This design comes from an exercise in tuning for small area on the open sky130 flow, not from production work.
The RTL was checked by simulation tests, not by an equivalence proof against the original design.
Not every run is shown, and edits may drop behaviour that the tests do not exercise.
Power and IR drop assume default switching activity.

==> flow/run.sh <==
#!/bin/bash
# synth_recipe.tcl (not shown) runs the flow's synth.tcl, then flattens the netlist and writes it again
# the make line also repeats each setting of config.mk as NAME=value (left out here)
make -C /OpenROAD-flow-scripts/flow DESIGN_CONFIG=/design/flow/config.mk WORK_HOME=/design/flow/orfs CLKGATE_MAP_FILE= SYNTH_SCRIPT=/design/flow/synth_recipe.tcl finish
==> flow/config.mk <==
export PLATFORM = sky130hd
export DESIGN_NAME = ddk_core
export DESIGN_NICKNAME = ddk_core
export VERILOG_FILES = /design/flow/design.v
export SDC_FILE = /design/flow/constraint.sdc
export NUM_CORES = 4
export LEC_CHECK = 0
export CAP_MARGIN = 20
export CORE_MARGIN = 2
export CORE_UTILIZATION = 40
export PLACE_DENSITY = 0.6
export SLEW_MARGIN = 20
==> flow/constraint.sdc <==
create_clock -name core_clock -period 6.0 [get_ports {SysClk}]
set_input_delay 1.2000 -clock core_clock [delete_from_list [all_inputs] [get_ports {SysClk}]]
set_output_delay 1.2000 -clock core_clock [all_outputs]
set_load 0.01 [all_outputs]
==> flow/design.v <==
module edge_detect (input async_sig,
                    input clk,
                    output reg rise,
                    output reg fall);
  reg [1:3] resync;
  always @(posedge clk)
  begin
    rise <= resync[2] & !resync[3];
    fall <= resync[3] & !resync[2];
    resync <= {async_sig , resync[1:2]};
  end
endmodule
module clk_counter(
    input wire          clk_in,
    input wire          rst,
    input wire          start,
    input wire          stop,
    output reg          state,
    output reg [31:0]   count
);
always @ (posedge clk_in)
begin
    if(rst)
    begin
        state <= 1'b0;
        count <= 32'b0;
    end
    else
    begin
        state <= state;
        count <= count;
        case (state)
            1'b0:
            begin
                if (start)
                begin
                    count <= 32'b0;
                    state <= 1'b1;
                end
            end
            1'b1:
            begin
                count <= count + 1;
                if (stop)
                begin
                    state <= 1'b0;
                end
            end
        endcase
    end
end
endmodule
module clk_counter_wb(
    input wire          clk_i,
    input wire          rst_i,
    output reg          ack_o,
    input wire [7:0]    dat_i,
    input wire [3:0]    adr_i,
    output reg [7:0]    dat_o,
    input wire          stb_i,
    input wire          we_i,
    input wire          clk_in,
    input wire [5:0]    ch_in
);
wire ch_start, ch_stop;
assign ch_start = ch_in[0];
assign ch_stop = ch_in[1];
wire start, stop;
edge_detect startedge(
    .clk(clk_in),
    .async_sig(ch_start),
    .fall(start)
);
edge_detect stopedge(
    .clk(clk_in),
    .async_sig(ch_stop),
    .fall(stop)
);
wire [31:0] count;
wire state;
reg force_rst;
wire clk_counter_rst;
assign clk_counter_rst = (rst_i || force_rst);
clk_counter clk_counteri(
    .clk_in(clk_in),
    .rst(clk_counter_rst),
    .start(start),
    .stop(stop),
    .count(count),
    .state(state)
);
always @ (posedge clk_i)
begin
    if(rst_i)
    begin
        force_rst <= 1'b0;
    end
    else
    begin
        ack_o <= 1'b0;
        dat_o <= 8'b0;
        if (stb_i)
        begin
            case(adr_i)
                8'h00:
                begin
                    if (we_i)
                    begin
                        force_rst <= dat_i[0];
                        ack_o <= 1'b1;
                    end
                    else
                    begin
                        dat_o[0] <= clk_counter_rst;
                        ack_o <= 1'b1;
                    end
                end
                8'h01:
                begin
                    begin
                        dat_o[7:0] <= count[07:00];
                        ack_o <= 1'b1;
                    end
                end
                8'h02:
                begin
                    begin
                        dat_o[7:0] <= count[15:08];
                        ack_o <= 1'b1;
                    end
                end
                8'h03:
                begin
                    begin
                        dat_o[7:0] <= count[23:16];
                        ack_o <= 1'b1;
                    end
                end
                8'h04:
                begin
                    begin
                        dat_o[7:0] <= count[31:24];
                        ack_o <= 1'b1;
                    end
                end
            endcase
        end
    end
end
endmodule
module  clk_gen(
    input wire        clk_i,
    input wire        rst_i,
    output reg        ack_o,
    input wire [7:0]  dat_i,
    input wire [3:0]  adr_i,
    output reg [7:0]  dat_o,
    input wire        stb_i,
    input wire        we_i,
    output wire       clk_posedge,
    output wire       clk_out);
reg          en;
reg          div_clk;
reg [7:0]    div;
reg [7:0]    periods;
assign clk_out = div_clk && en;
assign clk_posedge = (periods == 8'd0) && div_clk && en;
always @ (posedge clk_i)
begin
  if(rst_i)
  begin
    div <= 8'd0;
    en <= 1'b0;
    div_clk <= 1'b0;
    periods <= 8'd0;
    dat_o <= 8'd0;
  end
  else
  begin
    en <= en;
    div <= div;
    periods <= (periods + 1);
    div_clk <= div_clk;
    ack_o <= 1'b0;
    dat_o <= 8'd0;
    if(periods == div)
    begin
      periods <= 8'd0;
      div_clk <= ~div_clk;
    end
    if(stb_i)
    begin
      case(adr_i)
        4'h0:
        begin
          if(we_i)  
          begin
            en <= dat_i[0];
            ack_o <= 1'b1;
          end
          else  
          begin
            dat_o[0] <= en;
            ack_o <= 1'b1;
          end
        end
        4'h1:
        begin
          if(we_i)  
          begin
            div <= dat_i;
            periods <= 8'd0;
            ack_o <= 1'b1;
          end
          else  
          begin
            dat_o <= div;
            ack_o <= 1'b1;
          end
        end
      endcase
    end
  end
end
endmodule
module  krake_port(
    input wire        clk_i,
    input wire        rst_i,
    output reg        ack_o,
    input wire [7:0]  dat_i,
    input wire [3:0]  adr_i,
    output reg [7:0]  dat_o,
    input wire        stb_i,
    input wire        we_i,
    input wire [5:0]  ch_in,
    output reg [5:0]  ch_out,
    output reg [5:0]  ch_oe,
    input wire        clka,
    input wire        clkb,
    input wire        clkc,
    input wire        clkd);
reg [4:0] clk_conf [5:0];
reg [5:0] ch_data;
integer i;
always @ (posedge clk_i)
begin
  if(rst_i)
  begin
    ch_data <= 6'd0;
    ch_oe <= 6'd0;
    for(i = 0; i < 6; i = i + 1)
    begin
      clk_conf[i] <= 5'd0;
    end
  end
  else
  begin
    ack_o <= 1'b0;
    dat_o <= 8'd0;
    ch_oe <= ch_oe;
    if(stb_i)
    begin
      case(adr_i)
        4'h0:
        begin
          if(we_i)  
          begin
            ch_data <= dat_i[5:0];
            ack_o <= 1'b1;
          end
          else  
          begin
            dat_o[5:0] <= ch_in;
            ack_o <= 1'b1;
          end
        end
        4'h1:
        begin
          if(we_i)  
          begin
            ch_oe <= dat_i[5:0];
            ack_o <= 1'b1;
          end
          else  
          begin
            dat_o[5:0] <= ch_oe;
            ack_o <= 1'b1;
          end
        end
        4'h2:
        begin
          if(we_i)  
          begin
            clk_conf[0] <= dat_i[4:0];
            ack_o <= 1'b1;
          end
          else  
          begin
            dat_o[4:0] <= clk_conf[0];
            ack_o <= 1'b1;
          end
        end
        4'h3:
        begin
          if(we_i)  
          begin
            clk_conf[1] <= dat_i[4:0];
            ack_o <= 1'b1;
          end
          else  
          begin
            dat_o[4:0] <= clk_conf[1];
            ack_o <= 1'b1;
          end
        end
        4'h4:
        begin
          if(we_i)  
          begin
            clk_conf[2] <= dat_i[4:0];
            ack_o <= 1'b1;
          end
          else  
          begin
            dat_o[4:0] <= clk_conf[2];
            ack_o <= 1'b1;
          end
        end
        4'h5:
        begin
          if(we_i)  
          begin
            clk_conf[3] <= dat_i[4:0];
            ack_o <= 1'b1;
          end
          else  
          begin
            dat_o[4:0] <= clk_conf[3];
            ack_o <= 1'b1;
          end
        end
        4'h6:
        begin
          if(we_i)  
          begin
            clk_conf[4] <= dat_i[4:0];
            ack_o <= 1'b1;
          end
          else  
          begin
            dat_o[4:0] <= clk_conf[4];
            ack_o <= 1'b1;
          end
        end
        4'h7:
        begin
          if(we_i)  
          begin
            clk_conf[5] <= dat_i[4:0];
            ack_o <= 1'b1;
          end
          else  
          begin
            dat_o[4:0] <= clk_conf[5];
            ack_o <= 1'b1;
          end
        end
      endcase
    end
  end
end
always @ (*)
begin
  ch_out <= ch_data;
  for(i = 0; i < 6; i = i + 1)
  begin
    if(clk_conf[i][4] == 1'b1)
      ch_out[i] <= 1'b0;  
    else if(clk_conf[i][3] == 1'b1)
      ch_out[i] <= clkd;
    else if(clk_conf[i][2] == 1'b1)
      ch_out[i] <= clkc;
    else if(clk_conf[i][1] == 1'b1)
      ch_out[i] <= clkb;
    else if(clk_conf[i][0] == 1'b1)
      ch_out[i] <= clka;
  end
end
endmodule
module  uart_tx(
    input wire         clk,
    input wire         rst,
    output reg         dout,
    input wire [7:0]   data_out,
    input wire         en,
    output wire        rdy);
reg  [7:0]  data;
reg [1:0]  state;
reg [2:0] bit_cnt;
reg [8:0]  etu_cnt;
wire etu_full;
assign etu_full = (etu_cnt == (26'd50000000/115200));
assign rdy = (state == 2'b00);
always  @ (posedge clk)
begin
  if (rst)
  begin
    state <= 2'b00;
    dout <= 1'b1;
  end
  else
  begin
    etu_cnt <= (etu_cnt + 1);
    dout <= dout;
    data <= data;
    state <= state;
    bit_cnt <= bit_cnt;
    case(state)
      2'b00:
      begin
        if(en == 1)
        begin
          dout <= 1'b0;
          data <= data_out;
          state <= 2'b01;
          etu_cnt <= 9'd0;
          bit_cnt <= 3'd0;
        end
      end
      2'b01:
      if(etu_full)
      begin
        etu_cnt <= 9'd0;
        bit_cnt <= (bit_cnt + 1);
        dout <= data[0];
        data <= {data[0], data[7:1]};
        if(bit_cnt == 3'd7)
        begin
          state <= 2'b10;
        end
      end
      2'b10:
      if(etu_full)
      begin
        etu_cnt <= 9'd0;
        dout <= 1'b1;
        state <= 2'b11;
      end
      2'b11:
      if(etu_full)
      begin
        etu_cnt <= 9'd0;
        state <= 2'b00;
      end
      default:
        ;  
    endcase
  end
end
endmodule
module  read_ctl(
    input wire        clk_i,
    input wire        rst_i,
    input wire        ack_i,
    input wire [7:0]  dat_i,
    input wire [7:0]  adr_o,
    input wire        stb_o,
    input wire        we_o,
    output reg        valid,
    output reg        read_ack,
    output reg [7:0]  read_adr,
    output reg [7:0]  read_dat);
  reg [7:0] adr;
  reg read;
  always@(posedge clk_i)
  begin
    if(rst_i)
    begin
      valid <= 1'b0;
      read <= 1'b0;
    end  
    else
    begin
      read <= 1'b0;
      valid <= 1'b0;
      adr <= adr_o;  
      if(!we_o && stb_o)
        read <= 1'b1;
      if(read)
      begin
        valid <= 1'b1;
        read_dat <= dat_i;
        read_ack <= ack_i;
        read_adr <= adr;
      end
    end  
  end
endmodule
module p3_fifo #(
    parameter DEPTH_LOG2 = 5
)(
    input  wire [16:0] DATA,
    output reg  [16:0] Q,
    input  wire        WE,
    input  wire        RE,
    input  wire        WCLOCK,
    input  wire        RCLOCK,
    output wire        FULL,
    output wire        EMPTY,
    input  wire        RESET
);
localparam DEPTH = (1 << DEPTH_LOG2);
reg [16:0]         mem [0:DEPTH-1];
reg [DEPTH_LOG2:0] wptr;
reg [DEPTH_LOG2:0] rptr;
assign EMPTY = (wptr == rptr);
assign FULL  = (wptr[DEPTH_LOG2-1:0] == rptr[DEPTH_LOG2-1:0]) &&
               (wptr[DEPTH_LOG2] != rptr[DEPTH_LOG2]);
always @(posedge WCLOCK)
begin
  if(WE && !FULL)
    mem[wptr[DEPTH_LOG2-1:0]] <= DATA;
end
always @(posedge WCLOCK)
begin
  if(RESET)
  begin
    wptr <= 0;
    rptr <= 0;
  end
  else
  begin
    if(WE && !FULL)
      wptr <= wptr + 1'b1;
    if(RE && !EMPTY)
    begin
      rptr <= rptr + 1'b1;
      Q <= mem[rptr[DEPTH_LOG2-1:0]];
    end
  end
end
endmodule
module  read_fifo(
    input wire        clk_i,
    input wire        rst_i,
    input wire        ack_i,
    input wire [7:0]  dat_i,
    input wire [7:0]  adr_o,
    input wire        stb_o,
    input wire        we_o,
    output wire       dout);
reg [1:0] state;
wire       rd_valid;
wire       rd_ack;
wire [7:0] rd_adr;
wire [7:0] rd_dat;
reg       tx_en;
reg [7:0] tx_data;
wire      tx_rdy;
wire        fifo_empty;
wire [16:0] fifo_q;
wire        fifo_re;
wire [16:0] fifo_data;
assign fifo_re = (state == 0 && !fifo_empty);
assign fifo_data = {rd_ack,rd_adr,rd_dat};
wire       ack = fifo_q[16];
wire [7:0] adr = fifo_q[15:8];
wire [7:0] dat = fifo_q[7:0];
read_ctl rdi(
    .clk_i(clk_i),
    .rst_i(rst_i),
    .ack_i(ack_i),
    .dat_i(dat_i),
    .adr_o(adr_o),
    .stb_o(stb_o),
    .we_o(we_o),
    .valid(rd_valid),
    .read_ack(rd_ack),
    .read_adr(rd_adr),
    .read_dat(rd_dat));
p3_fifo fifoi(
    .WCLOCK(clk_i),
    .RCLOCK(clk_i),
    .RESET(rst_i),
    .DATA(fifo_data),
    .WE(rd_valid),
    .Q(fifo_q),
    .RE(fifo_re),
    .FULL(),
    .EMPTY(fifo_empty));
uart_tx txi(
    .clk(clk_i),
    .rst(rst_i),
    .dout(dout),
    .data_out(tx_data),
    .en(tx_en),
    .rdy(tx_rdy));
always @(posedge clk_i)
begin
  if(rst_i)
  begin
    state <= 0;
    tx_en <= 1'b0;
  end
  else
  begin
    state <= state;
    tx_data <= tx_data;
    tx_en <= 1'b0;
    case(state)
      0:
      begin
        if(fifo_re)
        begin
          state <= 1;
        end
      end
      1:
      begin
        if(!tx_en && tx_rdy)
        begin
          tx_data <= {7'd0, ack};
          tx_en <= 1'b1;
          state <= 2;
        end
      end
      2:
      begin
        if(!tx_en && tx_rdy)
        begin
          tx_data <= adr;
          tx_en <= 1'b1;
          state <= 3;
        end
      end
      3:
      begin
        if(!tx_en && tx_rdy)
        begin
          tx_data <= dat;
          tx_en <= 1'b1;
          state <= 0;
        end
      end
    endcase
  end
end
endmodule
module  krake_bus(
      input wire         clk_i,     
      input wire         rst_i,     
      input wire [15:0]  data,      
      input wire         data_clk,  
      input wire         we,        
      output reg         stb_o,     
      output reg [7:0]   adr_o,     
      output reg [7:0]   dat_o,     
      output reg         we_o);     
reg  clean;  
reg  dirty;  
always  @ (posedge clk_i)
begin
  stb_o <= 1'b0;
  dirty <= data_clk;
  clean <= dirty;
  we_o <= we;  
  adr_o <= data[15:8];  
  dat_o <= data[7:0];  
  if(clean ^ dirty)
    stb_o <= 1'b1;
end
endmodule
module ddk_core(
        input   wire  SysClk,             
        input   wire  SysRst,             
        output  wire  RX1,                
        input   wire  DataClk,            
        input   wire  DataWe,             
        input   wire  [15:0]  DATA,       
        input   wire  [5:0]    CH3_IN,    
        output  wire  [5:0]    CH3_OUT,   
        output  wire  [5:0]    CH3_OE,    
        input   wire  [5:0]    CH4_IN,    
        output  wire  [5:0]    CH4_OUT,   
        output  wire  [5:0]    CH4_OE,    
        input   wire  [5:0]    CH5_IN,    
        output  wire  [5:0]    CH5_OUT,   
        output  wire  [5:0]    CH5_OE,    
        input   wire  [5:0]    CH6_IN,    
        output  wire  [5:0]    CH6_OUT,   
        output  wire  [5:0]    CH6_OE,    
        input   wire  [5:0]    CH7_IN,    
        output  wire  [5:0]    CH7_OUT,   
        output  wire  [5:0]    CH7_OE,    
        input   wire  [5:0]    CH8_IN);   
wire         clk_o;
wire         rst_o;
wire         stb_o;
wire         we_o;
wire [7:0]   adr_o;
wire [7:0]   dat_o;
reg  [7:0]   dat_i;
reg          ack_i;
assign clk_o = SysClk;
assign rst_o = SysRst;
wire         ch1_stb_i;  
wire [7:0]   ch1_dat_o;  
wire         ch1_ack_o;  
wire         ch2_stb_i;  
wire [7:0]   ch2_dat_o;  
wire         ch2_ack_o;  
wire         ch3_stb_i;  
wire [7:0]   ch3_dat_o;  
wire         ch3_ack_o;  
wire         ch4_stb_i;  
wire [7:0]   ch4_dat_o;  
wire         ch4_ack_o;  
wire         ch5_stb_i;  
wire [7:0]   ch5_dat_o;  
wire         ch5_ack_o;  
wire         ch6_stb_i;  
wire [7:0]   ch6_dat_o;  
wire         ch6_ack_o;  
wire         ch7_stb_i;  
wire [7:0]   ch7_dat_o;  
wire         ch7_ack_o;  
wire         ch8_stb_i;  
wire [7:0]   ch8_dat_o;  
wire         ch8_ack_o;  
wire         clka_stb_i;  
wire [7:0]   clka_dat_o;  
wire         clka_ack_o;  
wire         clkb_stb_i;  
wire [7:0]   clkb_dat_o;  
wire         clkb_ack_o;  
wire         clkc_stb_i;  
wire [7:0]   clkc_dat_o;  
wire         clkc_ack_o;  
wire         clkd_stb_i;  
wire [7:0]   clkd_dat_o;  
wire         clkd_ack_o;  
wire clka_posedge;
wire clka;
wire clkb_posedge;
wire clkb;
wire clkc_posedge;
wire clkc;
wire clkd_posedge;
wire clkd;
krake_bus ext_bus(
    .clk_i(clk_o),
    .rst_i(rst_o),
    .data(DATA),
    .data_clk(DataClk),
    .we(DataWe),
    .stb_o(stb_o),
    .adr_o(adr_o),
    .dat_o(dat_o),
    .we_o(we_o));
read_fifo fifoi(
    .clk_i(clk_o),
    .rst_i(rst_o),
    .ack_i(ack_i),
    .dat_i(dat_i),
    .adr_o(adr_o),
    .stb_o(stb_o),
    .we_o(we_o),
    .dout(RX1));
assign ch1_dat_o  = 8'd0;
assign ch1_ack_o  = 1'b0;
assign ch2_dat_o  = 8'd0;
assign ch2_ack_o  = 1'b0;
assign clkb_dat_o = 8'd0;
assign clkb_ack_o = 1'b0;
assign clkc_dat_o = 8'd0;
assign clkc_ack_o = 1'b0;
assign clkd_dat_o = 8'd0;
assign clkd_ack_o = 1'b0;
assign clkb = 1'b0;
assign clkc = 1'b0;
assign clkd = 1'b0;
krake_port ch3(
    .clk_i(clk_o),
    .rst_i(rst_o),
    .ack_o(ch3_ack_o),
    .dat_i(dat_o),
    .adr_i(adr_o[3:0]),
    .dat_o(ch3_dat_o),
    .stb_i(ch3_stb_i),
    .we_i(we_o),
    .ch_in(CH3_IN),
    .ch_out(CH3_OUT),
    .ch_oe(CH3_OE),
    .clka(clka),
    .clkb(clkb),
    .clkc(clkc),
    .clkd(clkd));
krake_port ch4(
    .clk_i(clk_o),
    .rst_i(rst_o),
    .ack_o(ch4_ack_o),
    .dat_i(dat_o),
    .adr_i(adr_o[3:0]),
    .dat_o(ch4_dat_o),
    .stb_i(ch4_stb_i),
    .we_i(we_o),
    .ch_in(CH4_IN),
    .ch_out(CH4_OUT),
    .ch_oe(CH4_OE),
    .clka(clka),
    .clkb(clkb),
    .clkc(clkc),
    .clkd(clkd));
krake_port ch5(
    .clk_i(clk_o),
    .rst_i(rst_o),
    .ack_o(ch5_ack_o),
    .dat_i(dat_o),
    .adr_i(adr_o[3:0]),
    .dat_o(ch5_dat_o),
    .stb_i(ch5_stb_i),
    .we_i(we_o),
    .ch_in(CH5_IN),
    .ch_out(CH5_OUT),
    .ch_oe(CH5_OE),
    .clka(clka),
    .clkb(clkb),
    .clkc(clkc),
    .clkd(clkd));
krake_port ch6(
    .clk_i(clk_o),
    .rst_i(rst_o),
    .ack_o(ch6_ack_o),
    .dat_i(dat_o),
    .adr_i(adr_o[3:0]),
    .dat_o(ch6_dat_o),
    .stb_i(ch6_stb_i),
    .we_i(we_o),
    .ch_in(CH6_IN),
    .ch_out(CH6_OUT),
    .ch_oe(CH6_OE),
    .clka(clka),
    .clkb(clkb),
    .clkc(clkc),
    .clkd(clkd));
krake_port ch7(
    .clk_i(clk_o),
    .rst_i(rst_o),
    .ack_o(ch7_ack_o),
    .dat_i(dat_o),
    .adr_i(adr_o[3:0]),
    .dat_o(ch7_dat_o),
    .stb_i(ch7_stb_i),
    .we_i(we_o),
    .ch_in(CH7_IN),
    .ch_out(CH7_OUT),
    .ch_oe(CH7_OE),
    .clka(clka),
    .clkb(clkb),
    .clkc(clkc),
    .clkd(clkd));
clk_counter_wb ci(
    .clk_i(clk_o),
    .rst_i(rst_o),
    .ack_o(ch8_ack_o),
    .dat_i(dat_o),
    .adr_i(adr_o[3:0]),
    .dat_o(ch8_dat_o),
    .stb_i(ch8_stb_i),
    .we_i(we_o),
    .clk_in(clk_o),
    .ch_in(CH8_IN)
);
clk_gen clk_gena(
    .clk_i(clk_o),
    .rst_i(rst_o),
    .ack_o(clka_ack_o),
    .dat_i(dat_o),
    .adr_i(adr_o[3:0]),
    .dat_o(clka_dat_o),
    .stb_i(clka_stb_i),
    .we_i(we_o),
    .clk_posedge(clka_posedge),
    .clk_out(clka));
assign ch1_stb_i  = (stb_o && (adr_o[7:4] == 4'h0));
assign ch2_stb_i  = (stb_o && (adr_o[7:4] == 4'h1));
assign ch3_stb_i  = (stb_o && (adr_o[7:4] == 4'h2));
assign ch4_stb_i  = (stb_o && (adr_o[7:4] == 4'h3));
assign ch5_stb_i  = (stb_o && (adr_o[7:4] == 4'h4));
assign ch6_stb_i  = (stb_o && (adr_o[7:4] == 4'h5));
assign ch7_stb_i  = (stb_o && (adr_o[7:4] == 4'h6));
assign ch8_stb_i  = (stb_o && (adr_o[7:4] == 4'h7));
assign clka_stb_i = (stb_o && (adr_o[7:4] == 4'h8));
assign clkb_stb_i = (stb_o && (adr_o[7:4] == 4'h9));
assign clkc_stb_i = (stb_o && (adr_o[7:4] == 4'hA));
assign clkd_stb_i = (stb_o && (adr_o[7:4] == 4'hB));
always @ (
  adr_o or
  ch1_dat_o    or ch1_ack_o or
  ch2_dat_o    or ch2_ack_o or
  ch3_dat_o    or ch3_ack_o or
  ch4_dat_o    or ch4_ack_o or
  ch5_dat_o    or ch5_ack_o or
  ch6_dat_o    or ch6_ack_o or
  ch7_dat_o    or ch7_ack_o or
  ch8_dat_o    or ch8_ack_o or
  clka_dat_o   or clka_ack_o or
  clkb_dat_o   or clkb_ack_o or
  clkc_dat_o   or clkc_ack_o or
  clkd_dat_o   or clkd_ack_o)
begin
  dat_i <= ch1_dat_o;
  ack_i <= ch1_ack_o;
  case(adr_o[7:4])
    4'h1:
    begin
      dat_i <= ch2_dat_o;
      ack_i <= ch2_ack_o;
    end
    4'h2:
    begin
      dat_i <= ch3_dat_o;
      ack_i <= ch3_ack_o;
    end
    4'h3:
    begin
      dat_i <= ch4_dat_o;
      ack_i <= ch4_ack_o;
    end
    4'h4:
    begin
      dat_i <= ch5_dat_o;
      ack_i <= ch5_ack_o;
    end
    4'h5:
    begin
      dat_i <= ch6_dat_o;
      ack_i <= ch6_ack_o;
    end
    4'h6:
    begin
      dat_i <= ch7_dat_o;
      ack_i <= ch7_ack_o;
    end
    4'h7:
    begin
      dat_i <= ch8_dat_o;
      ack_i <= ch8_ack_o;
    end
    4'h8:
    begin
      dat_i <= clka_dat_o;
      ack_i <= clka_ack_o;
    end
    4'h9:
    begin
      dat_i <= clkb_dat_o;
      ack_i <= clkb_ack_o;
    end
    4'hA:
    begin
      dat_i <= clkc_dat_o;
      ack_i <= clkc_ack_o;
    end
    4'hB:
    begin
      dat_i <= clkd_dat_o;
      ack_i <= clkd_ack_o;
    end
  endcase
end
endmodule
Fig. 1: run 1, PDN straps and rails
Scale bar: 100 um. Pins as bars on the die edge. Tap cells in grey.
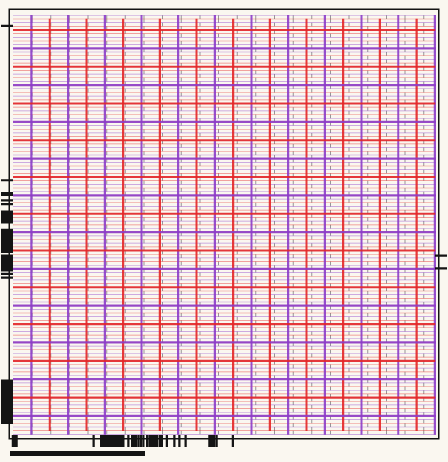
legend:
  red:
    net: VDD
  purple:
    net: VSS
rows: 114
met4 straps: 23
met5 straps: 22
met1 rails: 115
tap cells: 1276
Die Ht: 317 um
Max IR drop VDD: 0.344 mV
Chip Width: 317 um
core area: 96900 um^2

Fig. 2: run 1, placement by cell class
Fill, decap, tap and diode cells in grey.
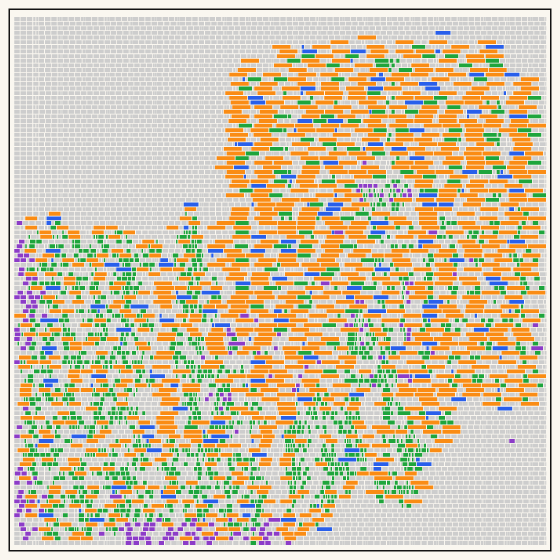
legend:
  green:
    class: combinational and other logic
    cells: 1571
  purple:
    class: other buffers and delay cells
    cells: 186
  orange:
    class: flops
    cells: 977
  blue:
    class: clock drivers and dummy loads
    cells: 188
number of standard-cell rows in the floorplan: 114
post-route core utilization: 46.7%
cell area after layout: 45200 um^2

Fig. 3: run 1, clock wires, drivers and flops
Scale bar: 100 um.
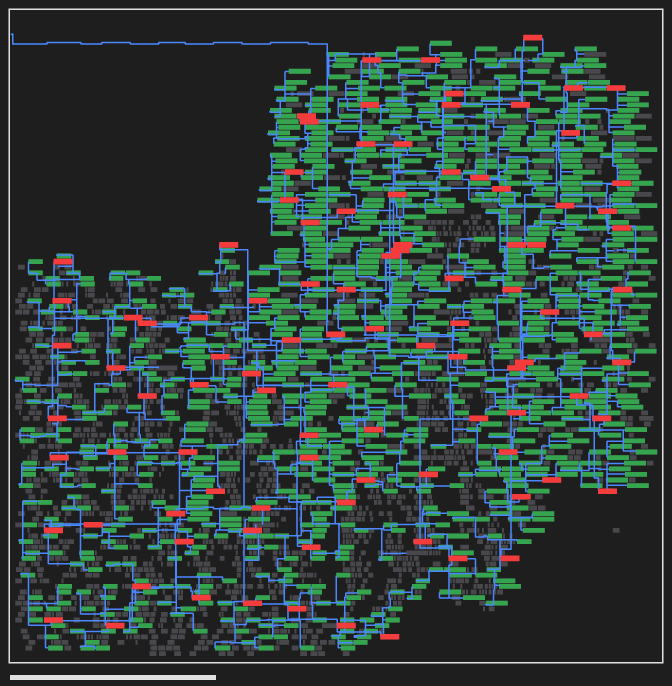
legend:
  green:
    item: flip-flops
    count: 977
  blue:
    item: clock wires
    length: 11200 um
  red:
    item: clock drivers
    count: 99
routed clock nets: 100
flops lie: all over the die
Clk power: 6310 uW
clock tree skew after final layout: 0.0423 ns

[run 1: report_power, final]
group	total, uW	internal, uW	leakage [uW]	switching (uW)
logic	1630	774	0.00478	857
registers	7450	7320	0.00857	127
clock network	6310	3670	0.00166	2640
[run 1: layer usage]
| metal | vias to the layer above | part of all wire [%] | global-route usage [%] |
|---|---|---|---|
| li1 | 10700 | - | - |
| met1 | 12000 | 42 | 26.5 |
| met2 | 816 | 49 | 33.7 |
| met3 | 163 | 5.7 | 2.91 |
| met4 | 0 | 2.9 | 6.13 |
| met5 | - | 0 | 0 |
[run 1: state kept, by name, indices dropped and copies added (netlist names), 8 cells and up]
signal,cells
fifoi.fifoi.mem,544
ci.clk_counteri.count,32
ch3.clk_conf,30
ch4.clk_conf,30
ch5.clk_conf,30
ch6.clk_conf,30
ch7.clk_conf,30
fifoi.fifoi.Q,17
fifoi.txi.etu_cnt,9
ci.dat_o,8
clk_gena.dat_o,8
clk_gena.div,8
clk_gena.periods,8
ext_bus.adr_o,8
ext_bus.dat_o,8
fifoi.rdi.adr,8
fifoi.rdi.read_adr,8
fifoi.rdi.read_dat,8
fifoi.tx_data,8
fifoi.txi.data,8
==> run summary, run 1 <==
- The most common library cell in the layout ignoring fill and taps is sky130_fd_sc_hd__edfxtp_1.
- Measured against its own limit, the worst slew margin works out to 30.5%.
- The layout buffer count excluding clock buffers is 186.
- The number of gates resized after cts is 0.
- The floorplan step defined a die boundary enclosing 100000 um^2.
- Across all setup checks in the final design, the least slack found is 1.97 ns.
- The cell area after placement is 41700 um^2.
- Following the worst setup path forward leads to its endpoint at CH7_OUT[0].
- The number of buffers inserted by port buffering is 112.
- The number of antenna violations at the first check in global routing is 3.
- Clock-pin slew was measured on the worst setup and hold paths at ~0.060 ns.
- The number of global-route vias before repair is 23800.
- The arrival time of data at the critical path endpoint is 2.83 ns.
- The H-tree depth reported by CTS is 3.
- The DRC violation count after routing is 0.
- The register fraction of the total cell area is 57.9%.
- The setup violation total in the final timing report is 0.
- The register-to-register setup slack is around 3.0 ns.
- Broken down by cell family, the worst path's largest delay share belongs to simple AND/OR/NAND/NOR gates.
- Counting flops with an async set or reset pin after synthesis yields a share of 0%.
- The total CTS buffers is 99.
- The first global-routing pass estimated 150 mm of wire.
- The final antenna diode count is 0.
- The layout cell share with drive strength beyond 1 is 14.0%.
- The register area share after synthesis is 66.9%.
- The total number of clock tree sinks is 977.
- In the final layout, clock buffers and inverters account for 7.51% of the cell area.
- The worst hold path terminates at ci.startedge.resync[2].
- In the final layout, the multi-input gates occupy 12200 um^2.
- There are around 980 flip-flops and latches.
- After synthesis, the largest area contributor takes up 50.6% of total cell area.
- The total number of yosys warnings is 12.
- Setup repair after global routing left no endpoint under its margin.
- The capturing element type of the critical path is an output pin.
- Entering global routing, the biggest net connects 211 pins.
- The class of the tightest hold or removal check is reg -> reg.
- The well-tap cell count is 1276.
- The post-placement worst setup slack is about 2.6 ns.
- The area growth from synthesis to layout is 15.5%.
- The startpoint type of the worst setup path is a flip-flop.
- The count of placed standard cells in the final layout, fillers left out is about 4200.
- The beginning of the worst register-to-register path is ext_bus.adr_o[6].
- For this design, the CTS-stage hold fixing added 0 buffers.
- Max-cap violations in this run came to 0.
- The length of the first detailed-routing pass in iterations is 6.
- The aggregate global routing overflow is 0.
- The highest fanout seen on the critical path is 30.
- The path length in cells of the critical path is 4.
- The remaining antenna violation count is 0.
- The largest total area in the synthesized netlist belongs to sky130_fd_sc_hd__edfxtp_1.
- The synthesized-area fraction occupied by ao, oa, aoi and oai cells is under 10%.
- The worst path buffer plus inverter count is 1.
- In the layout the commonest cells are 659 x sky130_fd_sc_hd__edfxtp_1, 349 x sky130_fd_sc_hd__nor2_1, 312 x sky130_fd_sc_hd__dfxtp_1.
- The most instantiated flip-flop cell in the synthesis netlist is sky130_fd_sc_hd__edfxtp_1.
- STA puts the critical path data required time at 4.80 ns.
- The number of vias per cell is 5.64.
- TritonCTS built the clock tree.
- The clock tree buffer depth is 3.
- The register bit count reported by yosys is about 980.
- The worst setup path is of the reg -> out kind.
- The number of cells on the worst hold path is 0.
- The footprint of the flip-flops and latches is 26200 um^2.
- The number of inserted filler cells in the final layout is between 8000 and 9000.
- The flow ran to the end and the layout has no timing, DRC or antenna violations.
- The number of setup buffers added after CTS is 0.
- The xor and xnor area share after synthesis is 0.918%.
- The maximum clock rate is 248 MHz.
- In this run, distinct cell masters in the synthesized netlist total 68.
- The portion of synthesized area spent on multiplexers is between 10% and 20%.
- In this run, placement finished with an instance count of 4005.
- The power per unit of standard cell area is 341 nW/um^2.
- The cell at the root of the clock tree is sky130_fd_sc_hd__clkbuf_16.
- The final total negative setup slack is 0 ns.
- The pin slew with the least headroom to its limit is 1.04 ns.
- The wire-length estimate of the detail-placed layout is between 60 and 70 mm.
- The largest individual stage delay along the critical path comes from the cell sky130_fd_sc_hd__and2_2.
- The number of multi-input combinational cells in the layout is 1554.
- For the finished layout, the period the worst path requires is between 4 and 5 ns.
- The total leakage power is ~0.015 uW.
- The fraction of the mapped netlist area in adder cells is 0.704%.
- The number of clock buffers in the layout is 135.
Fig. 4: run 1, wiring by layer
Scale bar: 100 um.
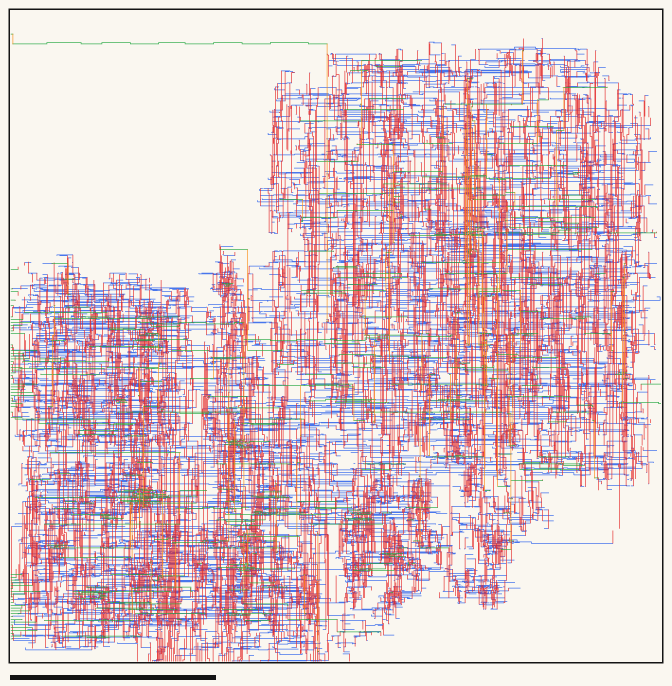

==> run 2: a larger rewrite; changed files in full <==
==> flow/design.v <==
module ddk_core(
        input   wire  SysClk,
        input   wire  SysRst,
        output  reg   RX1,
        input   wire  DataClk,
        input   wire  DataWe,
        input   wire  [15:0]  DATA,
        input   wire  [5:0]    CH3_IN,
        output  wire  [5:0]    CH3_OUT,
        output  wire  [5:0]    CH3_OE,
        input   wire  [5:0]    CH4_IN,
        output  wire  [5:0]    CH4_OUT,
        output  wire  [5:0]    CH4_OE,
        input   wire  [5:0]    CH5_IN,
        output  wire  [5:0]    CH5_OUT,
        output  wire  [5:0]    CH5_OE,
        input   wire  [5:0]    CH6_IN,
        output  wire  [5:0]    CH6_OUT,
        output  wire  [5:0]    CH6_OE,
        input   wire  [5:0]    CH7_IN,
        output  wire  [5:0]    CH7_OUT,
        output  wire  [5:0]    CH7_OE,
        input   wire  [5:0]    CH8_IN);
reg dirty, clean, stb;
always @(posedge SysClk) begin
  dirty <= DataClk;
  clean <= dirty;
  stb   <= clean ^ dirty;
end
wire [7:0] adr  = DATA[15:8];
wire [7:0] wdat = DATA[7:0];
wire [3:0] hi   = adr[7:4];
wire [3:0] lo   = adr[3:0];
wire       wr   = stb & DataWe;
reg rd1, valid;
always @(posedge SysClk) begin
  if (SysRst) begin
    rd1   <= 1'b0;
    valid <= 1'b0;
  end else begin
    rd1   <= stb & ~DataWe;
    valid <= rd1;
  end
end
reg       cg_en;
reg       div_clk;
reg [7:0] div;
reg [7:0] periods;
wire      clka = div_clk & cg_en;
always @(posedge SysClk) begin
  if (SysRst) begin
    div     <= 8'd0;
    cg_en   <= 1'b0;
    div_clk <= 1'b0;
    periods <= 8'd0;
  end else begin
    periods <= periods + 1'b1;
    if (periods == div) begin
      periods <= 8'd0;
      div_clk <= ~div_clk;
    end
    if (wr && hi == 4'h8 && lo == 4'h0)
      cg_en <= wdat[0];
    if (wr && hi == 4'h8 && lo == 4'h1) begin
      div     <= wdat;
      periods <= 8'd0;
    end
  end
end
reg  [29:0]  ch_data;
reg  [29:0]  ch_oe;
reg  [149:0] conf;
wire [29:0]  ch_in  = {CH7_IN, CH6_IN, CH5_IN, CH4_IN, CH3_IN};
wire [29:0]  ch_out;
genvar p, q;
generate
  for (p = 0; p < 5; p = p + 1) begin : g_port
    wire sel = wr && hi == (p + 2);
    always @(posedge SysClk) begin
      if (SysRst) begin
        ch_data[p*6 +: 6]  <= 6'd0;
        ch_oe[p*6 +: 6]    <= 6'd0;
        conf[p*30 +: 30]   <= 30'd0;
      end else if (sel) begin
        if (lo == 4'h0) ch_data[p*6 +: 6] <= wdat[5:0];
        if (lo == 4'h1) ch_oe[p*6 +: 6]   <= wdat[5:0];
        if (lo == 4'h2) conf[p*30 +  0 +: 5] <= wdat[4:0];
        if (lo == 4'h3) conf[p*30 +  5 +: 5] <= wdat[4:0];
        if (lo == 4'h4) conf[p*30 + 10 +: 5] <= wdat[4:0];
        if (lo == 4'h5) conf[p*30 + 15 +: 5] <= wdat[4:0];
        if (lo == 4'h6) conf[p*30 + 20 +: 5] <= wdat[4:0];
        if (lo == 4'h7) conf[p*30 + 25 +: 5] <= wdat[4:0];
      end
    end
    for (q = 0; q < 6; q = q + 1) begin : g_pin
      wire [4:0] c = conf[p*30 + q*5 +: 5];
      assign ch_out[p*6 + q] = (c[4:1] != 4'd0) ? 1'b0 :
                               c[0] ? clka : ch_data[p*6 + q];
    end
  end
endgenerate
assign {CH7_OUT, CH6_OUT, CH5_OUT, CH4_OUT, CH3_OUT} = ch_out;
assign {CH7_OE,  CH6_OE,  CH5_OE,  CH4_OE,  CH3_OE}  = ch_oe;
reg  [1:3] rs_start, rs_stop;
reg        start, stop;
reg        force_rst;
reg        cnt_state;
reg [31:0] count;
wire       cnt_rst = SysRst | force_rst;
always @(posedge SysClk) begin
  start    <= rs_start[3] & ~rs_start[2];
  stop     <= rs_stop[3]  & ~rs_stop[2];
  rs_start <= {CH8_IN[0], rs_start[1:2]};
  rs_stop  <= {CH8_IN[1], rs_stop[1:2]};
end
always @(posedge SysClk) begin
  if (SysRst)
    force_rst <= 1'b0;
  else if (wr && hi == 4'h7 && lo == 4'h0)
    force_rst <= wdat[0];
end
always @(posedge SysClk) begin
  if (cnt_rst) begin
    cnt_state <= 1'b0;
    count     <= 32'd0;
  end else if (!cnt_state) begin
    if (start) begin
      count     <= 32'd0;
      cnt_state <= 1'b1;
    end
  end else begin
    count <= count + 1'b1;
    if (stop)
      cnt_state <= 1'b0;
  end
end
reg [7:0] rdat;
integer k;
always @(*) begin
  rdat = 8'd0;
  for (k = 0; k < 5; k = k + 1) begin
    if (hi == k + 2 && !lo[3]) begin
      case (lo[2:0])
        3'd0: rdat[5:0] = ch_in[k*6 +: 6];
        3'd1: rdat[5:0] = ch_oe[k*6 +: 6];
        3'd2: rdat[4:0] = conf[k*30 +  0 +: 5];
        3'd3: rdat[4:0] = conf[k*30 +  5 +: 5];
        3'd4: rdat[4:0] = conf[k*30 + 10 +: 5];
        3'd5: rdat[4:0] = conf[k*30 + 15 +: 5];
        3'd6: rdat[4:0] = conf[k*30 + 20 +: 5];
        default: rdat[4:0] = conf[k*30 + 25 +: 5];
      endcase
    end
  end
  if (hi == 4'h7) begin
    case (lo)
      4'h0: rdat[0] = cnt_rst;
      4'h1: rdat = count[7:0];
      4'h2: rdat = count[15:8];
      4'h3: rdat = count[23:16];
      4'h4: rdat = count[31:24];
      default: rdat = 8'd0;
    endcase
  end
  if (hi == 4'h8) begin
    if (lo == 4'h0) rdat[0] = cg_en;
    if (lo == 4'h1) rdat = div;
  end
end
function [11:0] enc;
  input [7:0] a;
  input [7:0] d;
  reg [3:0] h, l;
  begin
    h = a[7:4];
    l = a[3:0];
    if (h >= 4'h2 && h <= 4'h6 && !l[3]) begin
      if (l[2:1] == 2'b00)
        enc = {2'b10, h[2:0], l[0], d[5:0]};
      else if (h == 4'h6)
        enc = {2'b11, l[2:1], 2'b00, l[0], d[4:0]};
      else
        enc = {2'b11, h[2], h[0], l[2:0], d[4:0]};
    end else if (h == 4'h7 && l <= 4'h4)
      enc = {1'b0, l[2:0], d};
    else if (h == 4'h8 && l[3:1] == 3'b000)
      enc = {1'b0, 2'b11, l[0], d};
    else
      enc = {1'b0, 3'b101, a};
  end
endfunction
function [16:0] dec;    
  input [11:0] e;
  reg [4:0] c;
  begin
    c = e[9:5];
    if (e[11:10] == 2'b11) begin
      if (c[2:1] == 2'b00)
        dec = {1'b1, 4'h6, 1'b0, c[4:3], c[0], 3'b000, e[4:0]};
      else
        dec = {1'b1, 1'b0, c[4], ~c[4], c[3], 1'b0, c[2:0], 3'b000, e[4:0]};
    end else if (e[11:10] == 2'b10)
      dec = {1'b1, 1'b0, e[9:7], 3'b000, e[6], 2'b00, e[5:0]};
    else if (e[10:8] == 3'b101)
      dec = {1'b0, e[7:0], 8'd0};
    else if (e[10:9] == 2'b11)
      dec = {1'b1, 4'h8, 3'b000, e[8], e[7:0]};
    else
      dec = {1'b1, 4'h7, 1'b0, e[10:8], e[7:0]};
  end
endfunction
reg [11:0] mem [0:31];
reg [5:0]  wptr, rptr;
reg [11:0] qe;
reg [1:0]  rf_state;
wire empty = (wptr == rptr);
wire full  = (wptr[4:0] == rptr[4:0]) && (wptr[5] != rptr[5]);
wire fifo_re = (rf_state == 2'd0) && !empty;
wire fifo_we = valid && !full;
reg [11:0] rd_e;
always @(posedge SysClk)
  if (stb)
    rd_e <= enc(adr, rdat);
always @(posedge SysClk)
  if (fifo_we)
    mem[wptr[4:0]] <= rd_e;
always @(posedge SysClk) begin
  if (SysRst) begin
    wptr <= 6'd0;
    rptr <= 6'd0;
  end else begin
    if (fifo_we)
      wptr <= wptr + 1'b1;
    if (fifo_re) begin
      rptr <= rptr + 1'b1;
      qe   <= mem[rptr[4:0]];
    end
  end
end
wire [16:0] qd = dec(qe);
reg  tx_en;
wire tx_rdy;
always @(posedge SysClk) begin
  if (SysRst) begin
    rf_state <= 2'd0;
    tx_en    <= 1'b0;
  end else begin
    tx_en <= 1'b0;
    case (rf_state)
      2'd0: if (fifo_re) rf_state <= 2'd1;
      default:
        if (!tx_en && tx_rdy) begin
          tx_en    <= 1'b1;
          rf_state <= rf_state + 1'b1;
        end
    endcase
  end
end
wire [7:0] tx_byte = (rf_state == 2'd2) ? {7'd0, qd[16]} :
                     (rf_state == 2'd3) ? qd[15:8] : qd[7:0];
reg [7:0] tx_sh;
reg [1:0] u_state;
reg [2:0] bit_cnt;
reg [8:0] etu_cnt;
wire      etu_full = (etu_cnt == 9'd434);
assign    tx_rdy = (u_state == 2'd0);
always @(posedge SysClk) begin
  if (SysRst) begin
    u_state <= 2'd0;
    RX1     <= 1'b1;
  end else begin
    etu_cnt <= etu_cnt + 1'b1;
    case (u_state)
      2'd0:
        if (tx_en) begin
          RX1     <= 1'b0;
          tx_sh   <= tx_byte;
          u_state <= 2'd1;
          etu_cnt <= 9'd0;
          bit_cnt <= 3'd0;
        end
      2'd1:
        if (etu_full) begin
          etu_cnt <= 9'd0;
          bit_cnt <= bit_cnt + 1'b1;
          RX1     <= tx_sh[0];
          tx_sh   <= {tx_sh[0], tx_sh[7:1]};
          if (bit_cnt == 3'd7)
            u_state <= 2'd2;
        end
      2'd2:
        if (etu_full) begin
          etu_cnt <= 9'd0;
          RX1     <= 1'b1;
          u_state <= 2'd3;
        end
      default:
        if (etu_full) begin
          etu_cnt <= 9'd0;
          u_state <= 2'd0;
        end
    endcase
  end
end
endmodule
Fig. 5: run 2, wiring by layer
Scale bar: 100 um.
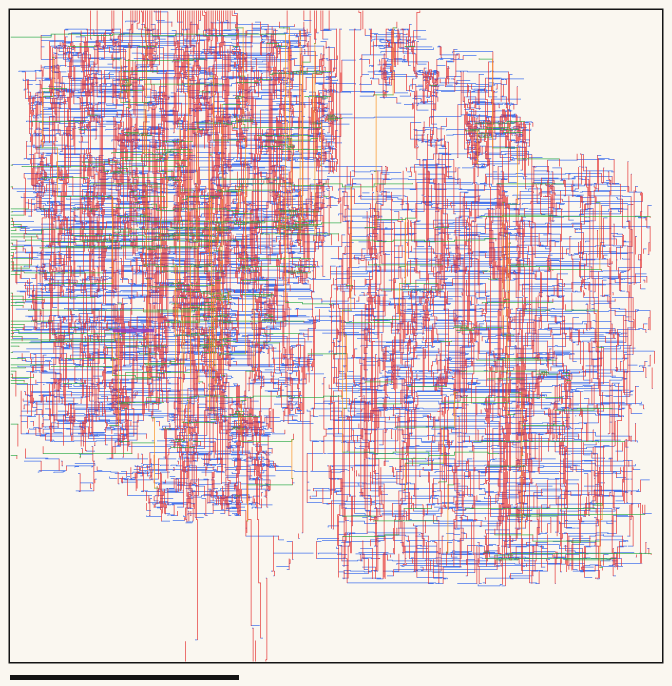
legend:
  green:
    layer: metal 3
    wire_length: 5190 um
  orange:
    layer: metal 4
    wire_length: 2800 um
  blue:
    layer: metal 1
    wire_length: 35.5 mm
  red:
    layer: metal 2
    wire_length: 39.5 mm
  purple:
    layer: metal 5
    wire_length: 16.6 um

Fig. 6: run 2, PDN straps and rails
Scale bar: 100 um. Pins as bars on the die edge. Tap cells in grey.
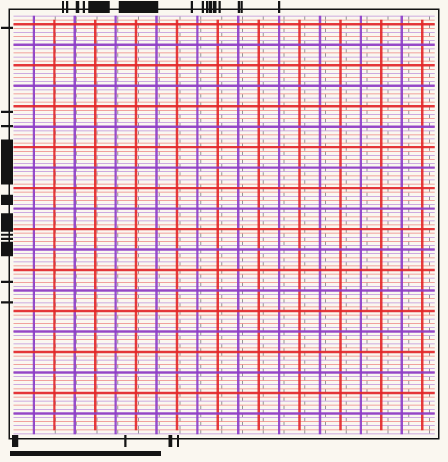
legend:
  red:
    net: VDD
  purple:
    net: VSS
met4 straps: 20
met1 rails: 103
tap cells: 1040
met5 straps: 20
signal pins: 117

==> run summary, run 2 <==
- The total number of yosys warnings is 1.
- For this run the aggregate overflow at the end of global routing stands at 0.
- The most critical setup path has its endpoint at CH7_OUT[4].
- After clock tree synthesis, the clock-pin slew on the worst setup and hold paths is 0.06 ns.
- The maximum clock rate is 225 MHz.
- Entering global routing, the biggest net connects 87 pins.
- Setup repair after global routing left no endpoint under its margin.
- The number of distinct library cells after synthesis is between 70 and 80.
- The number of placed cells counting well taps is 3574.
- In the global route stage, met2 resource usage came out at 32.6%.
- The number of vias per cell is 5.72.
- The cell class contributing the biggest share of worst-path delay is simple AND/OR/NAND/NOR gates.
- The startpoint type of the worst setup path is a flip-flop.
- In the routed design, unresolved DRC markers number 0.
- The capturing element type of the critical path is an output pin.
- The register bit count reported by yosys is 721.
- Post-CTS timing repair inserted 0 buffers for setup.
- Summing the areas of all fa, ha and maj instances in the mapped netlist gives 0.757% of the synthesized area.
- The count of placed standard cells in the final layout, fillers left out is 3730.
- In this run the worst path has a maximum fanout of 19.
- The register with the most flip-flops in the layout has around 380 of them.
- The arrival time of data at the critical path endpoint is 3.24 ns.
- Counting instances, the worst hold path has a depth of 0.
- The first global-routing pass estimated 126 mm of wire.
- The path length in cells of the critical path is 5.
- The detailed-routing wirelength on met1 is 35.5 mm.
- During placement, the flow inserted port buffers numbering 112.
- The run finished with no timing, DRC or antenna violations.
- The total CTS buffers is 78.
- The number of antenna violations at the first check in global routing was 3.
- The floorplan step defined a die boundary enclosing around 81000 um^2.
- The cell area after placement is approximately 33000 um^2.
- The number of global-route vias before repair came to 20900.
- The register area share after synthesis is 59.6%.
- The length of the first detailed-routing pass in iterations is 6.
- The share of Yosys cell area claimed by the top area cell type is 40.9%.
- Buffers inserted to repair hold after CTS numbered 0.
- Once layout is complete, the utilization of the core stands at 46.7%.
- For this run, the leading register cell type out of synthesis is sky130_fd_sc_hd__edfxtp_1.
- The worst slew slack as a fraction of its limit is 21.6%.
- On the critical path, the stage with the largest delay is an instance of sky130_fd_sc_hd__and2_1.
- The xor and xnor area share after synthesis is 1.17%.
- The final HPWL from detailed placement is about 53 mm.
- Summed over all instances, the cell type with the most area after synthesis is sky130_fd_sc_hd__edfxtp_1.
- The met2 wire length is slightly below 40 mm.
- At the pin with the least slew margin, the transition time is 1.18 ns.
- The area growth from synthesis to layout is 15.3%.
- The startpoint identified for the worst register-to-register timing path is rptr[0].
- At the placement stage, the worst setup path has a slack of 1.59 ns.
- In the final layout, the multi-input gates occupy 11900 um^2.
- CTS placed an instance of sky130_fd_sc_hd__clkbuf_16 at the clock tree root.
- The clock tree from TritonCTS is yes.
Fig. 7: run 2, clock wires, drivers and flops
Scale bar: 100 um.
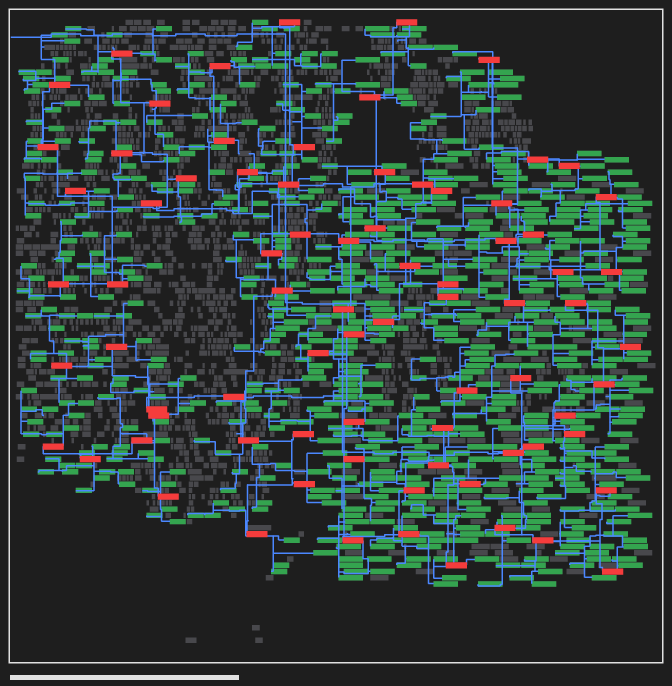
legend:
  red:
    item: clock drivers
    count: 78
  green:
    item: flip-flops
    count: 721
  blue:
    item: clock wires
    length: 8810 um
routed clock nets: 79
flops lie: all over the die

Fig. 8: run 2, placement by cell class
Fill, decap, tap and diode cells in grey.
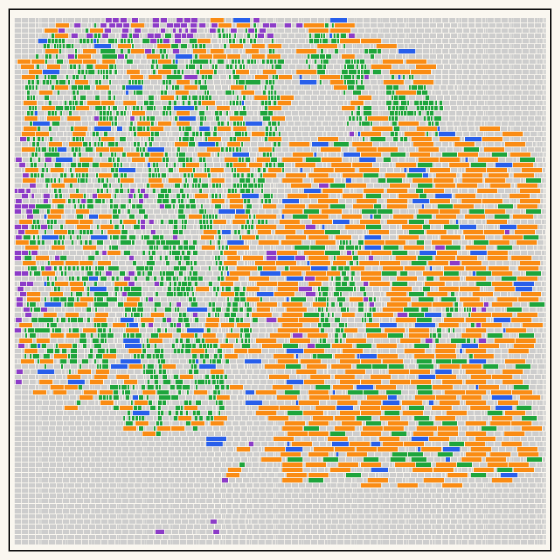
legend:
  purple:
    class: other buffers and delay cells
    cells: 169
  green:
    class: combinational and other logic
    cells: 1656
  orange:
    class: flops
    cells: 721
  blue:
    class: clock drivers and dummy loads
    cells: 143
number of standard-cell rows in the floorplan: 102
cell area after layout: 36200 um^2

run 2: changes by cell type in the layout (fill, tap and decap cells not counted), moves of 22 or more:
cell and delta:
sky130_fd_sc_hd__a21oi_1 +150, sky130_fd_sc_hd__o21ai_0 +50, sky130_fd_sc_hd__mux2_2 +25, sky130_fd_sc_hd__clkbuf_16 -25
sky130_fd_sc_hd__dfxtp_1 -22, sky130_fd_sc_hd__mux2i_1 -206, sky130_fd_sc_hd__a22o_1 -28, sky130_fd_sc_hd__mux4_2 +27
sky130_fd_sc_hd__nand2_1 +222, sky130_fd_sc_hd__o22ai_1 -33, sky130_fd_sc_hd__edfxtp_1 -231, sky130_fd_sc_hd__nor2_1 -171
sky130_fd_sc_hd__nand3_1 +142, sky130_fd_sc_hd__a22oi_1 -89
run 2: power by group:
| group | leakage (uW) | switching, uW | internal, uW |
|---|---|---|---|
| registers | 0.00623 | 223 | 5410 |
| clock network | 0.00125 | 1970 | 2850 |
| logic | 0.00386 | 792 | 756 |
run 2: area by class of cell:
type	instances	area share, %
multi-input combinational	1637	32.8
timing repair buffer	169	4.55
sequential	721	51.7
clock buffer	113	6.03
clock inverter	30	1.08
tap	1040	3.59
antenna	1	0.00691
inverter	19	0.197
Fig. 9: run 2, congestion heat map
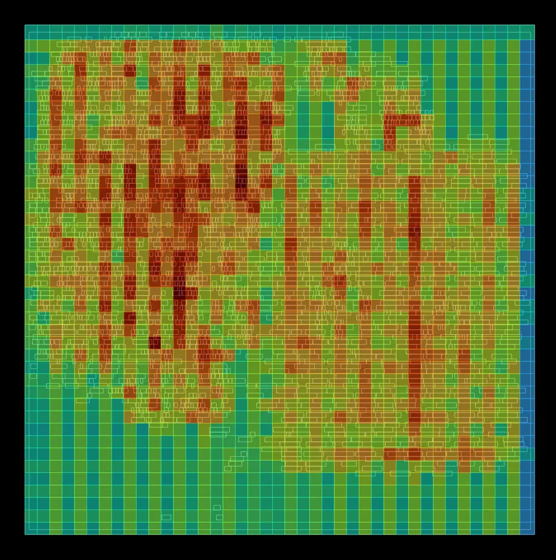

## Run 3: what changed since run 2
--- a/flow/design.v
+++ b/flow/design.v
@@ -211,3 +211,2 @@
 endfunction
-reg [11:0] mem [0:31];
 reg [5:0]  wptr, rptr;
@@ -215,2 +214,4 @@
 reg [1:0]  rf_state;
+reg [1:0]  rot;
+reg        pw, pr;
 wire empty = (wptr == rptr);
@@ -219,2 +220,7 @@
 wire fifo_we = valid && !full;
+wire [4:0] ws = wptr[4:0] - 1'b1;    
+wire [4:0] rs = rptr[4:0] - 1'b1;    
+wire ins    = pw && (rot + ws[4:3] == 2'd3);
+wire ld     = pr && (rot + rs[4:3] == 2'd3);
+wire bypass = pw && (ws == rptr[4:0]);
 reg [11:0] rd_e;
@@ -223,5 +229,17 @@
     rd_e <= enc(adr, rdat);
+reg [95:0] r0, r1, r2, r3;
+genvar b;
+generate
+  for (b = 0; b < 8; b = b + 1) begin : g_bank
+    always @(posedge SysClk) begin
+      r0[b*12 +: 12] <= (ins && ws[2:0] == b) ? rd_e : r3[b*12 +: 12];
+      r1[b*12 +: 12] <= r0[b*12 +: 12];
+      r2[b*12 +: 12] <= r1[b*12 +: 12];
+      r3[b*12 +: 12] <= r2[b*12 +: 12];
+    end
+  end
+endgenerate
+wire [11:0] tap = r3[rs[2:0]*12 +: 12];
 always @(posedge SysClk)
-  if (fifo_we)
-    mem[wptr[4:0]] <= rd_e;
+  rot <= rot + 1'b1;
 always @(posedge SysClk) begin
@@ -230,8 +248,21 @@
     rptr <= 6'd0;
+    pw   <= 1'b0;
+    pr   <= 1'b0;
   end else begin
-    if (fifo_we)
+    if (ins)
+      pw <= 1'b0;
+    if (fifo_we) begin
       wptr <= wptr + 1'b1;
+      pw   <= 1'b1;
+    end
+    if (ld) begin
+      pr <= 1'b0;
+      qe <= tap;
+    end
     if (fifo_re) begin
       rptr <= rptr + 1'b1;
-      qe   <= mem[rptr[4:0]];
+      if (bypass)
+        qe <= rd_e;
+      else
+        pr <= 1'b1;
     end
@@ -258,3 +289,3 @@
 end
-wire [7:0] tx_byte = (rf_state == 2'd2) ? {7'd0, qd[16]} :
+wire [7:0] tx_byte = (rf_state == 2'd2) ? 8'd0 :
                      (rf_state == 2'd3) ? qd[15:8] : qd[7:0];
@@ -285,3 +316,3 @@
           bit_cnt <= bit_cnt + 1'b1;
-          RX1     <= tx_sh[0];
+          RX1     <= (rf_state == 2'd2 && bit_cnt == 3'd0) ? qd[16] : tx_sh[0];
           tx_sh   <= {tx_sh[0], tx_sh[7:1]};
--- a/flow/config.mk
+++ b/flow/config.mk
@@ -10,2 +10,3 @@
 export CORE_UTILIZATION = 40
+export CTS_BUF_LIST = sky130_fd_sc_hd__clkbuf_4
 export PLACE_DENSITY = 0.6
Fig. 10: run 3, congestion heat map
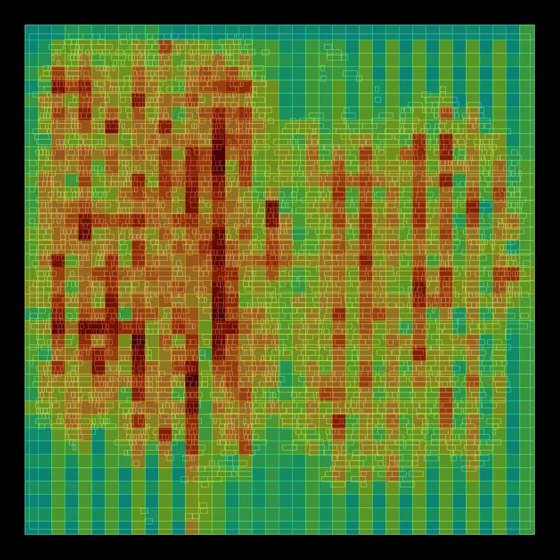
met3 Usage GRT: 5.24%
busiest metal layer after global routing: met2
GR Layer Usage met2: 34.7%

Fig. 11: run 3, clock wires, drivers and flops
Scale bar: 100 um.
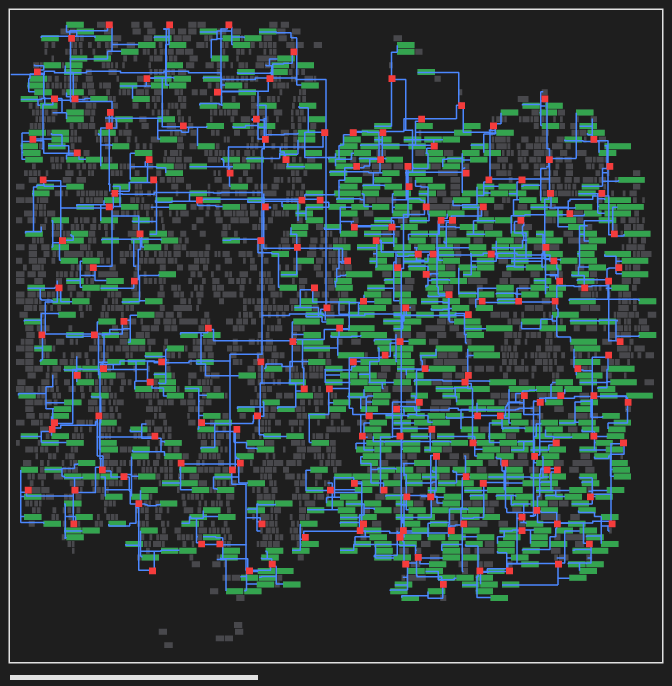
legend:
  green:
    item: flip-flops
    count: 725
  red:
    item: clock drivers
    count: 181
  blue:
    item: clock wires
    length: 9540 um
flops lie: all over the die
routed clock nets: 182

==> run summary, run 3 <==
- Of all nets on the critical path, the largest fanout is 30.
- The met2 wire length is 35.6 mm.
- The run finished with no timing, DRC or antenna violations.
- Counting instances, the worst hold path has a depth of 0.
- On the critical path the largest part of the delay comes from buffers and inverters.
- For hold timing, the worst endpoint is r1[14].
- The number of violations of the max-capacitance limit is 0.
- The flip-flop count of the largest register, all copies and words added is 150.
- The most instantiated flip-flop cell in the synthesis netlist is sky130_fd_sc_hd__dfxtp_1.
- Across all register-to-register paths, the minimum setup slack is 2.62 ns.
- The class of the tightest hold or removal check is reg -> reg.
- After synthesis, the share of flip-flops with an asynchronous set or reset is 0%.
- After filler insertion, the fill cell instance count of the layout stands at 6228.
- Leaving out fill and tap cells, the most frequent cells in the layout are 680 x sky130_fd_sc_hd__dfxtp_1, 301 x sky130_fd_sc_hd__nand2_1, 272 x sky130_fd_sc_hd__clkbuf_4.
- The final standard cell area without fillers is 30900 um^2.
- The number of vias per cell is approximately 5.5.
- The pin slew with the least headroom to its limit is 1.25 ns.
- The final HPWL from detailed placement is 47.3 mm.
- The path length in cells of the critical path is 5.
- The share of total power dissipated in sequential elements is 50.6%.
- The number of hold buffers added after CTS was 0.
- The clock skew after layout is 0.0599 ns.
- The slack of the critical path is 1.83 ns.
- The aggregate global routing overflow is 0.
- The post-placement worst setup slack is 1.77 ns.
- The die covers 69200 um^2.
- The largest total area in the synthesized netlist belongs to sky130_fd_sc_hd__dfxtp_1.
- The most critical setup path has its endpoint at CH3_OUT[5].
- The floorplan step set the die width to 263 um.
- Setup violations remaining at the end of the flow were counted as 0.
- The number of setup buffers added after CTS is 0.
- The number of gates resized after CTS was 0.
- The detail route stage leaves a number of antenna-violating nets equal to 0.
- Summing the areas of all xor and xnor instances in the mapped netlist gives 1.88% of the synthesized area.
- The utilization after layout is a little under half.
- The register area share after synthesis is 55.7%.
- The synthesized-area fraction occupied by ao, oa, aoi and oai cells is 11.5%.
- The share of Yosys cell area claimed by the top area cell type is 50.8%.
- Setup repair after global routing left no endpoint under its margin.
- The final total negative setup slack is 0 ns.
- Summed over all nets, wire length on met3 after detailed routing comes to ~5.2 mm.
- The floorplan row count is 94.
- The clock tree from TritonCTS is yes.
- The area growth from synthesis to layout is 15.2%.
- The highest-delay cell along the critical path is sky130_fd_sc_hd__clkdlybuf4s50_1.
- The number of antenna violations at the first check in global routing was 7.
- Synthesis inferred between 700 and 800 register bits.
- The worst setup path is launched from a flip-flop.
- The required time at the endpoint of the critical path is 4.80 ns.
- The power per unit of standard cell area is 332 nW/um^2.
- The H-tree depth reported by CTS is 4.
- No sink is reached through more buffers than the 3 on the longest clock path.
- The length of the first detailed-routing pass in iterations is 5.
- The overall die height is 263 um.
- The worst slew slack as a fraction of its limit is between 15 and 20%.
- In this run the static leakage power is 0.0115 uW.
- Subtracting the final worst setup slack from the clock period gives 4.17 ns.
- The worst path buffer plus inverter count is 2.
- Routed signal wires occupy layers up through met5.
- The arrival time of data at the critical path endpoint is 2.97 ns.
- The DRC violation count after routing is 0.
- After detailed placement, the total cell area comes to approximately 29000 um^2.
- The library cell used most frequently in the layout, excluding fill and tap cells, is sky130_fd_sc_hd__dfxtp_1.
- For this run, the number of Yosys warnings is 1.
- The multiplexer share of the synthesized area is about an eighth.
- The combinational cell fraction of total power is 9.7%.
- Summing all multi-input logic gate instances after layout gives 11000 um^2.
- The detailed-routing wirelength on met1 is 31.8 mm.
- After clock tree synthesis, the clock-pin slew on the worst setup and hold paths is roughly 0.07 ns.
- Internal power comes to 7540 uW.
- The layout cell share with drive strength beyond 1 is 18.9%.
- The cell at the root of the clock tree is sky130_fd_sc_hd__clkbuf_4.
- The fraction of the mapped netlist area in adder cells is 1.12%.
- The wire length of the first global-routing pass is approximately 120 mm.
- The number of buffers inserted by port buffering is 112.
- The power share of the clock group is 39.7%.
- The beginning of the worst register-to-register path is wptr[0].
- Registers take 15000 um^2.
- The number of distinct library cells after synthesis is 71.
- The switching power of the nets is 2730 uW.
Fig. 12: run 3, wiring by layer
Scale bar: 100 um.
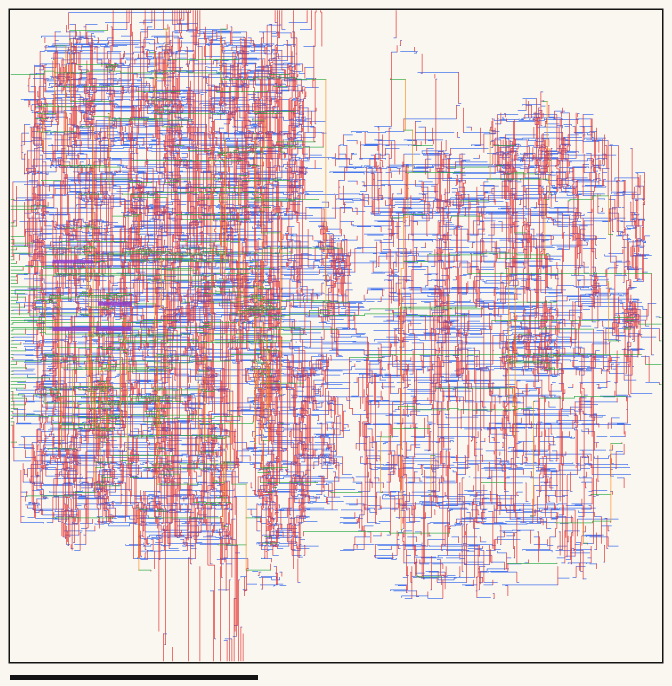
legend:
  orange:
    layer: metal 4
    wire_length: 2350 um
  blue:
    layer: metal 1
    wire_length: 31.8 mm
  green:
    layer: metal 3
    wire_length: 5200 um
  red:
    layer: metal 2
    wire_length: 35.6 mm
  purple:
    layer: metal 5
    wire_length: 53.4 um
Avg WL per Cell: 19.8 um
Total Routing Usage GR: 21.2%

Fig. 13: run 3, placement by cell class
Fill, decap, tap and diode cells in grey.
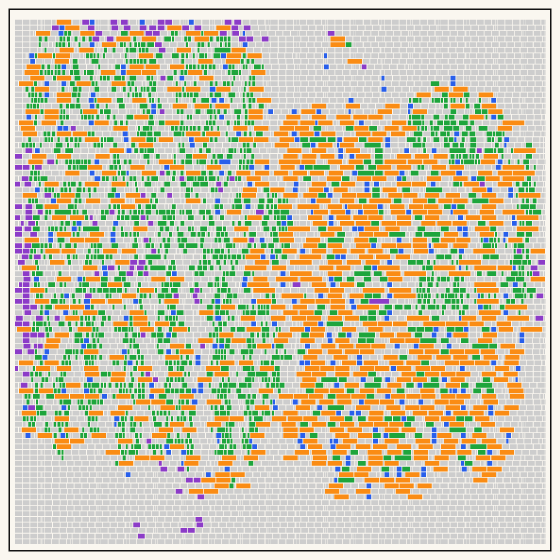
legend:
  orange:
    class: flops
    cells: 725
  purple:
    class: other buffers and delay cells
    cells: 151
  blue:
    class: clock drivers and dummy loads
    cells: 316
  green:
    class: combinational and other logic
    cells: 1735

[run 3: cell types whose count changed after synthesis, moves of 12 or more]
cell,delta
sky130_fd_sc_hd__mux2_2,+112
sky130_fd_sc_hd__xor2_1,+12
sky130_fd_sc_hd__a21oi_1,+22
sky130_fd_sc_hd__or3_1,-14
sky130_fd_sc_hd__dfxtp_1,+388
sky130_fd_sc_hd__edfxtp_1,-384
sky130_fd_sc_hd__nand3_1,-27
sky130_fd_sc_hd__o21ai_0,+49
sky130_fd_sc_hd__mux4_2,-103
sky130_fd_sc_hd__buf_2,-14
[run 3: area by class of cell]
cell class / count / share of cell area [%]
Multi-Input combinational cell: 1705 / 35.8
Sequential cell: 725 / 48.4
Tap cell: 864 / 3.50
Inverter: 30 / 0.364
Timing Repair Buffer: 151 / 4.55
Clock inverter: 44 / 0.773
Clock buffer: 272 / 6.61
Antenna cell: 7 / 0.0567
[run 3: power by group through the flow]
| stage | combinational, uW | sequential [uW] | clock [uW] |
|---|---|---|---|
| floorplan | 715 | 5230 | 0 |
| global placement | 971 | 5290 | 0 |
| global route | 1080 | 5210 | 4460 |
| finish | 997 | 5190 | 4080 |
| detailed placement | 991 | 5300 | 0 |
| CTS | 996 | 5190 | 4200 |
## Run 4: what changed since run 3
--- a/flow/config.mk
+++ b/flow/config.mk
@@ -10,3 +10,4 @@
 export CORE_UTILIZATION = 40
-export CTS_BUF_LIST = sky130_fd_sc_hd__clkbuf_4
+export CTS_BUF_LIST = sky130_fd_sc_hd__clkbuf_8
+export CTS_CLUSTER_SIZE = 20
 export PLACE_DENSITY = 0.6
Fig. 14: run 4, PDN straps and rails
Scale bar: 100 um. Pins as bars on the die edge. Tap cells in grey.
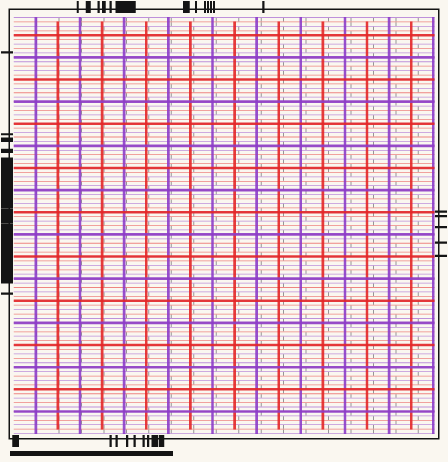
legend:
  purple:
    net: VSS
  red:
    net: VDD
met5 straps: 18
rows: 94
met1 rails: 95

Fig. 15: run 4, congestion heat map
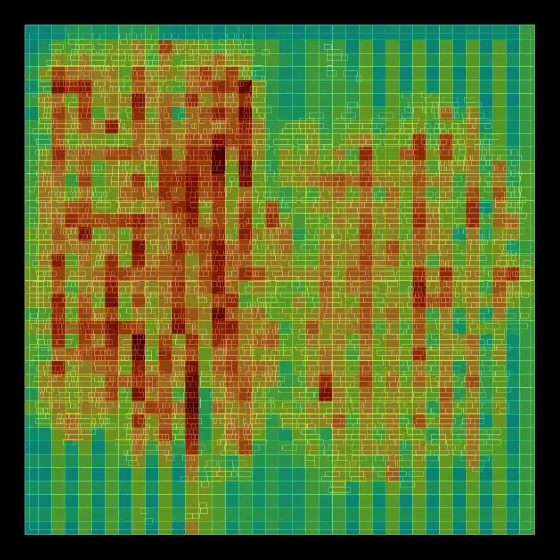
Total Routing Usage GR: 20.8%
met1 demand-to-capacity share in global routing: 26.4%
met3 Usage GRT: 4.27%
GR Layer Usage met2: 34.3%

==> run summary, run 4 <==
- The run finished with no timing, DRC or antenna violations.
- The worst hold path terminates at r3[15].
- The clock tree buffer depth is 3.
- The width of the die is about 260 um.
- The number of buffers inserted by port buffering is about 110.
- The largest individual stage delay along the critical path comes from the cell sky130_fd_sc_hd__clkdlybuf4s50_1.
- The number of buffers inserted by hold repair at cts is 0.
- The number of violations of the max-capacitance limit is 0.
- The most instantiated flip-flop cell in the synthesis netlist is sky130_fd_sc_hd__dfxtp_1.
- The largest net degree at the start of global routing is 113.
- The first global-routing pass estimated 114 mm of wire.
- Across the VDD grid, the largest voltage drop is 0.210 mV.
- The post-route minimum period is 3.83 ns.
- After filler insertion, the fill cell instance count of the layout stands at 6170.
- At the placement stage, the worst setup path has a slack of between 1.5 and 2 ns.
- Relative to the synthesized area, the layout overhead comes to 15.0%.
- Summed over the clock group, the power is roughly 4000 uW.
- Setup repair after global routing left no endpoint under its margin.
- The die area is around 69000 um^2.
- Summed over all combinational cells, the power is about 1000 uW.
- Counting buffers and inverters, the worst setup path is 5 cells deep.
- The register with the most flip-flops in the layout has 150 of them.
- The classification of the worst setup path is reg -> out.
- The remaining antenna violation count is 0.
- The capturing element type of the critical path is an output pin.
- The count of placed standard cells in the final layout, fillers left out is 3671.
- Cell internal power was estimated by the tool at about 7600 uW.
- The tree is rooted in a sky130_fd_sc_hd__clkbuf_8.
- The number of placed cells counting well taps is 3474.
- The total number of clock tree sinks is 725.
- Data on the critical path is required at its endpoint by 4.80 ns.
- The top cell types in the final layout, fill and taps aside, are 680 x sky130_fd_sc_hd__dfxtp_1, 301 x sky130_fd_sc_hd__nand2_1, 247 x sky130_fd_sc_hd__a21oi_1.
- The H-tree was split into 3 levels.
- Of all nets on the critical path, the largest fanout is 30.
- In this run the critical register-to-register path is launched from wptr[0].
- The class of the tightest hold or removal check is reg -> reg.
- The placed instances occupy a cell area of around 29000 um^2.
- The register area share after synthesis is a little under three fifths.
- On the critical path the largest part of the delay comes from buffers and inverters.
- Of the total power, the share spent switching nets is 25.6%.
- The layer flagged by global routing as most heavily used is met2.
- The worst slew slack as a fraction of its limit is approximately 17%.
- The slack of the critical path is 2.17 ns.
- Leaving out fill and tap cells, the most frequent cell in the layout is sky130_fd_sc_hd__dfxtp_1.
- The worst hold path passes through 0 cells.
- The number of gates resized after CTS was 0.
- The setup violation total in the final timing report is 0.
- Summed over all failing endpoints, the final setup total negative slack is 0 ns.
- The arrival time of data at the critical path endpoint is roughly 2.6 ns.
- The clock tree from TritonCTS is yes.
- Derived from the worst setup path, the maximum achievable clock frequency is ~260 MHz.
- The number of setup buffers added after CTS is 0.
- The power share of the clock group is about two fifths.
- In this run, flip-flops and latches consume approximately half of the power.
- The number of vias per cell is 5.49.
- Summed over all instances, the cell type with the most area after synthesis is sky130_fd_sc_hd__dfxtp_1.
- The total CTS buffers is around 110.
- The final standard cell area without fillers is 30900 um^2.
- The power group with the largest share is sequential cells.
- The total number of yosys warnings is 1.
- The sequential cells in the finished layout cover a total of about 15000 um^2.
- The total leakage power is 0.0114 uW.
- The area of the core is 66100 um^2.
- The clock skew after layout is 0.0403 ns.
- The utilization after layout is 46.7%.
- The layout cell share with drive strength beyond 1 is 14.9%.
- The first detailed-routing pass took 6 iterations.
- The switching power of the nets is 2630 uW.
- Setup slack on the worst reg-to-reg path comes out at 2.63 ns.
- The worst path buffer plus inverter count is 2.
- The floorplan row count is 94.
- The power consumed by sequential cells is around 5200 uW.
- The area of combinational cells with multiple inputs is 11000 um^2.
- The net count of the finished layout is around 2800.
- The HPWL after detailed placement is 47.3 mm.
- After synthesis the netlist holds a flip-flop and latch count of 725.
Fig. 16: run 4, placement by cell class
Fill, decap, tap and diode cells in grey.
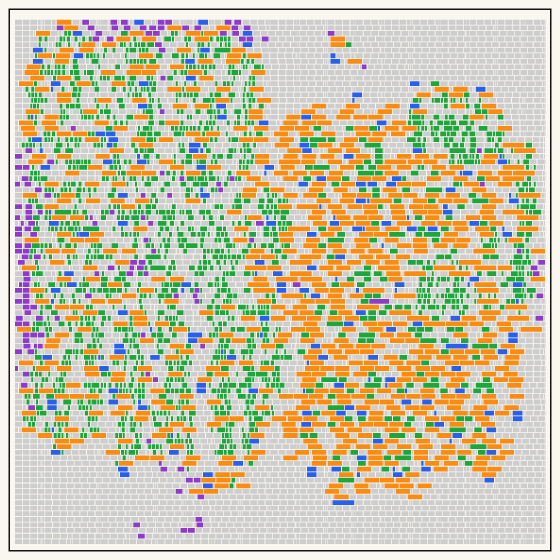
legend:
  green:
    class: combinational and other logic
    cells: 1735
  blue:
    class: clock drivers and dummy loads
    cells: 195
  purple:
    class: other buffers and delay cells
    cells: 151
  orange:
    class: flops
    cells: 725

Fig. 17: run 4, wiring by layer
Scale bar: 100 um.
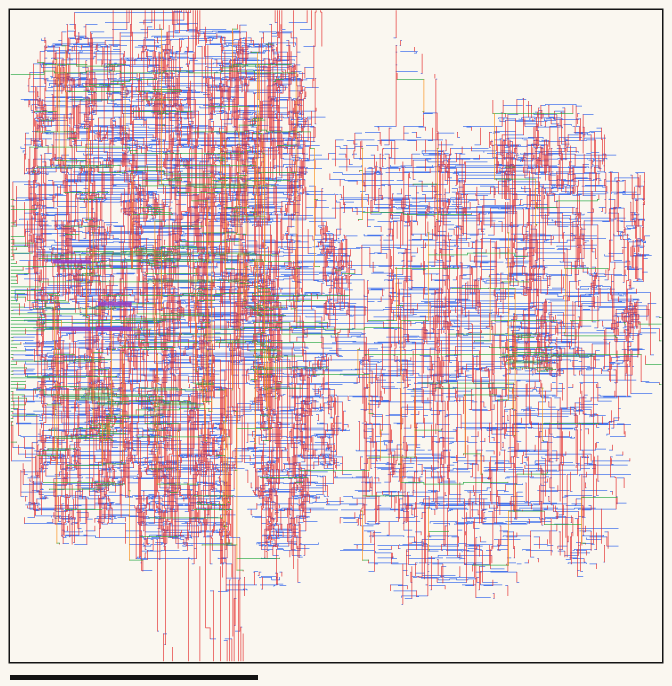
legend:
  green:
    layer: metal 3
    wire_length: 5000 um
  red:
    layer: metal 2
    wire_length: 34.6 mm
  orange:
    layer: metal 4
    wire_length: 2680 um
  blue:
    layer: metal 1
    wire_length: 31.4 mm
  purple:
    layer: metal 5
    wire_length: 49.7 um
WL final: 73.7 mm
overall via count from detail_route: 20200
Avg WL per Cell: 20.1 um

-- run 4: cell counts after synthesis --
Identical to the previous run, type by type.
-- run 4: layer usage --
layer / vias to the layer above / part of all wire, % / wire length (um)
met5: - / 0.066 / 49
met4: 8 / 3.6 / 2680
met3: 217 / 6.8 / 5000
met2: 749 / 47 / 34600
met1: 9688 / 43 / 31400
li1: 9505 / - / -
-- run 4: logic make-up after synthesis --
kind of cell	share of synthesized area, %
adder cells (fa/ha/maj)	1.12
XOR/XNOR	1.88
buffers and inverters	3.18
flip-flops	55.7
AO/OA/AOI/OAI	11.5
AND/OR/NAND/NOR	14.2
multiplexers	12.5
-- run 4: cell type report --
class | instances | area share [%]
clock inverter | 55 | 1.06
antenna | 1 | 0.00811
tap | 864 | 3.50
timing repair buffer | 151 | 4.56
multi-input combinational | 1705 | 35.8
inverter | 30 | 0.365
clock buffer | 140 | 6.24
sequential | 725 | 48.5
-- run 4: worst reg2reg max path: cells and delay by family, from the launching register on --
| family | cells | cell delay, ns |
|---|---|---|
| DFF | 1 | 0.40 |
| muxes | 1 | 0.58 |
| xor gates and xnor gates | 3 | 0.66 |
| and+or+nand+nor | 4 | 1.40 |
| adders and majority gates | 1 | 0.20 |
Fig. 18: run 4, clock wires, drivers and flops
Scale bar: 100 um.
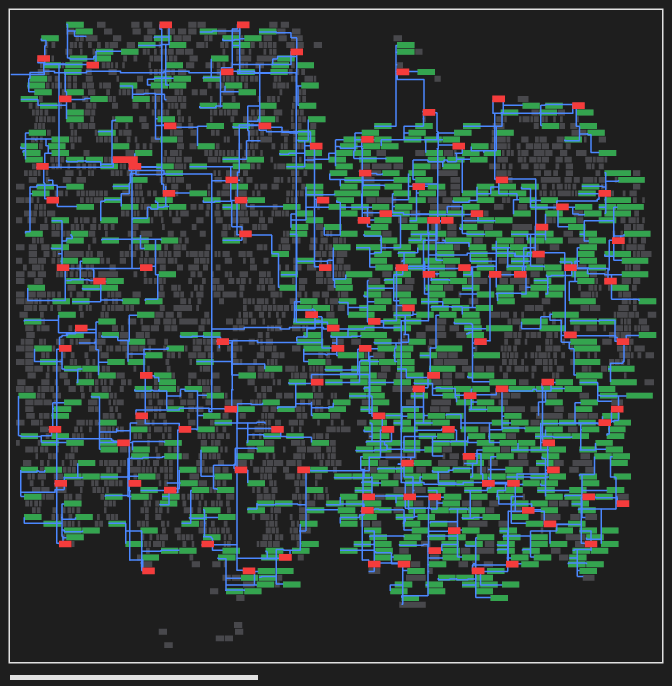

## Run 5: what changed since run 4
--- a/flow/config.mk
+++ b/flow/config.mk
@@ -10,4 +10,4 @@
 export CORE_UTILIZATION = 40
-export CTS_BUF_LIST = sky130_fd_sc_hd__clkbuf_8
-export CTS_CLUSTER_SIZE = 20
+export CTS_BUF_LIST = sky130_fd_sc_hd__clkbuf_16
+export CTS_CLUSTER_SIZE = 30
 export PLACE_DENSITY = 0.6
Fig. 19: run 5, clock wires, drivers and flops
Scale bar: 100 um.
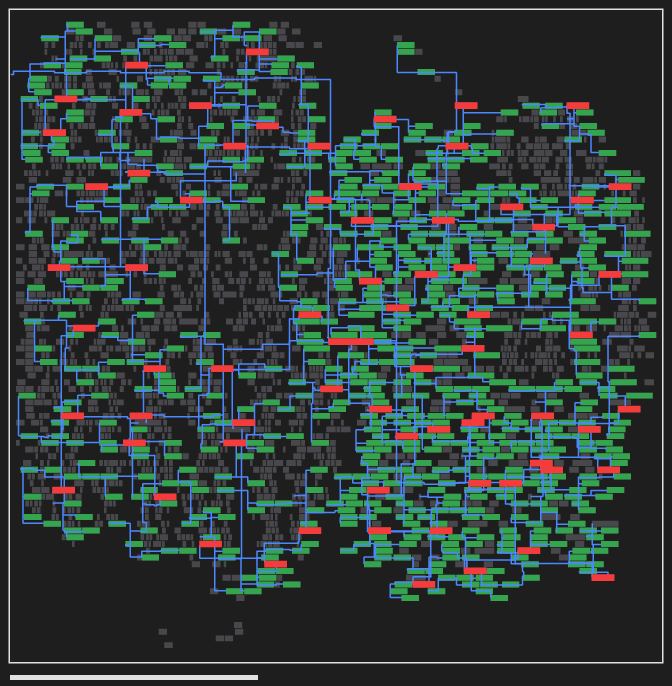
legend:
  green:
    item: flip-flops
    count: 725
  blue:
    item: clock wires
    length: 8360 um
  red:
    item: clock drivers
    count: 73
routed clock nets: 74
clock latency of the later-clocked register in the worst-skew pair: 0.64 ns
clock tree skew after final layout: 0.0243 ns

Fig. 20: run 5, wiring by layer
Scale bar: 100 um.
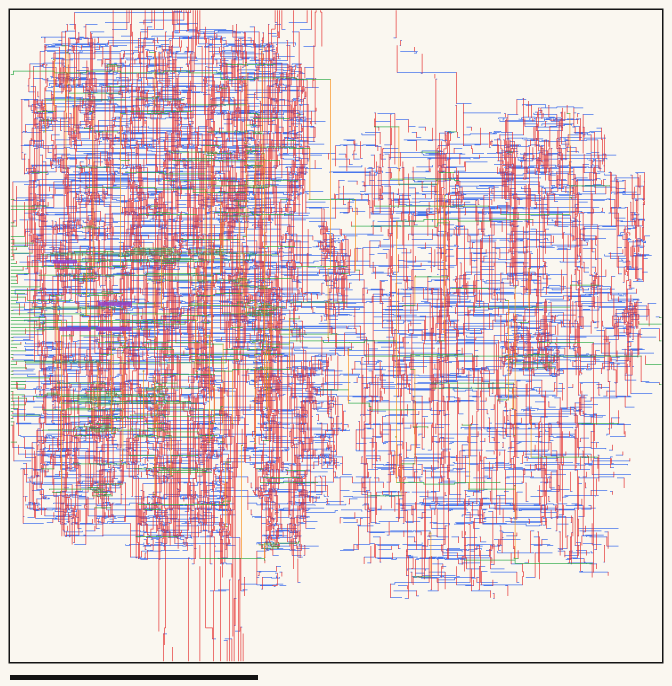
legend:
  green:
    layer: metal 3
    wire_length: 4740 um
  blue:
    layer: metal 1
    wire_length: 31.4 mm
  orange:
    layer: metal 4
    wire_length: 2280 um
  red:
    layer: metal 2
    wire_length: 35.0 mm
  purple:
    layer: metal 5
    wire_length: 44.2 um

Fig. 21: run 5, congestion heat map
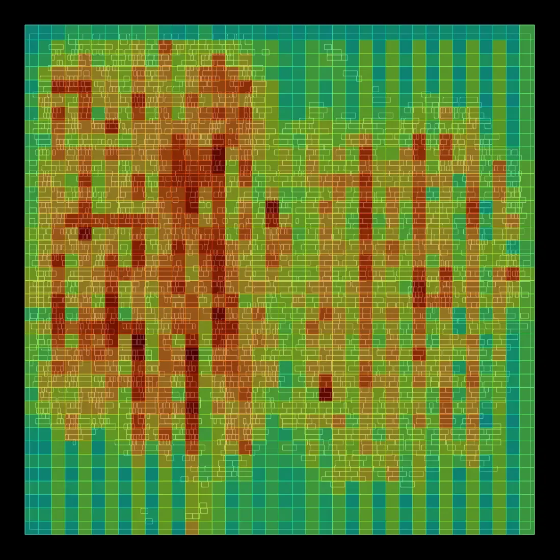
post-route core utilization: 46.7%
met3 Usage GRT: 4.18%
GR Layer Usage met2: 34.5%
met1 demand-to-capacity share in global routing: 26.4%

Fig. 22: run 5, placement by cell class
Fill, decap, tap and diode cells in grey.
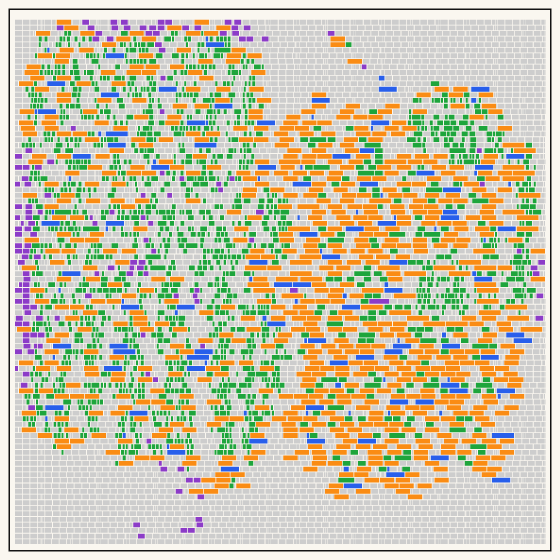
legend:
  purple:
    class: other buffers and delay cells
    cells: 151
  blue:
    class: clock drivers and dummy loads
    cells: 134
  orange:
    class: flops
    cells: 725
  green:
    class: combinational and other logic
    cells: 1735
number of standard-cell rows in the floorplan: 94
core area: 66100 um^2

==> run summary, run 5 <==
- After global routing the overflow that remains totals 0.
- TritonCTS built the clock tree.
- In this run the deepest clock path goes through 3 buffers.
- In this run the number of H-tree levels came out at 3.
- The die area is 69200 um^2.
- After clock tree synthesis, the setup repair step added 0 buffers.
- Across the whole layout, storage elements account for ~15000 um^2.
- Routed signal wires occupy layers up through met5.
- The run finished with no timing, DRC or antenna violations.
- The biggest area contributor in the post-synthesis netlist is sky130_fd_sc_hd__dfxtp_1.
- In the final layout, flip-flops and latches take up 48.4% of the cell area.
- After detailed placement, the design holds a cell count of 3474.
- The length of the first detailed-routing pass in iterations is 5.
- The most common library cell in the layout ignoring fill and taps is sky130_fd_sc_hd__dfxtp_1.
- Measured against its own limit, the worst slew margin works out to 17.4%.
- Using the TritonRoute via totals, the vias-per-cell ratio works out to 5.54.
- The total leakage power is ~0.011 uW.
- The area of combinational cells with multiple inputs is 11000 um^2.
- The tightest min-delay check is of the reg -> reg type.
- Measured along the y axis, the die boundary spans 263 um.
- Setup repair after global routing left no endpoint under its margin.
- For this floorplan the total number of well-tap instances is 864.
- The count of placed standard cells in the final layout, fillers left out is 3610.
- The number of distinct library cells after synthesis is 71.
- The clock slew at the register clock pins of the worst setup and hold paths is 0.06 ns.
- At the pin with the least slew margin, the transition time is around 1.2 ns.
- The startpoint type of the worst setup path is a flip-flop.
- The final antenna diode count is 1.
- The DRC violation count after routing is 0.
- The count of sequential standard cells is 725.
- The number of buffers inserted by hold repair at cts is 0.
- The wire length on met3 is 4.74 mm.
- The fraction of final cell area spent on non-clock buffers in this run is approximately 4.6%.
- Compared with the post-synthesis result, the final layout area differs by 15.1%.
- The fraction of area in clock buffers and inverters is 7.40%.
- Subtracting the final worst setup slack from the clock period gives roughly 3.8 ns.
- The number of clock buffers in the layout is 74.
- Counting both buffers and inverters, the worst setup path holds a total of 2.
- The number of global-route vias before repair came to 19700.
- The dominant kind of cell is flip-flops and latches.
- In the final timing run, aggregate negative setup slack is 0 ns.
- The total number of clock tree sinks is 725.
- The count of nets left with antenna violations once routing finished came out at 0.
- At the worst endpoint, the arrival time is 2.55 ns.
- The width of the die is roughly 260 um.
- The final standard cell area without fillers is 30900 um^2.
- Buffers placed on the I/O ports in this run total 112.
- The slack of the critical path is 2.25 ns.
- The number of multi-input combinational cells in the layout is around 1700.
- The top cell types in the final layout, fill and taps aside, are 680 x sky130_fd_sc_hd__dfxtp_1, 301 x sky130_fd_sc_hd__nand2_1, 247 x sky130_fd_sc_hd__a21oi_1.
- TritonCTS created 73 clock buffers.
- The register area share after synthesis is 55.7%.
- The layout has 30 inverters outside the clock class.
- Once placement finished, the instance area stood at 28600 um^2.
- The cell class contributing the biggest share of worst-path delay is buffers and inverters.
- After detailed routing, the average wire length per cell comes to 20.3 um.
- The highest-delay cell along the critical path is sky130_fd_sc_hd__clkdlybuf4s50_1.
- The met2 wire length is 35.0 mm.
- After layout, the buffer instance count without clock buffers stands at 151.
- The share of Yosys cell area claimed by the top area cell type is 50.8%.
-- run 5: cell types whose count changed in the layout (fill, tap and decap cells not counted), sizes merged --
cell / before / now
bufinv: 2 / 1
clkbuf: 140 / 74
clkinv: 12 / 25
inv: 69 / 62
-- run 5: path summary, 6_finish.rpt --
check | slack, ns | cells after the start | startpoint | to
min reg2reg | 0.31 | 0 | r0[21] | r1[21]
max reg2reg | 2.62 | 9 | wptr[0] | r0[72]
max | 2.25 | 5 | cg_en | CH3_OUT[5]
min | 0.31 | 0 | r0[21] | r1[21]
-- run 5: where the power goes --
group | internal [uW] | total (uW) | switching (uW)
Clock | 2330 | 4310 | 1970
Sequential | 5060 | 5190 | 137
Combinational | 402 | 995 | 592
Total | 7790 | 10500 | 2700
-- run 5: metal layers --
layer,up-vias,global-route usage (%)
met3,175,4.18
met4,8,8.15
met5,-,0
li1,9434,-
met1,9699,26.4
met2,679,34.5
-- run 5: logic make-up (layout without fill, tap and decap cells) --
kind of cell	after synthesis	in the layout	synth area share (%)
buf+inv	212	315	3.18
mux	281	281	12.5
compound gates	521	521	11.5
simple gates	823	823	14.2
other cells	0	1	0
flops	725	725	55.7
xor+xnor	56	56	1.88
fa+ha+maj	24	24	1.12
## Run 6: what changed since run 5
--- a/flow/config.mk
+++ b/flow/config.mk
@@ -11,2 +11,3 @@
 export CTS_BUF_LIST = sky130_fd_sc_hd__clkbuf_16
+export CTS_CLUSTER_DIAMETER = 100
 export CTS_CLUSTER_SIZE = 30
Fig. 23: run 6, clock wires, drivers and flops
Scale bar: 100 um.
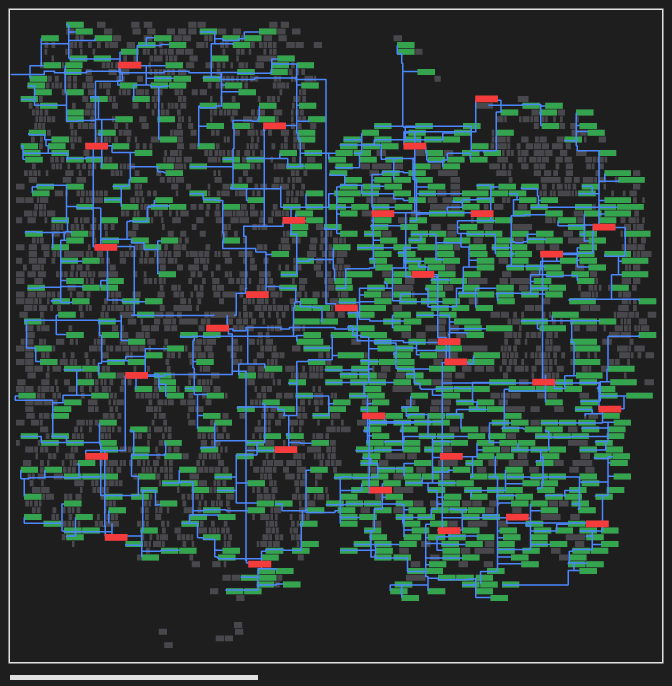
legend:
  red:
    item: clock drivers
    count: 30
  blue:
    item: clock wires
    length: 7340 um
  green:
    item: flip-flops
    count: 725
flops lie: all over the die
routed clock nets: 31
Clk power: 2510 uW
clock tree skew after final layout: 0.0257 ns
Clk network pwr share: 28.9%

Fig. 24: run 6, congestion heat map
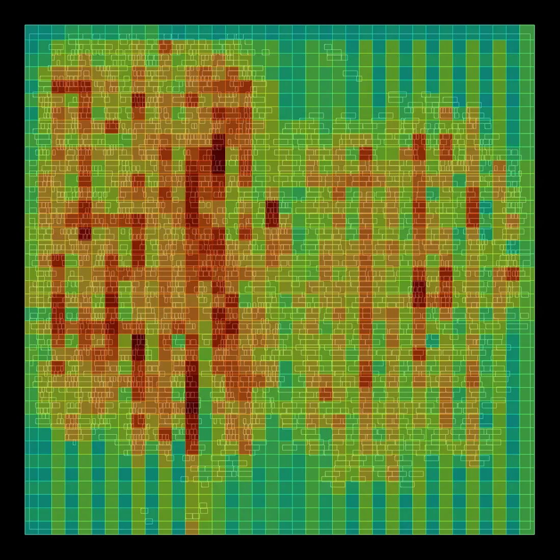
Avg WL per Cell: 20.5 um
met3 Usage GRT: 2.88%
Total Routing Usage GR: 20.1%
post-route core utilization: 44.7%

Fig. 25: run 6, placement by cell class
Fill, decap, tap and diode cells in grey.
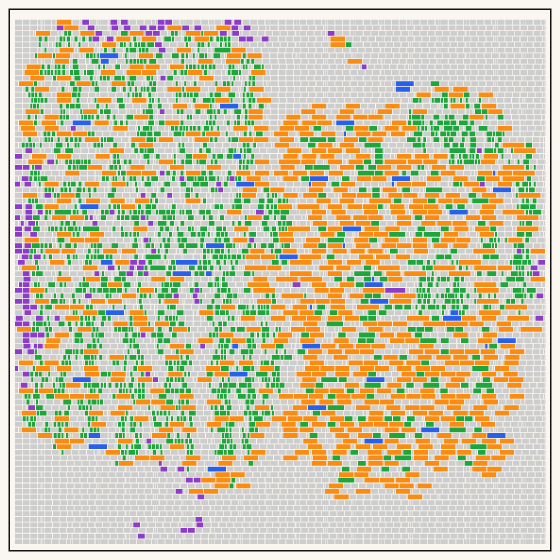
legend:
  blue:
    class: clock drivers and dummy loads
    cells: 47
  orange:
    class: flops
    cells: 725
  purple:
    class: other buffers and delay cells
    cells: 151
  green:
    class: combinational and other logic
    cells: 1735
cell area after layout: 29500 um^2
share of the final layout cell area in sequential cells: 50.7%

Fig. 26: run 6, wiring by layer
Scale bar: 100 um.
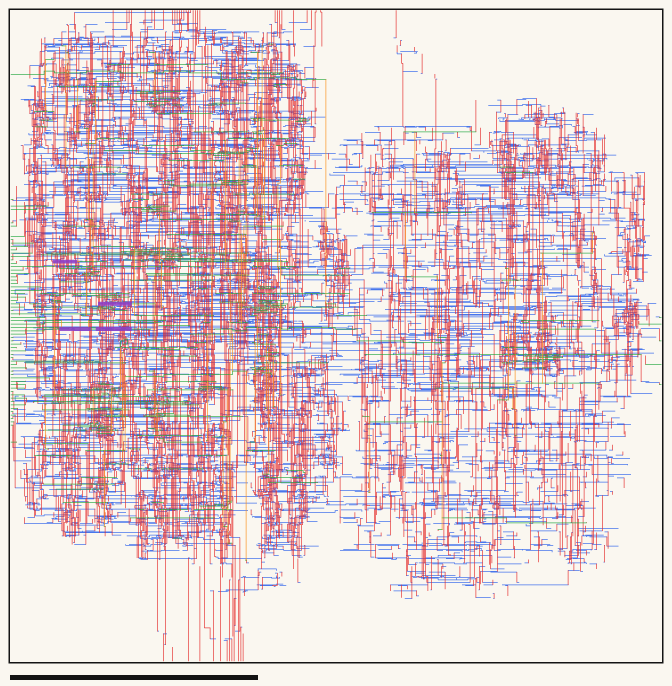
legend:
  green:
    layer: metal 3
    wire_length: 4370 um
  blue:
    layer: metal 1
    wire_length: 31.4 mm
  orange:
    layer: metal 4
    wire_length: 2190 um
  purple:
    layer: metal 5
    wire_length: 44.2 um
  red:
    layer: metal 2
    wire_length: 34.3 mm
overall via count from detail_route: 19700
WL final: 72.3 mm

==> run summary, run 6 <==
- In the routed layout, each cell is associated on average with a via count of 5.59.
- The startpoint type of the worst setup path is a flip-flop.
- For this design the static power due to leakage is 0.0106 uW.
- Setup repair after global routing left no endpoint under its margin.
- The final total negative setup slack is 0 ns.
- The register bit count reported by yosys is approximately 730.
- The number of buffers inserted by port buffering is about 110.
- Sequential cells were found to cover about 56% of the synthesized design area.
- For this design the ratio of total power to cell area is 295 nW/um^2.
- Ranked by power, first place goes to sequential cells.
- For the pin with the worst max-slew slack, the measured transition is 1.24 ns.
- Data arrives at the worst endpoint at 2.62 ns.
- The post-placement worst setup slack is between 1.5 and 2 ns.
- Once the clock tree was built, the resizer swapped 0 gates to a different size.
- Summed over all layers, the global routing overflow is 0.
- The die area is roughly 69000 um^2.
- The final HPWL from detailed placement is roughly 47 mm.
- The DRC violation count after routing is 0.
- The top cell type by area accounts for between 50% and 60% of the synthesized area.
- The share of total power dissipated in combinational logic is between 10 and 15%.
- The proportion of total power due to net switching is 26.3%.
- After synthesis, the netlist uses 71 different library cells.
- After clock tree synthesis, the setup repair step added 0 buffers.
- In this run the worst hold path is classified as reg -> reg.
- The worst slew slack as a fraction of its limit is approximately 17%.
- The worst path meets setup with 2.18 ns of slack.
- The number of violations of the max-capacitance limit is 0.
- The region available for standard cell placement spans 66100 um^2.
- The classification of the worst setup path is reg -> out.
- The maximum clock rate is 262 MHz.
- In the detailed route, the total length drawn on met3 is about 4.4 mm.
- The dominant cell type by area after synthesis is sky130_fd_sc_hd__dfxtp_1.
- The clock tree buffer depth is 3.
- For the worst setup path, the data required time is 4.80 ns.
- The setup violation total in the final timing report is 0.
- The capturing element type of the critical path is an output pin.
- The net count of the finished layout is 2723.
- Summed over all nets, wire length on met2 after detailed routing comes to 34.3 mm.
- The length of the first detailed-routing pass in iterations is 5.
- The number of buffers and inverters on the critical path is 2.
- The combinational-cell power consumption is slightly below 1000 uW.
- The clock latency of the later-clocked register in the worst-skew pair is between 0.6 and 0.7 ns.
- The number of global-route vias before repair is 19100.
- After clock tree synthesis, the clock-pin slew on the worst setup and hold paths is 0.12 ns.
- The width of the die is 263 um.
- The highest routing layer actually used is met5.
- The worst-case IR drop observed on VDD is 0.235 mV.
- The flow ran to the end and the layout has no timing, DRC or antenna violations.
- The tree is rooted in a sky130_fd_sc_hd__clkbuf_16.
- Leaving out fill and tap cells, the most frequent cell in the layout is sky130_fd_sc_hd__dfxtp_1.
- TritonCTS built the clock tree.
- The total number of clock tree sinks is 725.
- For this run, the number of Yosys warnings is 1.
- Of all nets on the critical path, the largest fanout is 30.
- The internal power is 6410 uW.
- The total CTS buffers is 30.
- In this run, power in flip-flops and latches comes to 5190 uW.
- In this run the core area contains 94 standard-cell rows.
- The H-tree depth reported by CTS is 1.
- The remaining antenna violation count is 0.
- The number of buffers inserted by hold repair at cts is 0.
- Of the cells placed in the final design, the portion with a size suffix greater than 1 is 11.2%.
- From synthesis to final layout, the design area changed by 10.0%.
- Counting every net in the synthesized netlist gives 2722.
- The most instantiated flip-flop cell in the synthesis netlist is sky130_fd_sc_hd__dfxtp_1.
- The switching power of the nets is 2280 uW.
- The critical path crosses 5 cells after its start point.
- The wire length of the first global-routing pass is roughly 110 mm.
- The overall die height is 263 um.
- Per report_power, the sequential group accounts for 59.7% of the total.
- The number of antenna violations at the first check in global routing is 5.
- Counting cells, the worst reg-to-reg path comes to 9.
- The number of placed cells counting well taps is between 3000 and 4000.
- The post-route minimum period is 3.82 ns.
- The cell class contributing the biggest share of worst-path delay is buffers and inverters.
## run 6: kinds of logic after synthesis
| group | Yosys count | share of synthesized area [%] |
|---|---|---|
| buf+inv | 212 | 3.18 |
| mux | 281 | 12.5 |
| simple gates | 823 | 14.2 |
| flops | 725 | 55.7 |
| fa+ha+maj | 24 | 1.12 |
| compound gates | 521 | 11.5 |
| xor+xnor | 56 | 1.88 |
## run 6: path summary, 6_finish.rpt
| kind | start | endpoint | slack, ns |
|---|---|---|---|
| setup / recovery | cg_en | CH3_OUT[4] | 2.18 |
| hold / removal | r0[88] | r1[88] | 0.32 |
| setup reg to reg | wptr[0] | r0[59] | 2.64 |
| hold reg to reg | r0[88] | r1[88] | 0.32 |
## run 6: layout make-up
class / instances / area (um^2)
multi-input combinational: 1705 / 11000
antenna: 1 / 2.50
tap: 864 / 1080
fill: 6241 / 36600
sequential: 725 / 15000
inverter: 30 / 113
clock buffer: 30 / 751
timing repair buffer: 151 / 1410
clock inverter: 17 / 164
## run 6: per-layer routing
metal / vias to the layer above / global-route usage (%)
met2: 660 / 34.1
met5: - / 0
li1: 9289 / -
met1: 9585 / 26.4
met4: 8 / 6.36
met3: 139 / 2.88
## Run 7: what changed since run 6
--- a/flow/config.mk
+++ b/flow/config.mk
@@ -10,5 +10,2 @@
 export CORE_UTILIZATION = 40
-export CTS_BUF_LIST = sky130_fd_sc_hd__clkbuf_16
-export CTS_CLUSTER_DIAMETER = 100
-export CTS_CLUSTER_SIZE = 30
 export PLACE_DENSITY = 0.6
Fig. 27: run 7, placement by cell class
Fill, decap, tap and diode cells in grey.
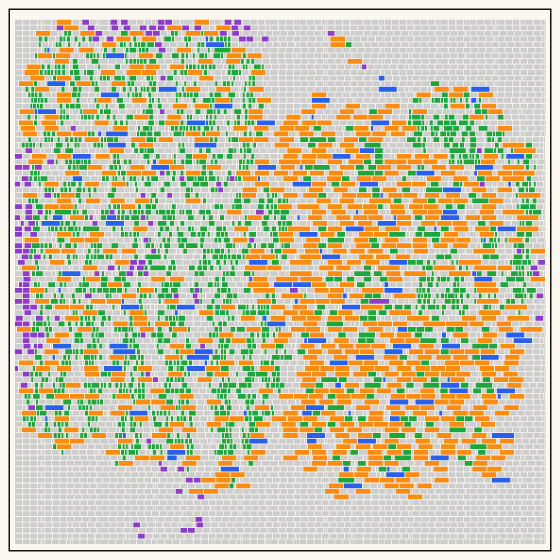
legend:
  blue:
    class: clock drivers and dummy loads
    cells: 134
  orange:
    class: flops
    cells: 725
  purple:
    class: other buffers and delay cells
    cells: 151
  green:
    class: combinational and other logic
    cells: 1735
cell area after layout: 31000 um^2
share of the final layout cell area in sequential cells: 48.3%

Fig. 28: run 7, clock wires, drivers and flops
Scale bar: 100 um.
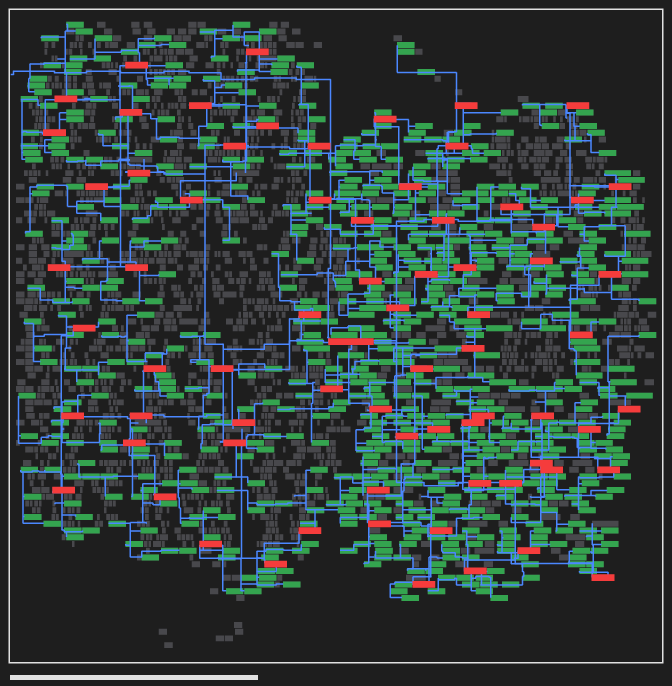
legend:
  blue:
    item: clock wires
    length: 8350 um
  green:
    item: flip-flops
    count: 725
  red:
    item: clock drivers
    count: 73
routed clock nets: 74
flops lie: all over the die
Clk power: 4450 uW
Clk network pwr share: 41.8%

==> run summary, run 7 <==
- The cell area after placement is roughly 29000 um^2.
- Entering global routing, the biggest net connects 113 pins.
- The floorplan has 94 rows.
- Of the cells placed in the final design, the portion with a size suffix greater than 1 is 13.5%.
- The maximum VDD drop is 0.222 mV.
- The highest fanout seen on the critical path is 30.
- The total number of yosys warnings is 1.
- The number of vias per cell is 5.53.
- The clock reaches the later pin of the worst-skew pair after 0.63 ns.
- The xor and xnor area share after synthesis is roughly 1.9%.
- The wire length of the first global-routing pass is 114 mm.
- For this design the ratio of total power to cell area is 343 nW/um^2.
- Clock tree synthesis inserted a total of 73 buffers.
- The total number of vias is 20000.
- The finished layout holds between 3000 and 4000 standard cells, fillers aside.
- In this run the deepest clock path goes through 3 buffers.
- The cell at the root of the clock tree is sky130_fd_sc_hd__clkbuf_16.
- Summing the areas of all and, or, nand and nor instances in the mapped netlist gives 14.2% of the synthesized area.
- The share of Yosys cell area claimed by the top area cell type is 50.8%.
- The portion of synthesized area spent on multiplexers is between 10% and 20%.
- The combinational cell fraction of total power is 9.3%.
- The area of the core is 66100 um^2.
- The stage delay of the slowest cell on the critical path is 0.59 ns.
- The net count of the finished layout is 2766.
- The arrival time of data at the critical path endpoint is ~2.5 ns.
- The final HPWL from detailed placement is 47.3 mm.
- The internal power of the cells totals 7940 uW.
- Summed over all failing endpoints, the final setup total negative slack is 0 ns.
- Summed over all cells, the static leakage comes to 0.0113 uW.
- The setup path with the least slack is of type reg -> out.
- The proportion of total power due to net switching is 25.4%.
- After detailed placement, the design holds a cell count of 3474.
- Once the clock tree was built, the setup fixing pass inserted 0 buffers.
- The signal on the critical path passes through and2_1 > buf_4 > mux2i_1 > nor2_1 > clkdlybuf4s50_1.
- The count of buffers added on input and output ports is about 110.
- The slack of the critical path is approximately 2.3 ns.
- After detailed routing, the number of remaining DRC violations is 0.
- At the placement stage, the worst setup path has a slack of 1.77 ns.
- The synthesized design contains 725 register bits.
- The library cells used most frequently in the layout, excluding fill and tap cells, are 680 x sky130_fd_sc_hd__dfxtp_1, 301 x sky130_fd_sc_hd__nand2_1, 247 x sky130_fd_sc_hd__a21oi_1.
- The die area is roughly 69000 um^2.
- The pin slew with the least headroom to its limit is 1.21 ns.
- The share of total power dissipated in sequential elements is between 40 and 50%.
- The number of violations of the max-capacitance limit is 0.
- Summing the areas of all compound-gate instances in the mapped netlist gives 11.5% of the synthesized area.
- The maximum clock rate is 267 MHz.
- The flow ran to the end and the layout has no timing, DRC or antenna violations.
- Setup repair after global routing left no endpoint under its margin.
- The length of the first detailed-routing pass in iterations is 5.
- Between clock sinks in the finished design, the worst skew comes to approximately 0.023 ns.
- The switching power of the nets is between 2000 and 3000 uW.
- The async set-or-reset flop fraction in the synthesized netlist is 0%.
- The number of antenna violations at the first check in global routing is 5.
- TritonCTS built the clock tree.
- The fraction of the mapped netlist area in adder cells is ~1.1%.
- The dominant cell type by area after synthesis is sky130_fd_sc_hd__dfxtp_1.
- From synthesis to final layout, the design area changed by 15.4%.
- The number of buffers inserted by hold repair at cts is 0.
- The number of buffers and inverters on the critical path is 2.
- The required time at the endpoint of the critical path is 4.80 ns.
- The number of global-route vias before repair was 19700.
- The total overflow left after global routing is 0.
- The number of different library cells used by synthesis comes to 71.
- The setup violation total in the final timing report is 0.
- The number of nets produced by synthesis is 2722.
- After clock tree synthesis, the clock-pin slew on the worst setup and hold paths is 0.06 ns.
- The slowest stage of the critical path belongs to the cell sky130_fd_sc_hd__clkdlybuf4s50_1.
- The worst slew slack as a fraction of its limit is a little under a fifth.
- The width of the die is around 260 um.
- The capturing element type of the critical path is an output pin.
- The worst hold path belongs to the class reg -> reg.
- The worst setup path is launched from a flip-flop.
- The overall die height is approximately 260 um.
- The total number of clock tree sinks is slightly above 700.
- CTS built an H-tree with a depth of 3.
Fig. 29: run 7, wiring by layer
Scale bar: 100 um.
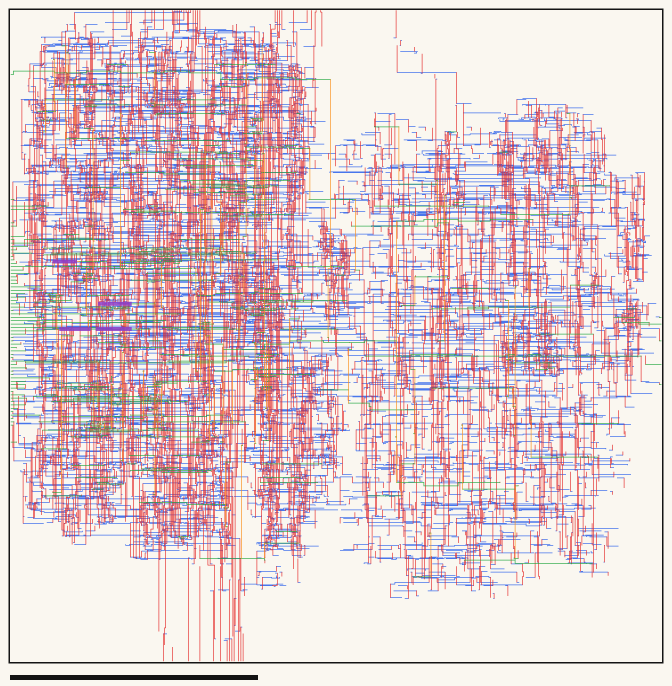
legend:
  blue:
    layer: metal 1
    wire_length: 31.5 mm
  purple:
    layer: metal 5
    wire_length: 44.2 um
  green:
    layer: metal 3
    wire_length: 4660 um
  red:
    layer: metal 2
    wire_length: 35.1 mm
  orange:
    layer: metal 4
    wire_length: 2290 um
Total Routing Usage GR: 20.7%
WL final: 73.5 mm

Fig. 30: run 7, congestion heat map
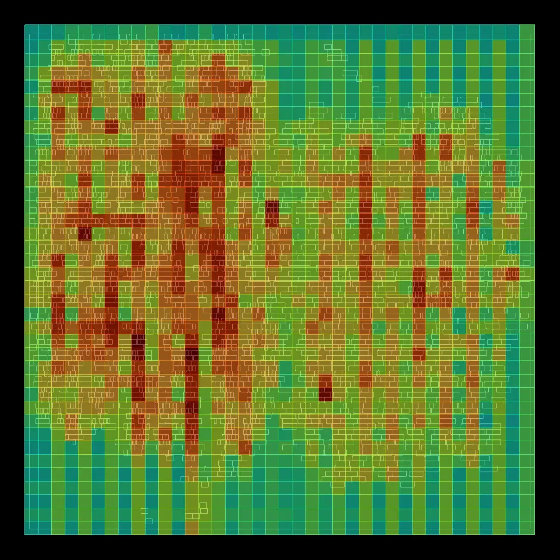
post-route core utilization: 46.9%
met3 Usage GRT: 4.12%
Avg WL per Cell: 20.4 um
met1 demand-to-capacity share in global routing: 26.4%
GR Layer Usage met2: 34.6%

==> run 7: final timing paths <==
check | startpoint | endpoint | slack (ns) | depth (start not counted)
setup / recovery | cg_en | CH3_OUT[4] | 2.26 | 5
hold / removal | r0[21] | r1[21] | 0.31 | 0
setup reg to reg | wptr[0] | r0[72] | 2.61 | 9
hold reg to reg | r0[21] | r1[21] | 0.31 | 0
==> run 7: final cells by class <==
class	instances	area, um^2
Clock buffer	106	2050
Fill cell	6096	35100
Timing Repair Buffer	151	1410
Sequential cell	725	15000
Clock inverter	28	314
Antenna cell	1	2.50
Inverter	30	113
Multi-Input combinational cell	1705	11000
Tap cell	864	1080
==> run 7: layer usage <==
metal	track usage [%]	vias to the layer above	wire length, um
met5	0	-	44
met4	8.28	8	2290
met3	4.12	175	4660
met2	34.6	664	35100
met1	26.4	9681	31500
li1	-	9422	-
==> run 7: power groups by stage <==
stage | sequential (uW) | combinational [uW] | clock [uW]
2_1_floorplan | 5230 | 715 | 0
3_3_place_gp | 5290 | 971 | 0
3_5_place_dp | 5300 | 991 | 0
4_1_cts | 5200 | 994 | 4540
5_1_grt | 5210 | 1080 | 4750
6_report | 5190 | 994 | 4450
## Run 8: what changed since run 7
==> flow/flow/run.sh (new file) <==
#!/bin/bash
# Standard ORFS layout, with the combinational logic of the standard synthesis re-mapped
# by ABC for area (registers untouched) and the smallest buffer on the ports.
set -euo pipefail
W=$(pwd)
R=$W/orfs/results/$FLOW_PLATFORM/ddk_core/base
export LIB=$FLOW_HOME/platforms/$FLOW_PLATFORM/lib/sky130_fd_sc_hd__tt_025C_1v80.lib

# 1. standard synthesis
bash standard.sh synth > $W/1_synth_standard.log 2>&1
cp $R/1_2_yosys.v $W/1_2_yosys_standard.v

# 2. area re-mapping of the combinational logic
python3 flow/comb_lib.py $LIB $W/comb.lib > $W/comb_lib.log 2>&1
export COMB_LIB=$W/comb.lib NETLIST_IN=$W/1_2_yosys_standard.v NETLIST_OUT=$W/1_2_yosys_remap.v STAT_OUT=$W/remap_stat.txt
DU=""
for c in $(sed -n '/DONT_USE_CELLS/,/^$/p' $FLOW_HOME/platforms/$FLOW_PLATFORM/config.mk | grep -o 'sky130_fd_sc_hd__[a-z0-9_]*'); do DU="$DU -dont_use $c"; done
export DONT_USE_ARGS="$DU"
yosys -c flow/remap.tcl > $W/remap.log 2>&1
cp $W/1_2_yosys_remap.v $R/1_2_yosys.v
touch $R/1_2_yosys.v

# 3. the rest of the standard flow on the re-mapped netlist
export BUFFER_PORTS_ARGS="-buffer_cell sky130_fd_sc_hd__buf_1"
bash standard.sh finish > $W/2_to_6_standard.log 2>&1
==> flow/flow/comb_lib.py (new file) <==
# Writes a copy of a liberty file with only its combinational cells (no ff, latch or
# statetable groups), so Yosys can read their functions while flip-flops stay black boxes.
import re, sys
lib = open(sys.argv[1]).read()
parts = re.split(r'(\n\s*cell\s*\()', lib)
keep = [parts[0]]
for i in range(1, len(parts), 2):
    c = parts[i] + parts[i + 1]
    if not re.search(r'\bff\s*\(|\blatch\s*\(|statetable', c):
        keep.append(c)
txt = ''.join(keep)
txt += '}\n' * (txt.count('{') - txt.count('}'))
open(sys.argv[2], 'w').write(txt)
==> flow/flow/remap.tcl (new file) <==
# Re-map the combinational logic of the standard synthesis netlist for area. Flip-flops are
# black boxes here, so every register keeps its instance name, cell type and connections.
yosys read_liberty -lib $::env(LIB)
yosys read_liberty -overwrite -ignore_miss_func $::env(COMB_LIB)
yosys read_verilog $::env(NETLIST_IN)
yosys hierarchy -top $::env(FLOW_TOP)
yosys flatten
yosys opt_clean
yosys abc -liberty $::env(LIB) {*}$::env(DONT_USE_ARGS) -script "+strash;dch;map -a;topo"
yosys read_liberty -lib -overwrite $::env(LIB)
yosys opt_clean -purge
yosys setundef -zero
yosys splitnets
yosys opt_clean -purge
yosys hilomap -singleton -hicell sky130_fd_sc_hd__conb_1 HI -locell sky130_fd_sc_hd__conb_1 LO
yosys insbuf -buf sky130_fd_sc_hd__buf_4 A X
yosys check -assert -mapped
yosys tee -o $::env(STAT_OUT) stat -liberty $::env(LIB)
yosys write_verilog -noattr -nohex -nodec $::env(NETLIST_OUT)
==> flow/standard.sh (new file) <==
#!/bin/bash
# synth_recipe.tcl (not shown) runs the flow's synth.tcl, then flattens the netlist and writes it again
# the make line also repeats each setting of config.mk as NAME=value (left out here)
make -C /OpenROAD-flow-scripts/flow DESIGN_CONFIG=/design/flow/config.mk WORK_HOME=/design/flow/orfs CLKGATE_MAP_FILE= SYNTH_SCRIPT=/design/flow/synth_recipe.tcl "${@:-finish}"
removed: flow/run.sh
Fig. 31: run 8, PDN straps and rails
Scale bar: 100 um. Pins as bars on the die edge. Tap cells in grey.
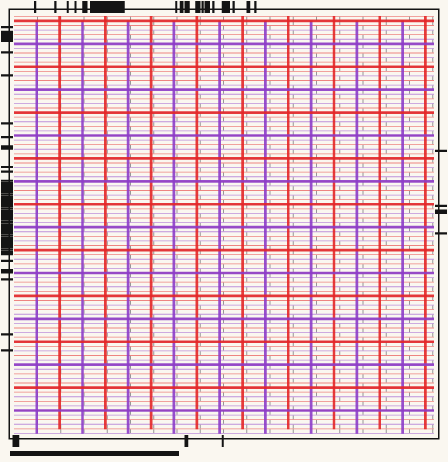
legend:
  purple:
    net: VSS
  red:
    net: VDD
rows: 91
tap cells: 837

Fig. 32: run 8, wiring by layer
Scale bar: 100 um.
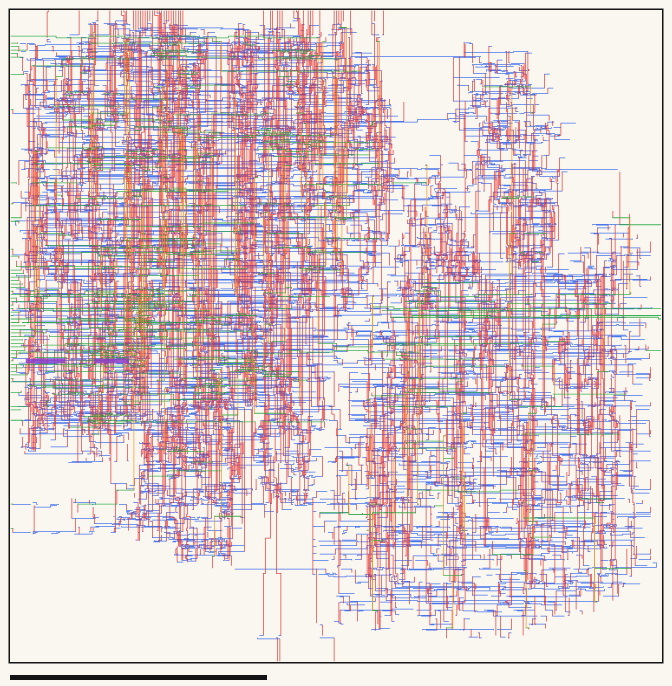
legend:
  blue:
    layer: metal 1
    wire_length: 33.2 mm
  orange:
    layer: metal 4
    wire_length: 3920 um
  red:
    layer: metal 2
    wire_length: 35.1 mm
  green:
    layer: metal 3
    wire_length: 5690 um
  purple:
    layer: metal 5
    wire_length: 25.8 um
Total Routing Usage GR: 23.9%
Avg WL per Cell: 20.4 um
overall via count from detail_route: 20700
WL final: 77.9 mm

==> run summary, run 8 <==
- The run finished with no timing, DRC or antenna violations.
- Across the run, the number of max-cap violations was 0.
- The stage delay of the slowest cell on the critical path is 0.51 ns.
- The die area is 64500 um^2.
- The cell class contributing the biggest share of worst-path delay is buffers and inverters.
- The library cell used most frequently in the layout, excluding fill and tap cells, is sky130_fd_sc_hd__dfxtp_1.
- For this design, the slowest cell found on the critical path is sky130_fd_sc_hd__nor2_1.
- During placement, the flow inserted port buffers numbering 112.
- The number of global-route vias before repair is 19900.
- The area of the core is just over 60000 um^2.
- The library cells used most frequently in the layout, excluding fill and tap cells, are 681 x sky130_fd_sc_hd__dfxtp_1, 416 x sky130_fd_sc_hd__nor2_1, 377 x sky130_fd_sc_hd__o21ai_0.
- The setup violation total in the final timing report is 0.
- Measured along the y axis, the die boundary spans between 200 and 300 um.
- The number of gates resized after cts is 0.
- The classification of the worst setup path is in -> reg.
- The maximum VDD drop is 0.251 mV.
- The flip-flop count of the largest register, all copies and words added is 150.
- The number of vias per cell is approximately 5.4.
- The clock tree synthesis step divided the H-tree into 3 levels.
- The length of the first detailed-routing pass in iterations is 6.
- In this run the most used layer during global routing was met2.
- The total number of clock tree sinks is a little over 700.
- The critical path goes through buf_1 > clkinv_1 > buf_4 > nor2_1 > clkinv_1 > nor2_1 > clkinv_1 > nor2_1 > clkinv_1 > nor2_1 > clkinv_1 > nand2_1 > nor2_1.
- The highest routing layer actually used is met5.
- The total leakage power is 0.0101 uW.
- The width of the die is around 250 um.
- For the final routed database, the setup TNS stands at 0 ns.
- The worst setup path is captured at a flip-flop.
- The arrival time of data at the critical path endpoint is 5.03 ns.
- The total CTS buffers is 75.
- The remaining antenna violation count is 0.
- Counting every net in the synthesized netlist gives 2800.
- The wire length of the first global-routing pass is 117 mm.
- After detailed routing, the number of remaining DRC violations is 0.
- The clock passes through at most 3 buffers.
- Global routing finished with a remaining overflow of 0.
- The number of setup buffers added after CTS is 0.
- The post-route minimum period is 4.54 ns.
- The critical path contains buffers and inverters numbering 7 combined.
- The area growth from synthesis to layout is 16.0%.
- The total number of yosys warnings is 1.
- The beginning of the worst register-to-register path is cnt_state.
- Clock-pin slew was measured on the worst setup and hold paths at 0.06 ns.
- Static timing analysis puts the maximum clock frequency at 220 MHz.
- The wire length on met3 is 5.69 mm.
Fig. 33: run 8, congestion heat map
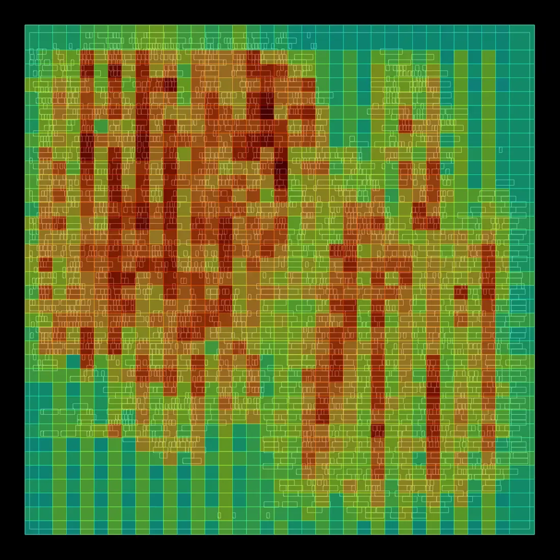
post-route core utilization: 47.0%
GR Layer Usage met2: 38.3%
met1 demand-to-capacity share in global routing: 31.0%
met3 Usage GRT: 4.27%

Fig. 34: run 8, placement by cell class
Fill, decap, tap and diode cells in grey.
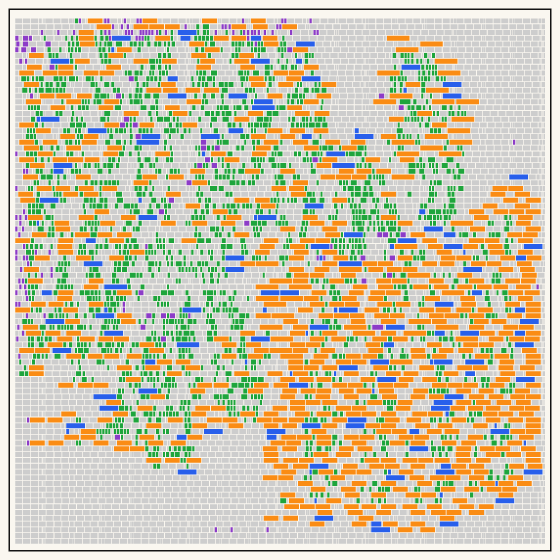
legend:
  green:
    class: combinational and other logic
    cells: 1959
  purple:
    class: other buffers and delay cells
    cells: 153
  blue:
    class: clock drivers and dummy loads
    cells: 138
  orange:
    class: flops
    cells: 725

[run 8: power breakdown]
part / switching [uW] / internal [uW]
clock: 2010 / 2800
combinational: 640 / 244
sequential: 122 / 5080
total: 2770 / 8120
[run 8: layout make-up]
| cell class | instances | area, um^2 |
|---|---|---|
| clock inverter | 28 | 353 |
| multi-input combinational | 1648 | 8460 |
| sequential | 725 | 15000 |
| timing repair buffer | 153 | 743 |
| tap | 837 | 1050 |
| clock buffer | 110 | 2270 |
| fill | 5893 | 32700 |
| antenna | 2 | 5.00 |
| inverter | 311 | 1170 |
[run 8: through the flow]
stage | hold WS (ns) | setup slack (ns) | cell area [um^2] | utilization, % | instances
floorplan | 0.310 | 1.62 | 25000 | - | 2744
global placement | 0.310 | 1.19 | 26400 | 42.7 | 3673
global route | 0.311 | 1.34 | 29000 | 47.0 | 3812
CTS | 0.308 | 1.65 | 29000 | 47.0 | 3812
finish | 0.309 | 1.46 | 29000 | 47.0 | 3814
detailed placement | 0.312 | 1.02 | 26400 | 42.7 | 3674
[run 8: worst paths after layout]
kind	to	depth (start not counted)
max	periods[7]	13
min reg2reg	r2[77]	0
min	r2[77]	0
max reg2reg	count[25]	16

separate check: timing with driven ports:
How much do the figures lean on ideal ports? The routed layouts below were timed once more, with nothing changed but the port constraints.
Step 1 sets driving cells, clkbuf_16 on the clock port and buf_2 on the other inputs (assumed; they add their load-dependent delay and slew).
Step 2, shift: input delay + t, output delay - t, t = (earliest + latest rising clock arrival at the registers) / 2. This alone moves slack from input paths to output paths.
Three values: no drivers, after step 1, after step 2; two values: the first two.
run | shift t [ns] | setup WS [ns] | worst setup path at the end | clock arrival spread, ns | slew at the worst register clock pin (ns)
run 1 | 0.725 | 1.969 / 1.901 / 2.626 | register to output | 0.053 / 0.054 | 0.07 / 0.07
run 2 | 0.688 | 1.560 / 1.491 / 1.367 | input to register | 0.039 / 0.039 | 0.06 / 0.06
run 3 | 1.069 | 1.831 / 1.771 / 1.628 | input to register | 0.075 / 0.075 | 0.07 / 0.07
run 4 | 0.771 | 2.167 / 2.103 / 1.635 | input to register | 0.043 / 0.042 | 0.07 / 0.07
run 5 | 0.689 | 2.246 / 2.181 / 1.673 | input to register | 0.027 / 0.026 | 0.07 / 0.07
run 6 | 0.700 | 2.177 / 2.114 / 1.677 | input to register | 0.029 / 0.028 | 0.12 / 0.12
run 7 | 0.688 | 2.256 / 2.191 / 1.659 | input to register | 0.027 / 0.026 | 0.07 / 0.07
run 8 | 0.686 | 1.460 / 1.495 / 0.809 | input to register | 0.033 / 0.033 | 0.07 / 0.07
After both steps setup and hold are still met in every run listed. For run 8, which loses most, drivers alone change the setup slack by +0.035 ns; drivers and shift together by -0.651 ns.
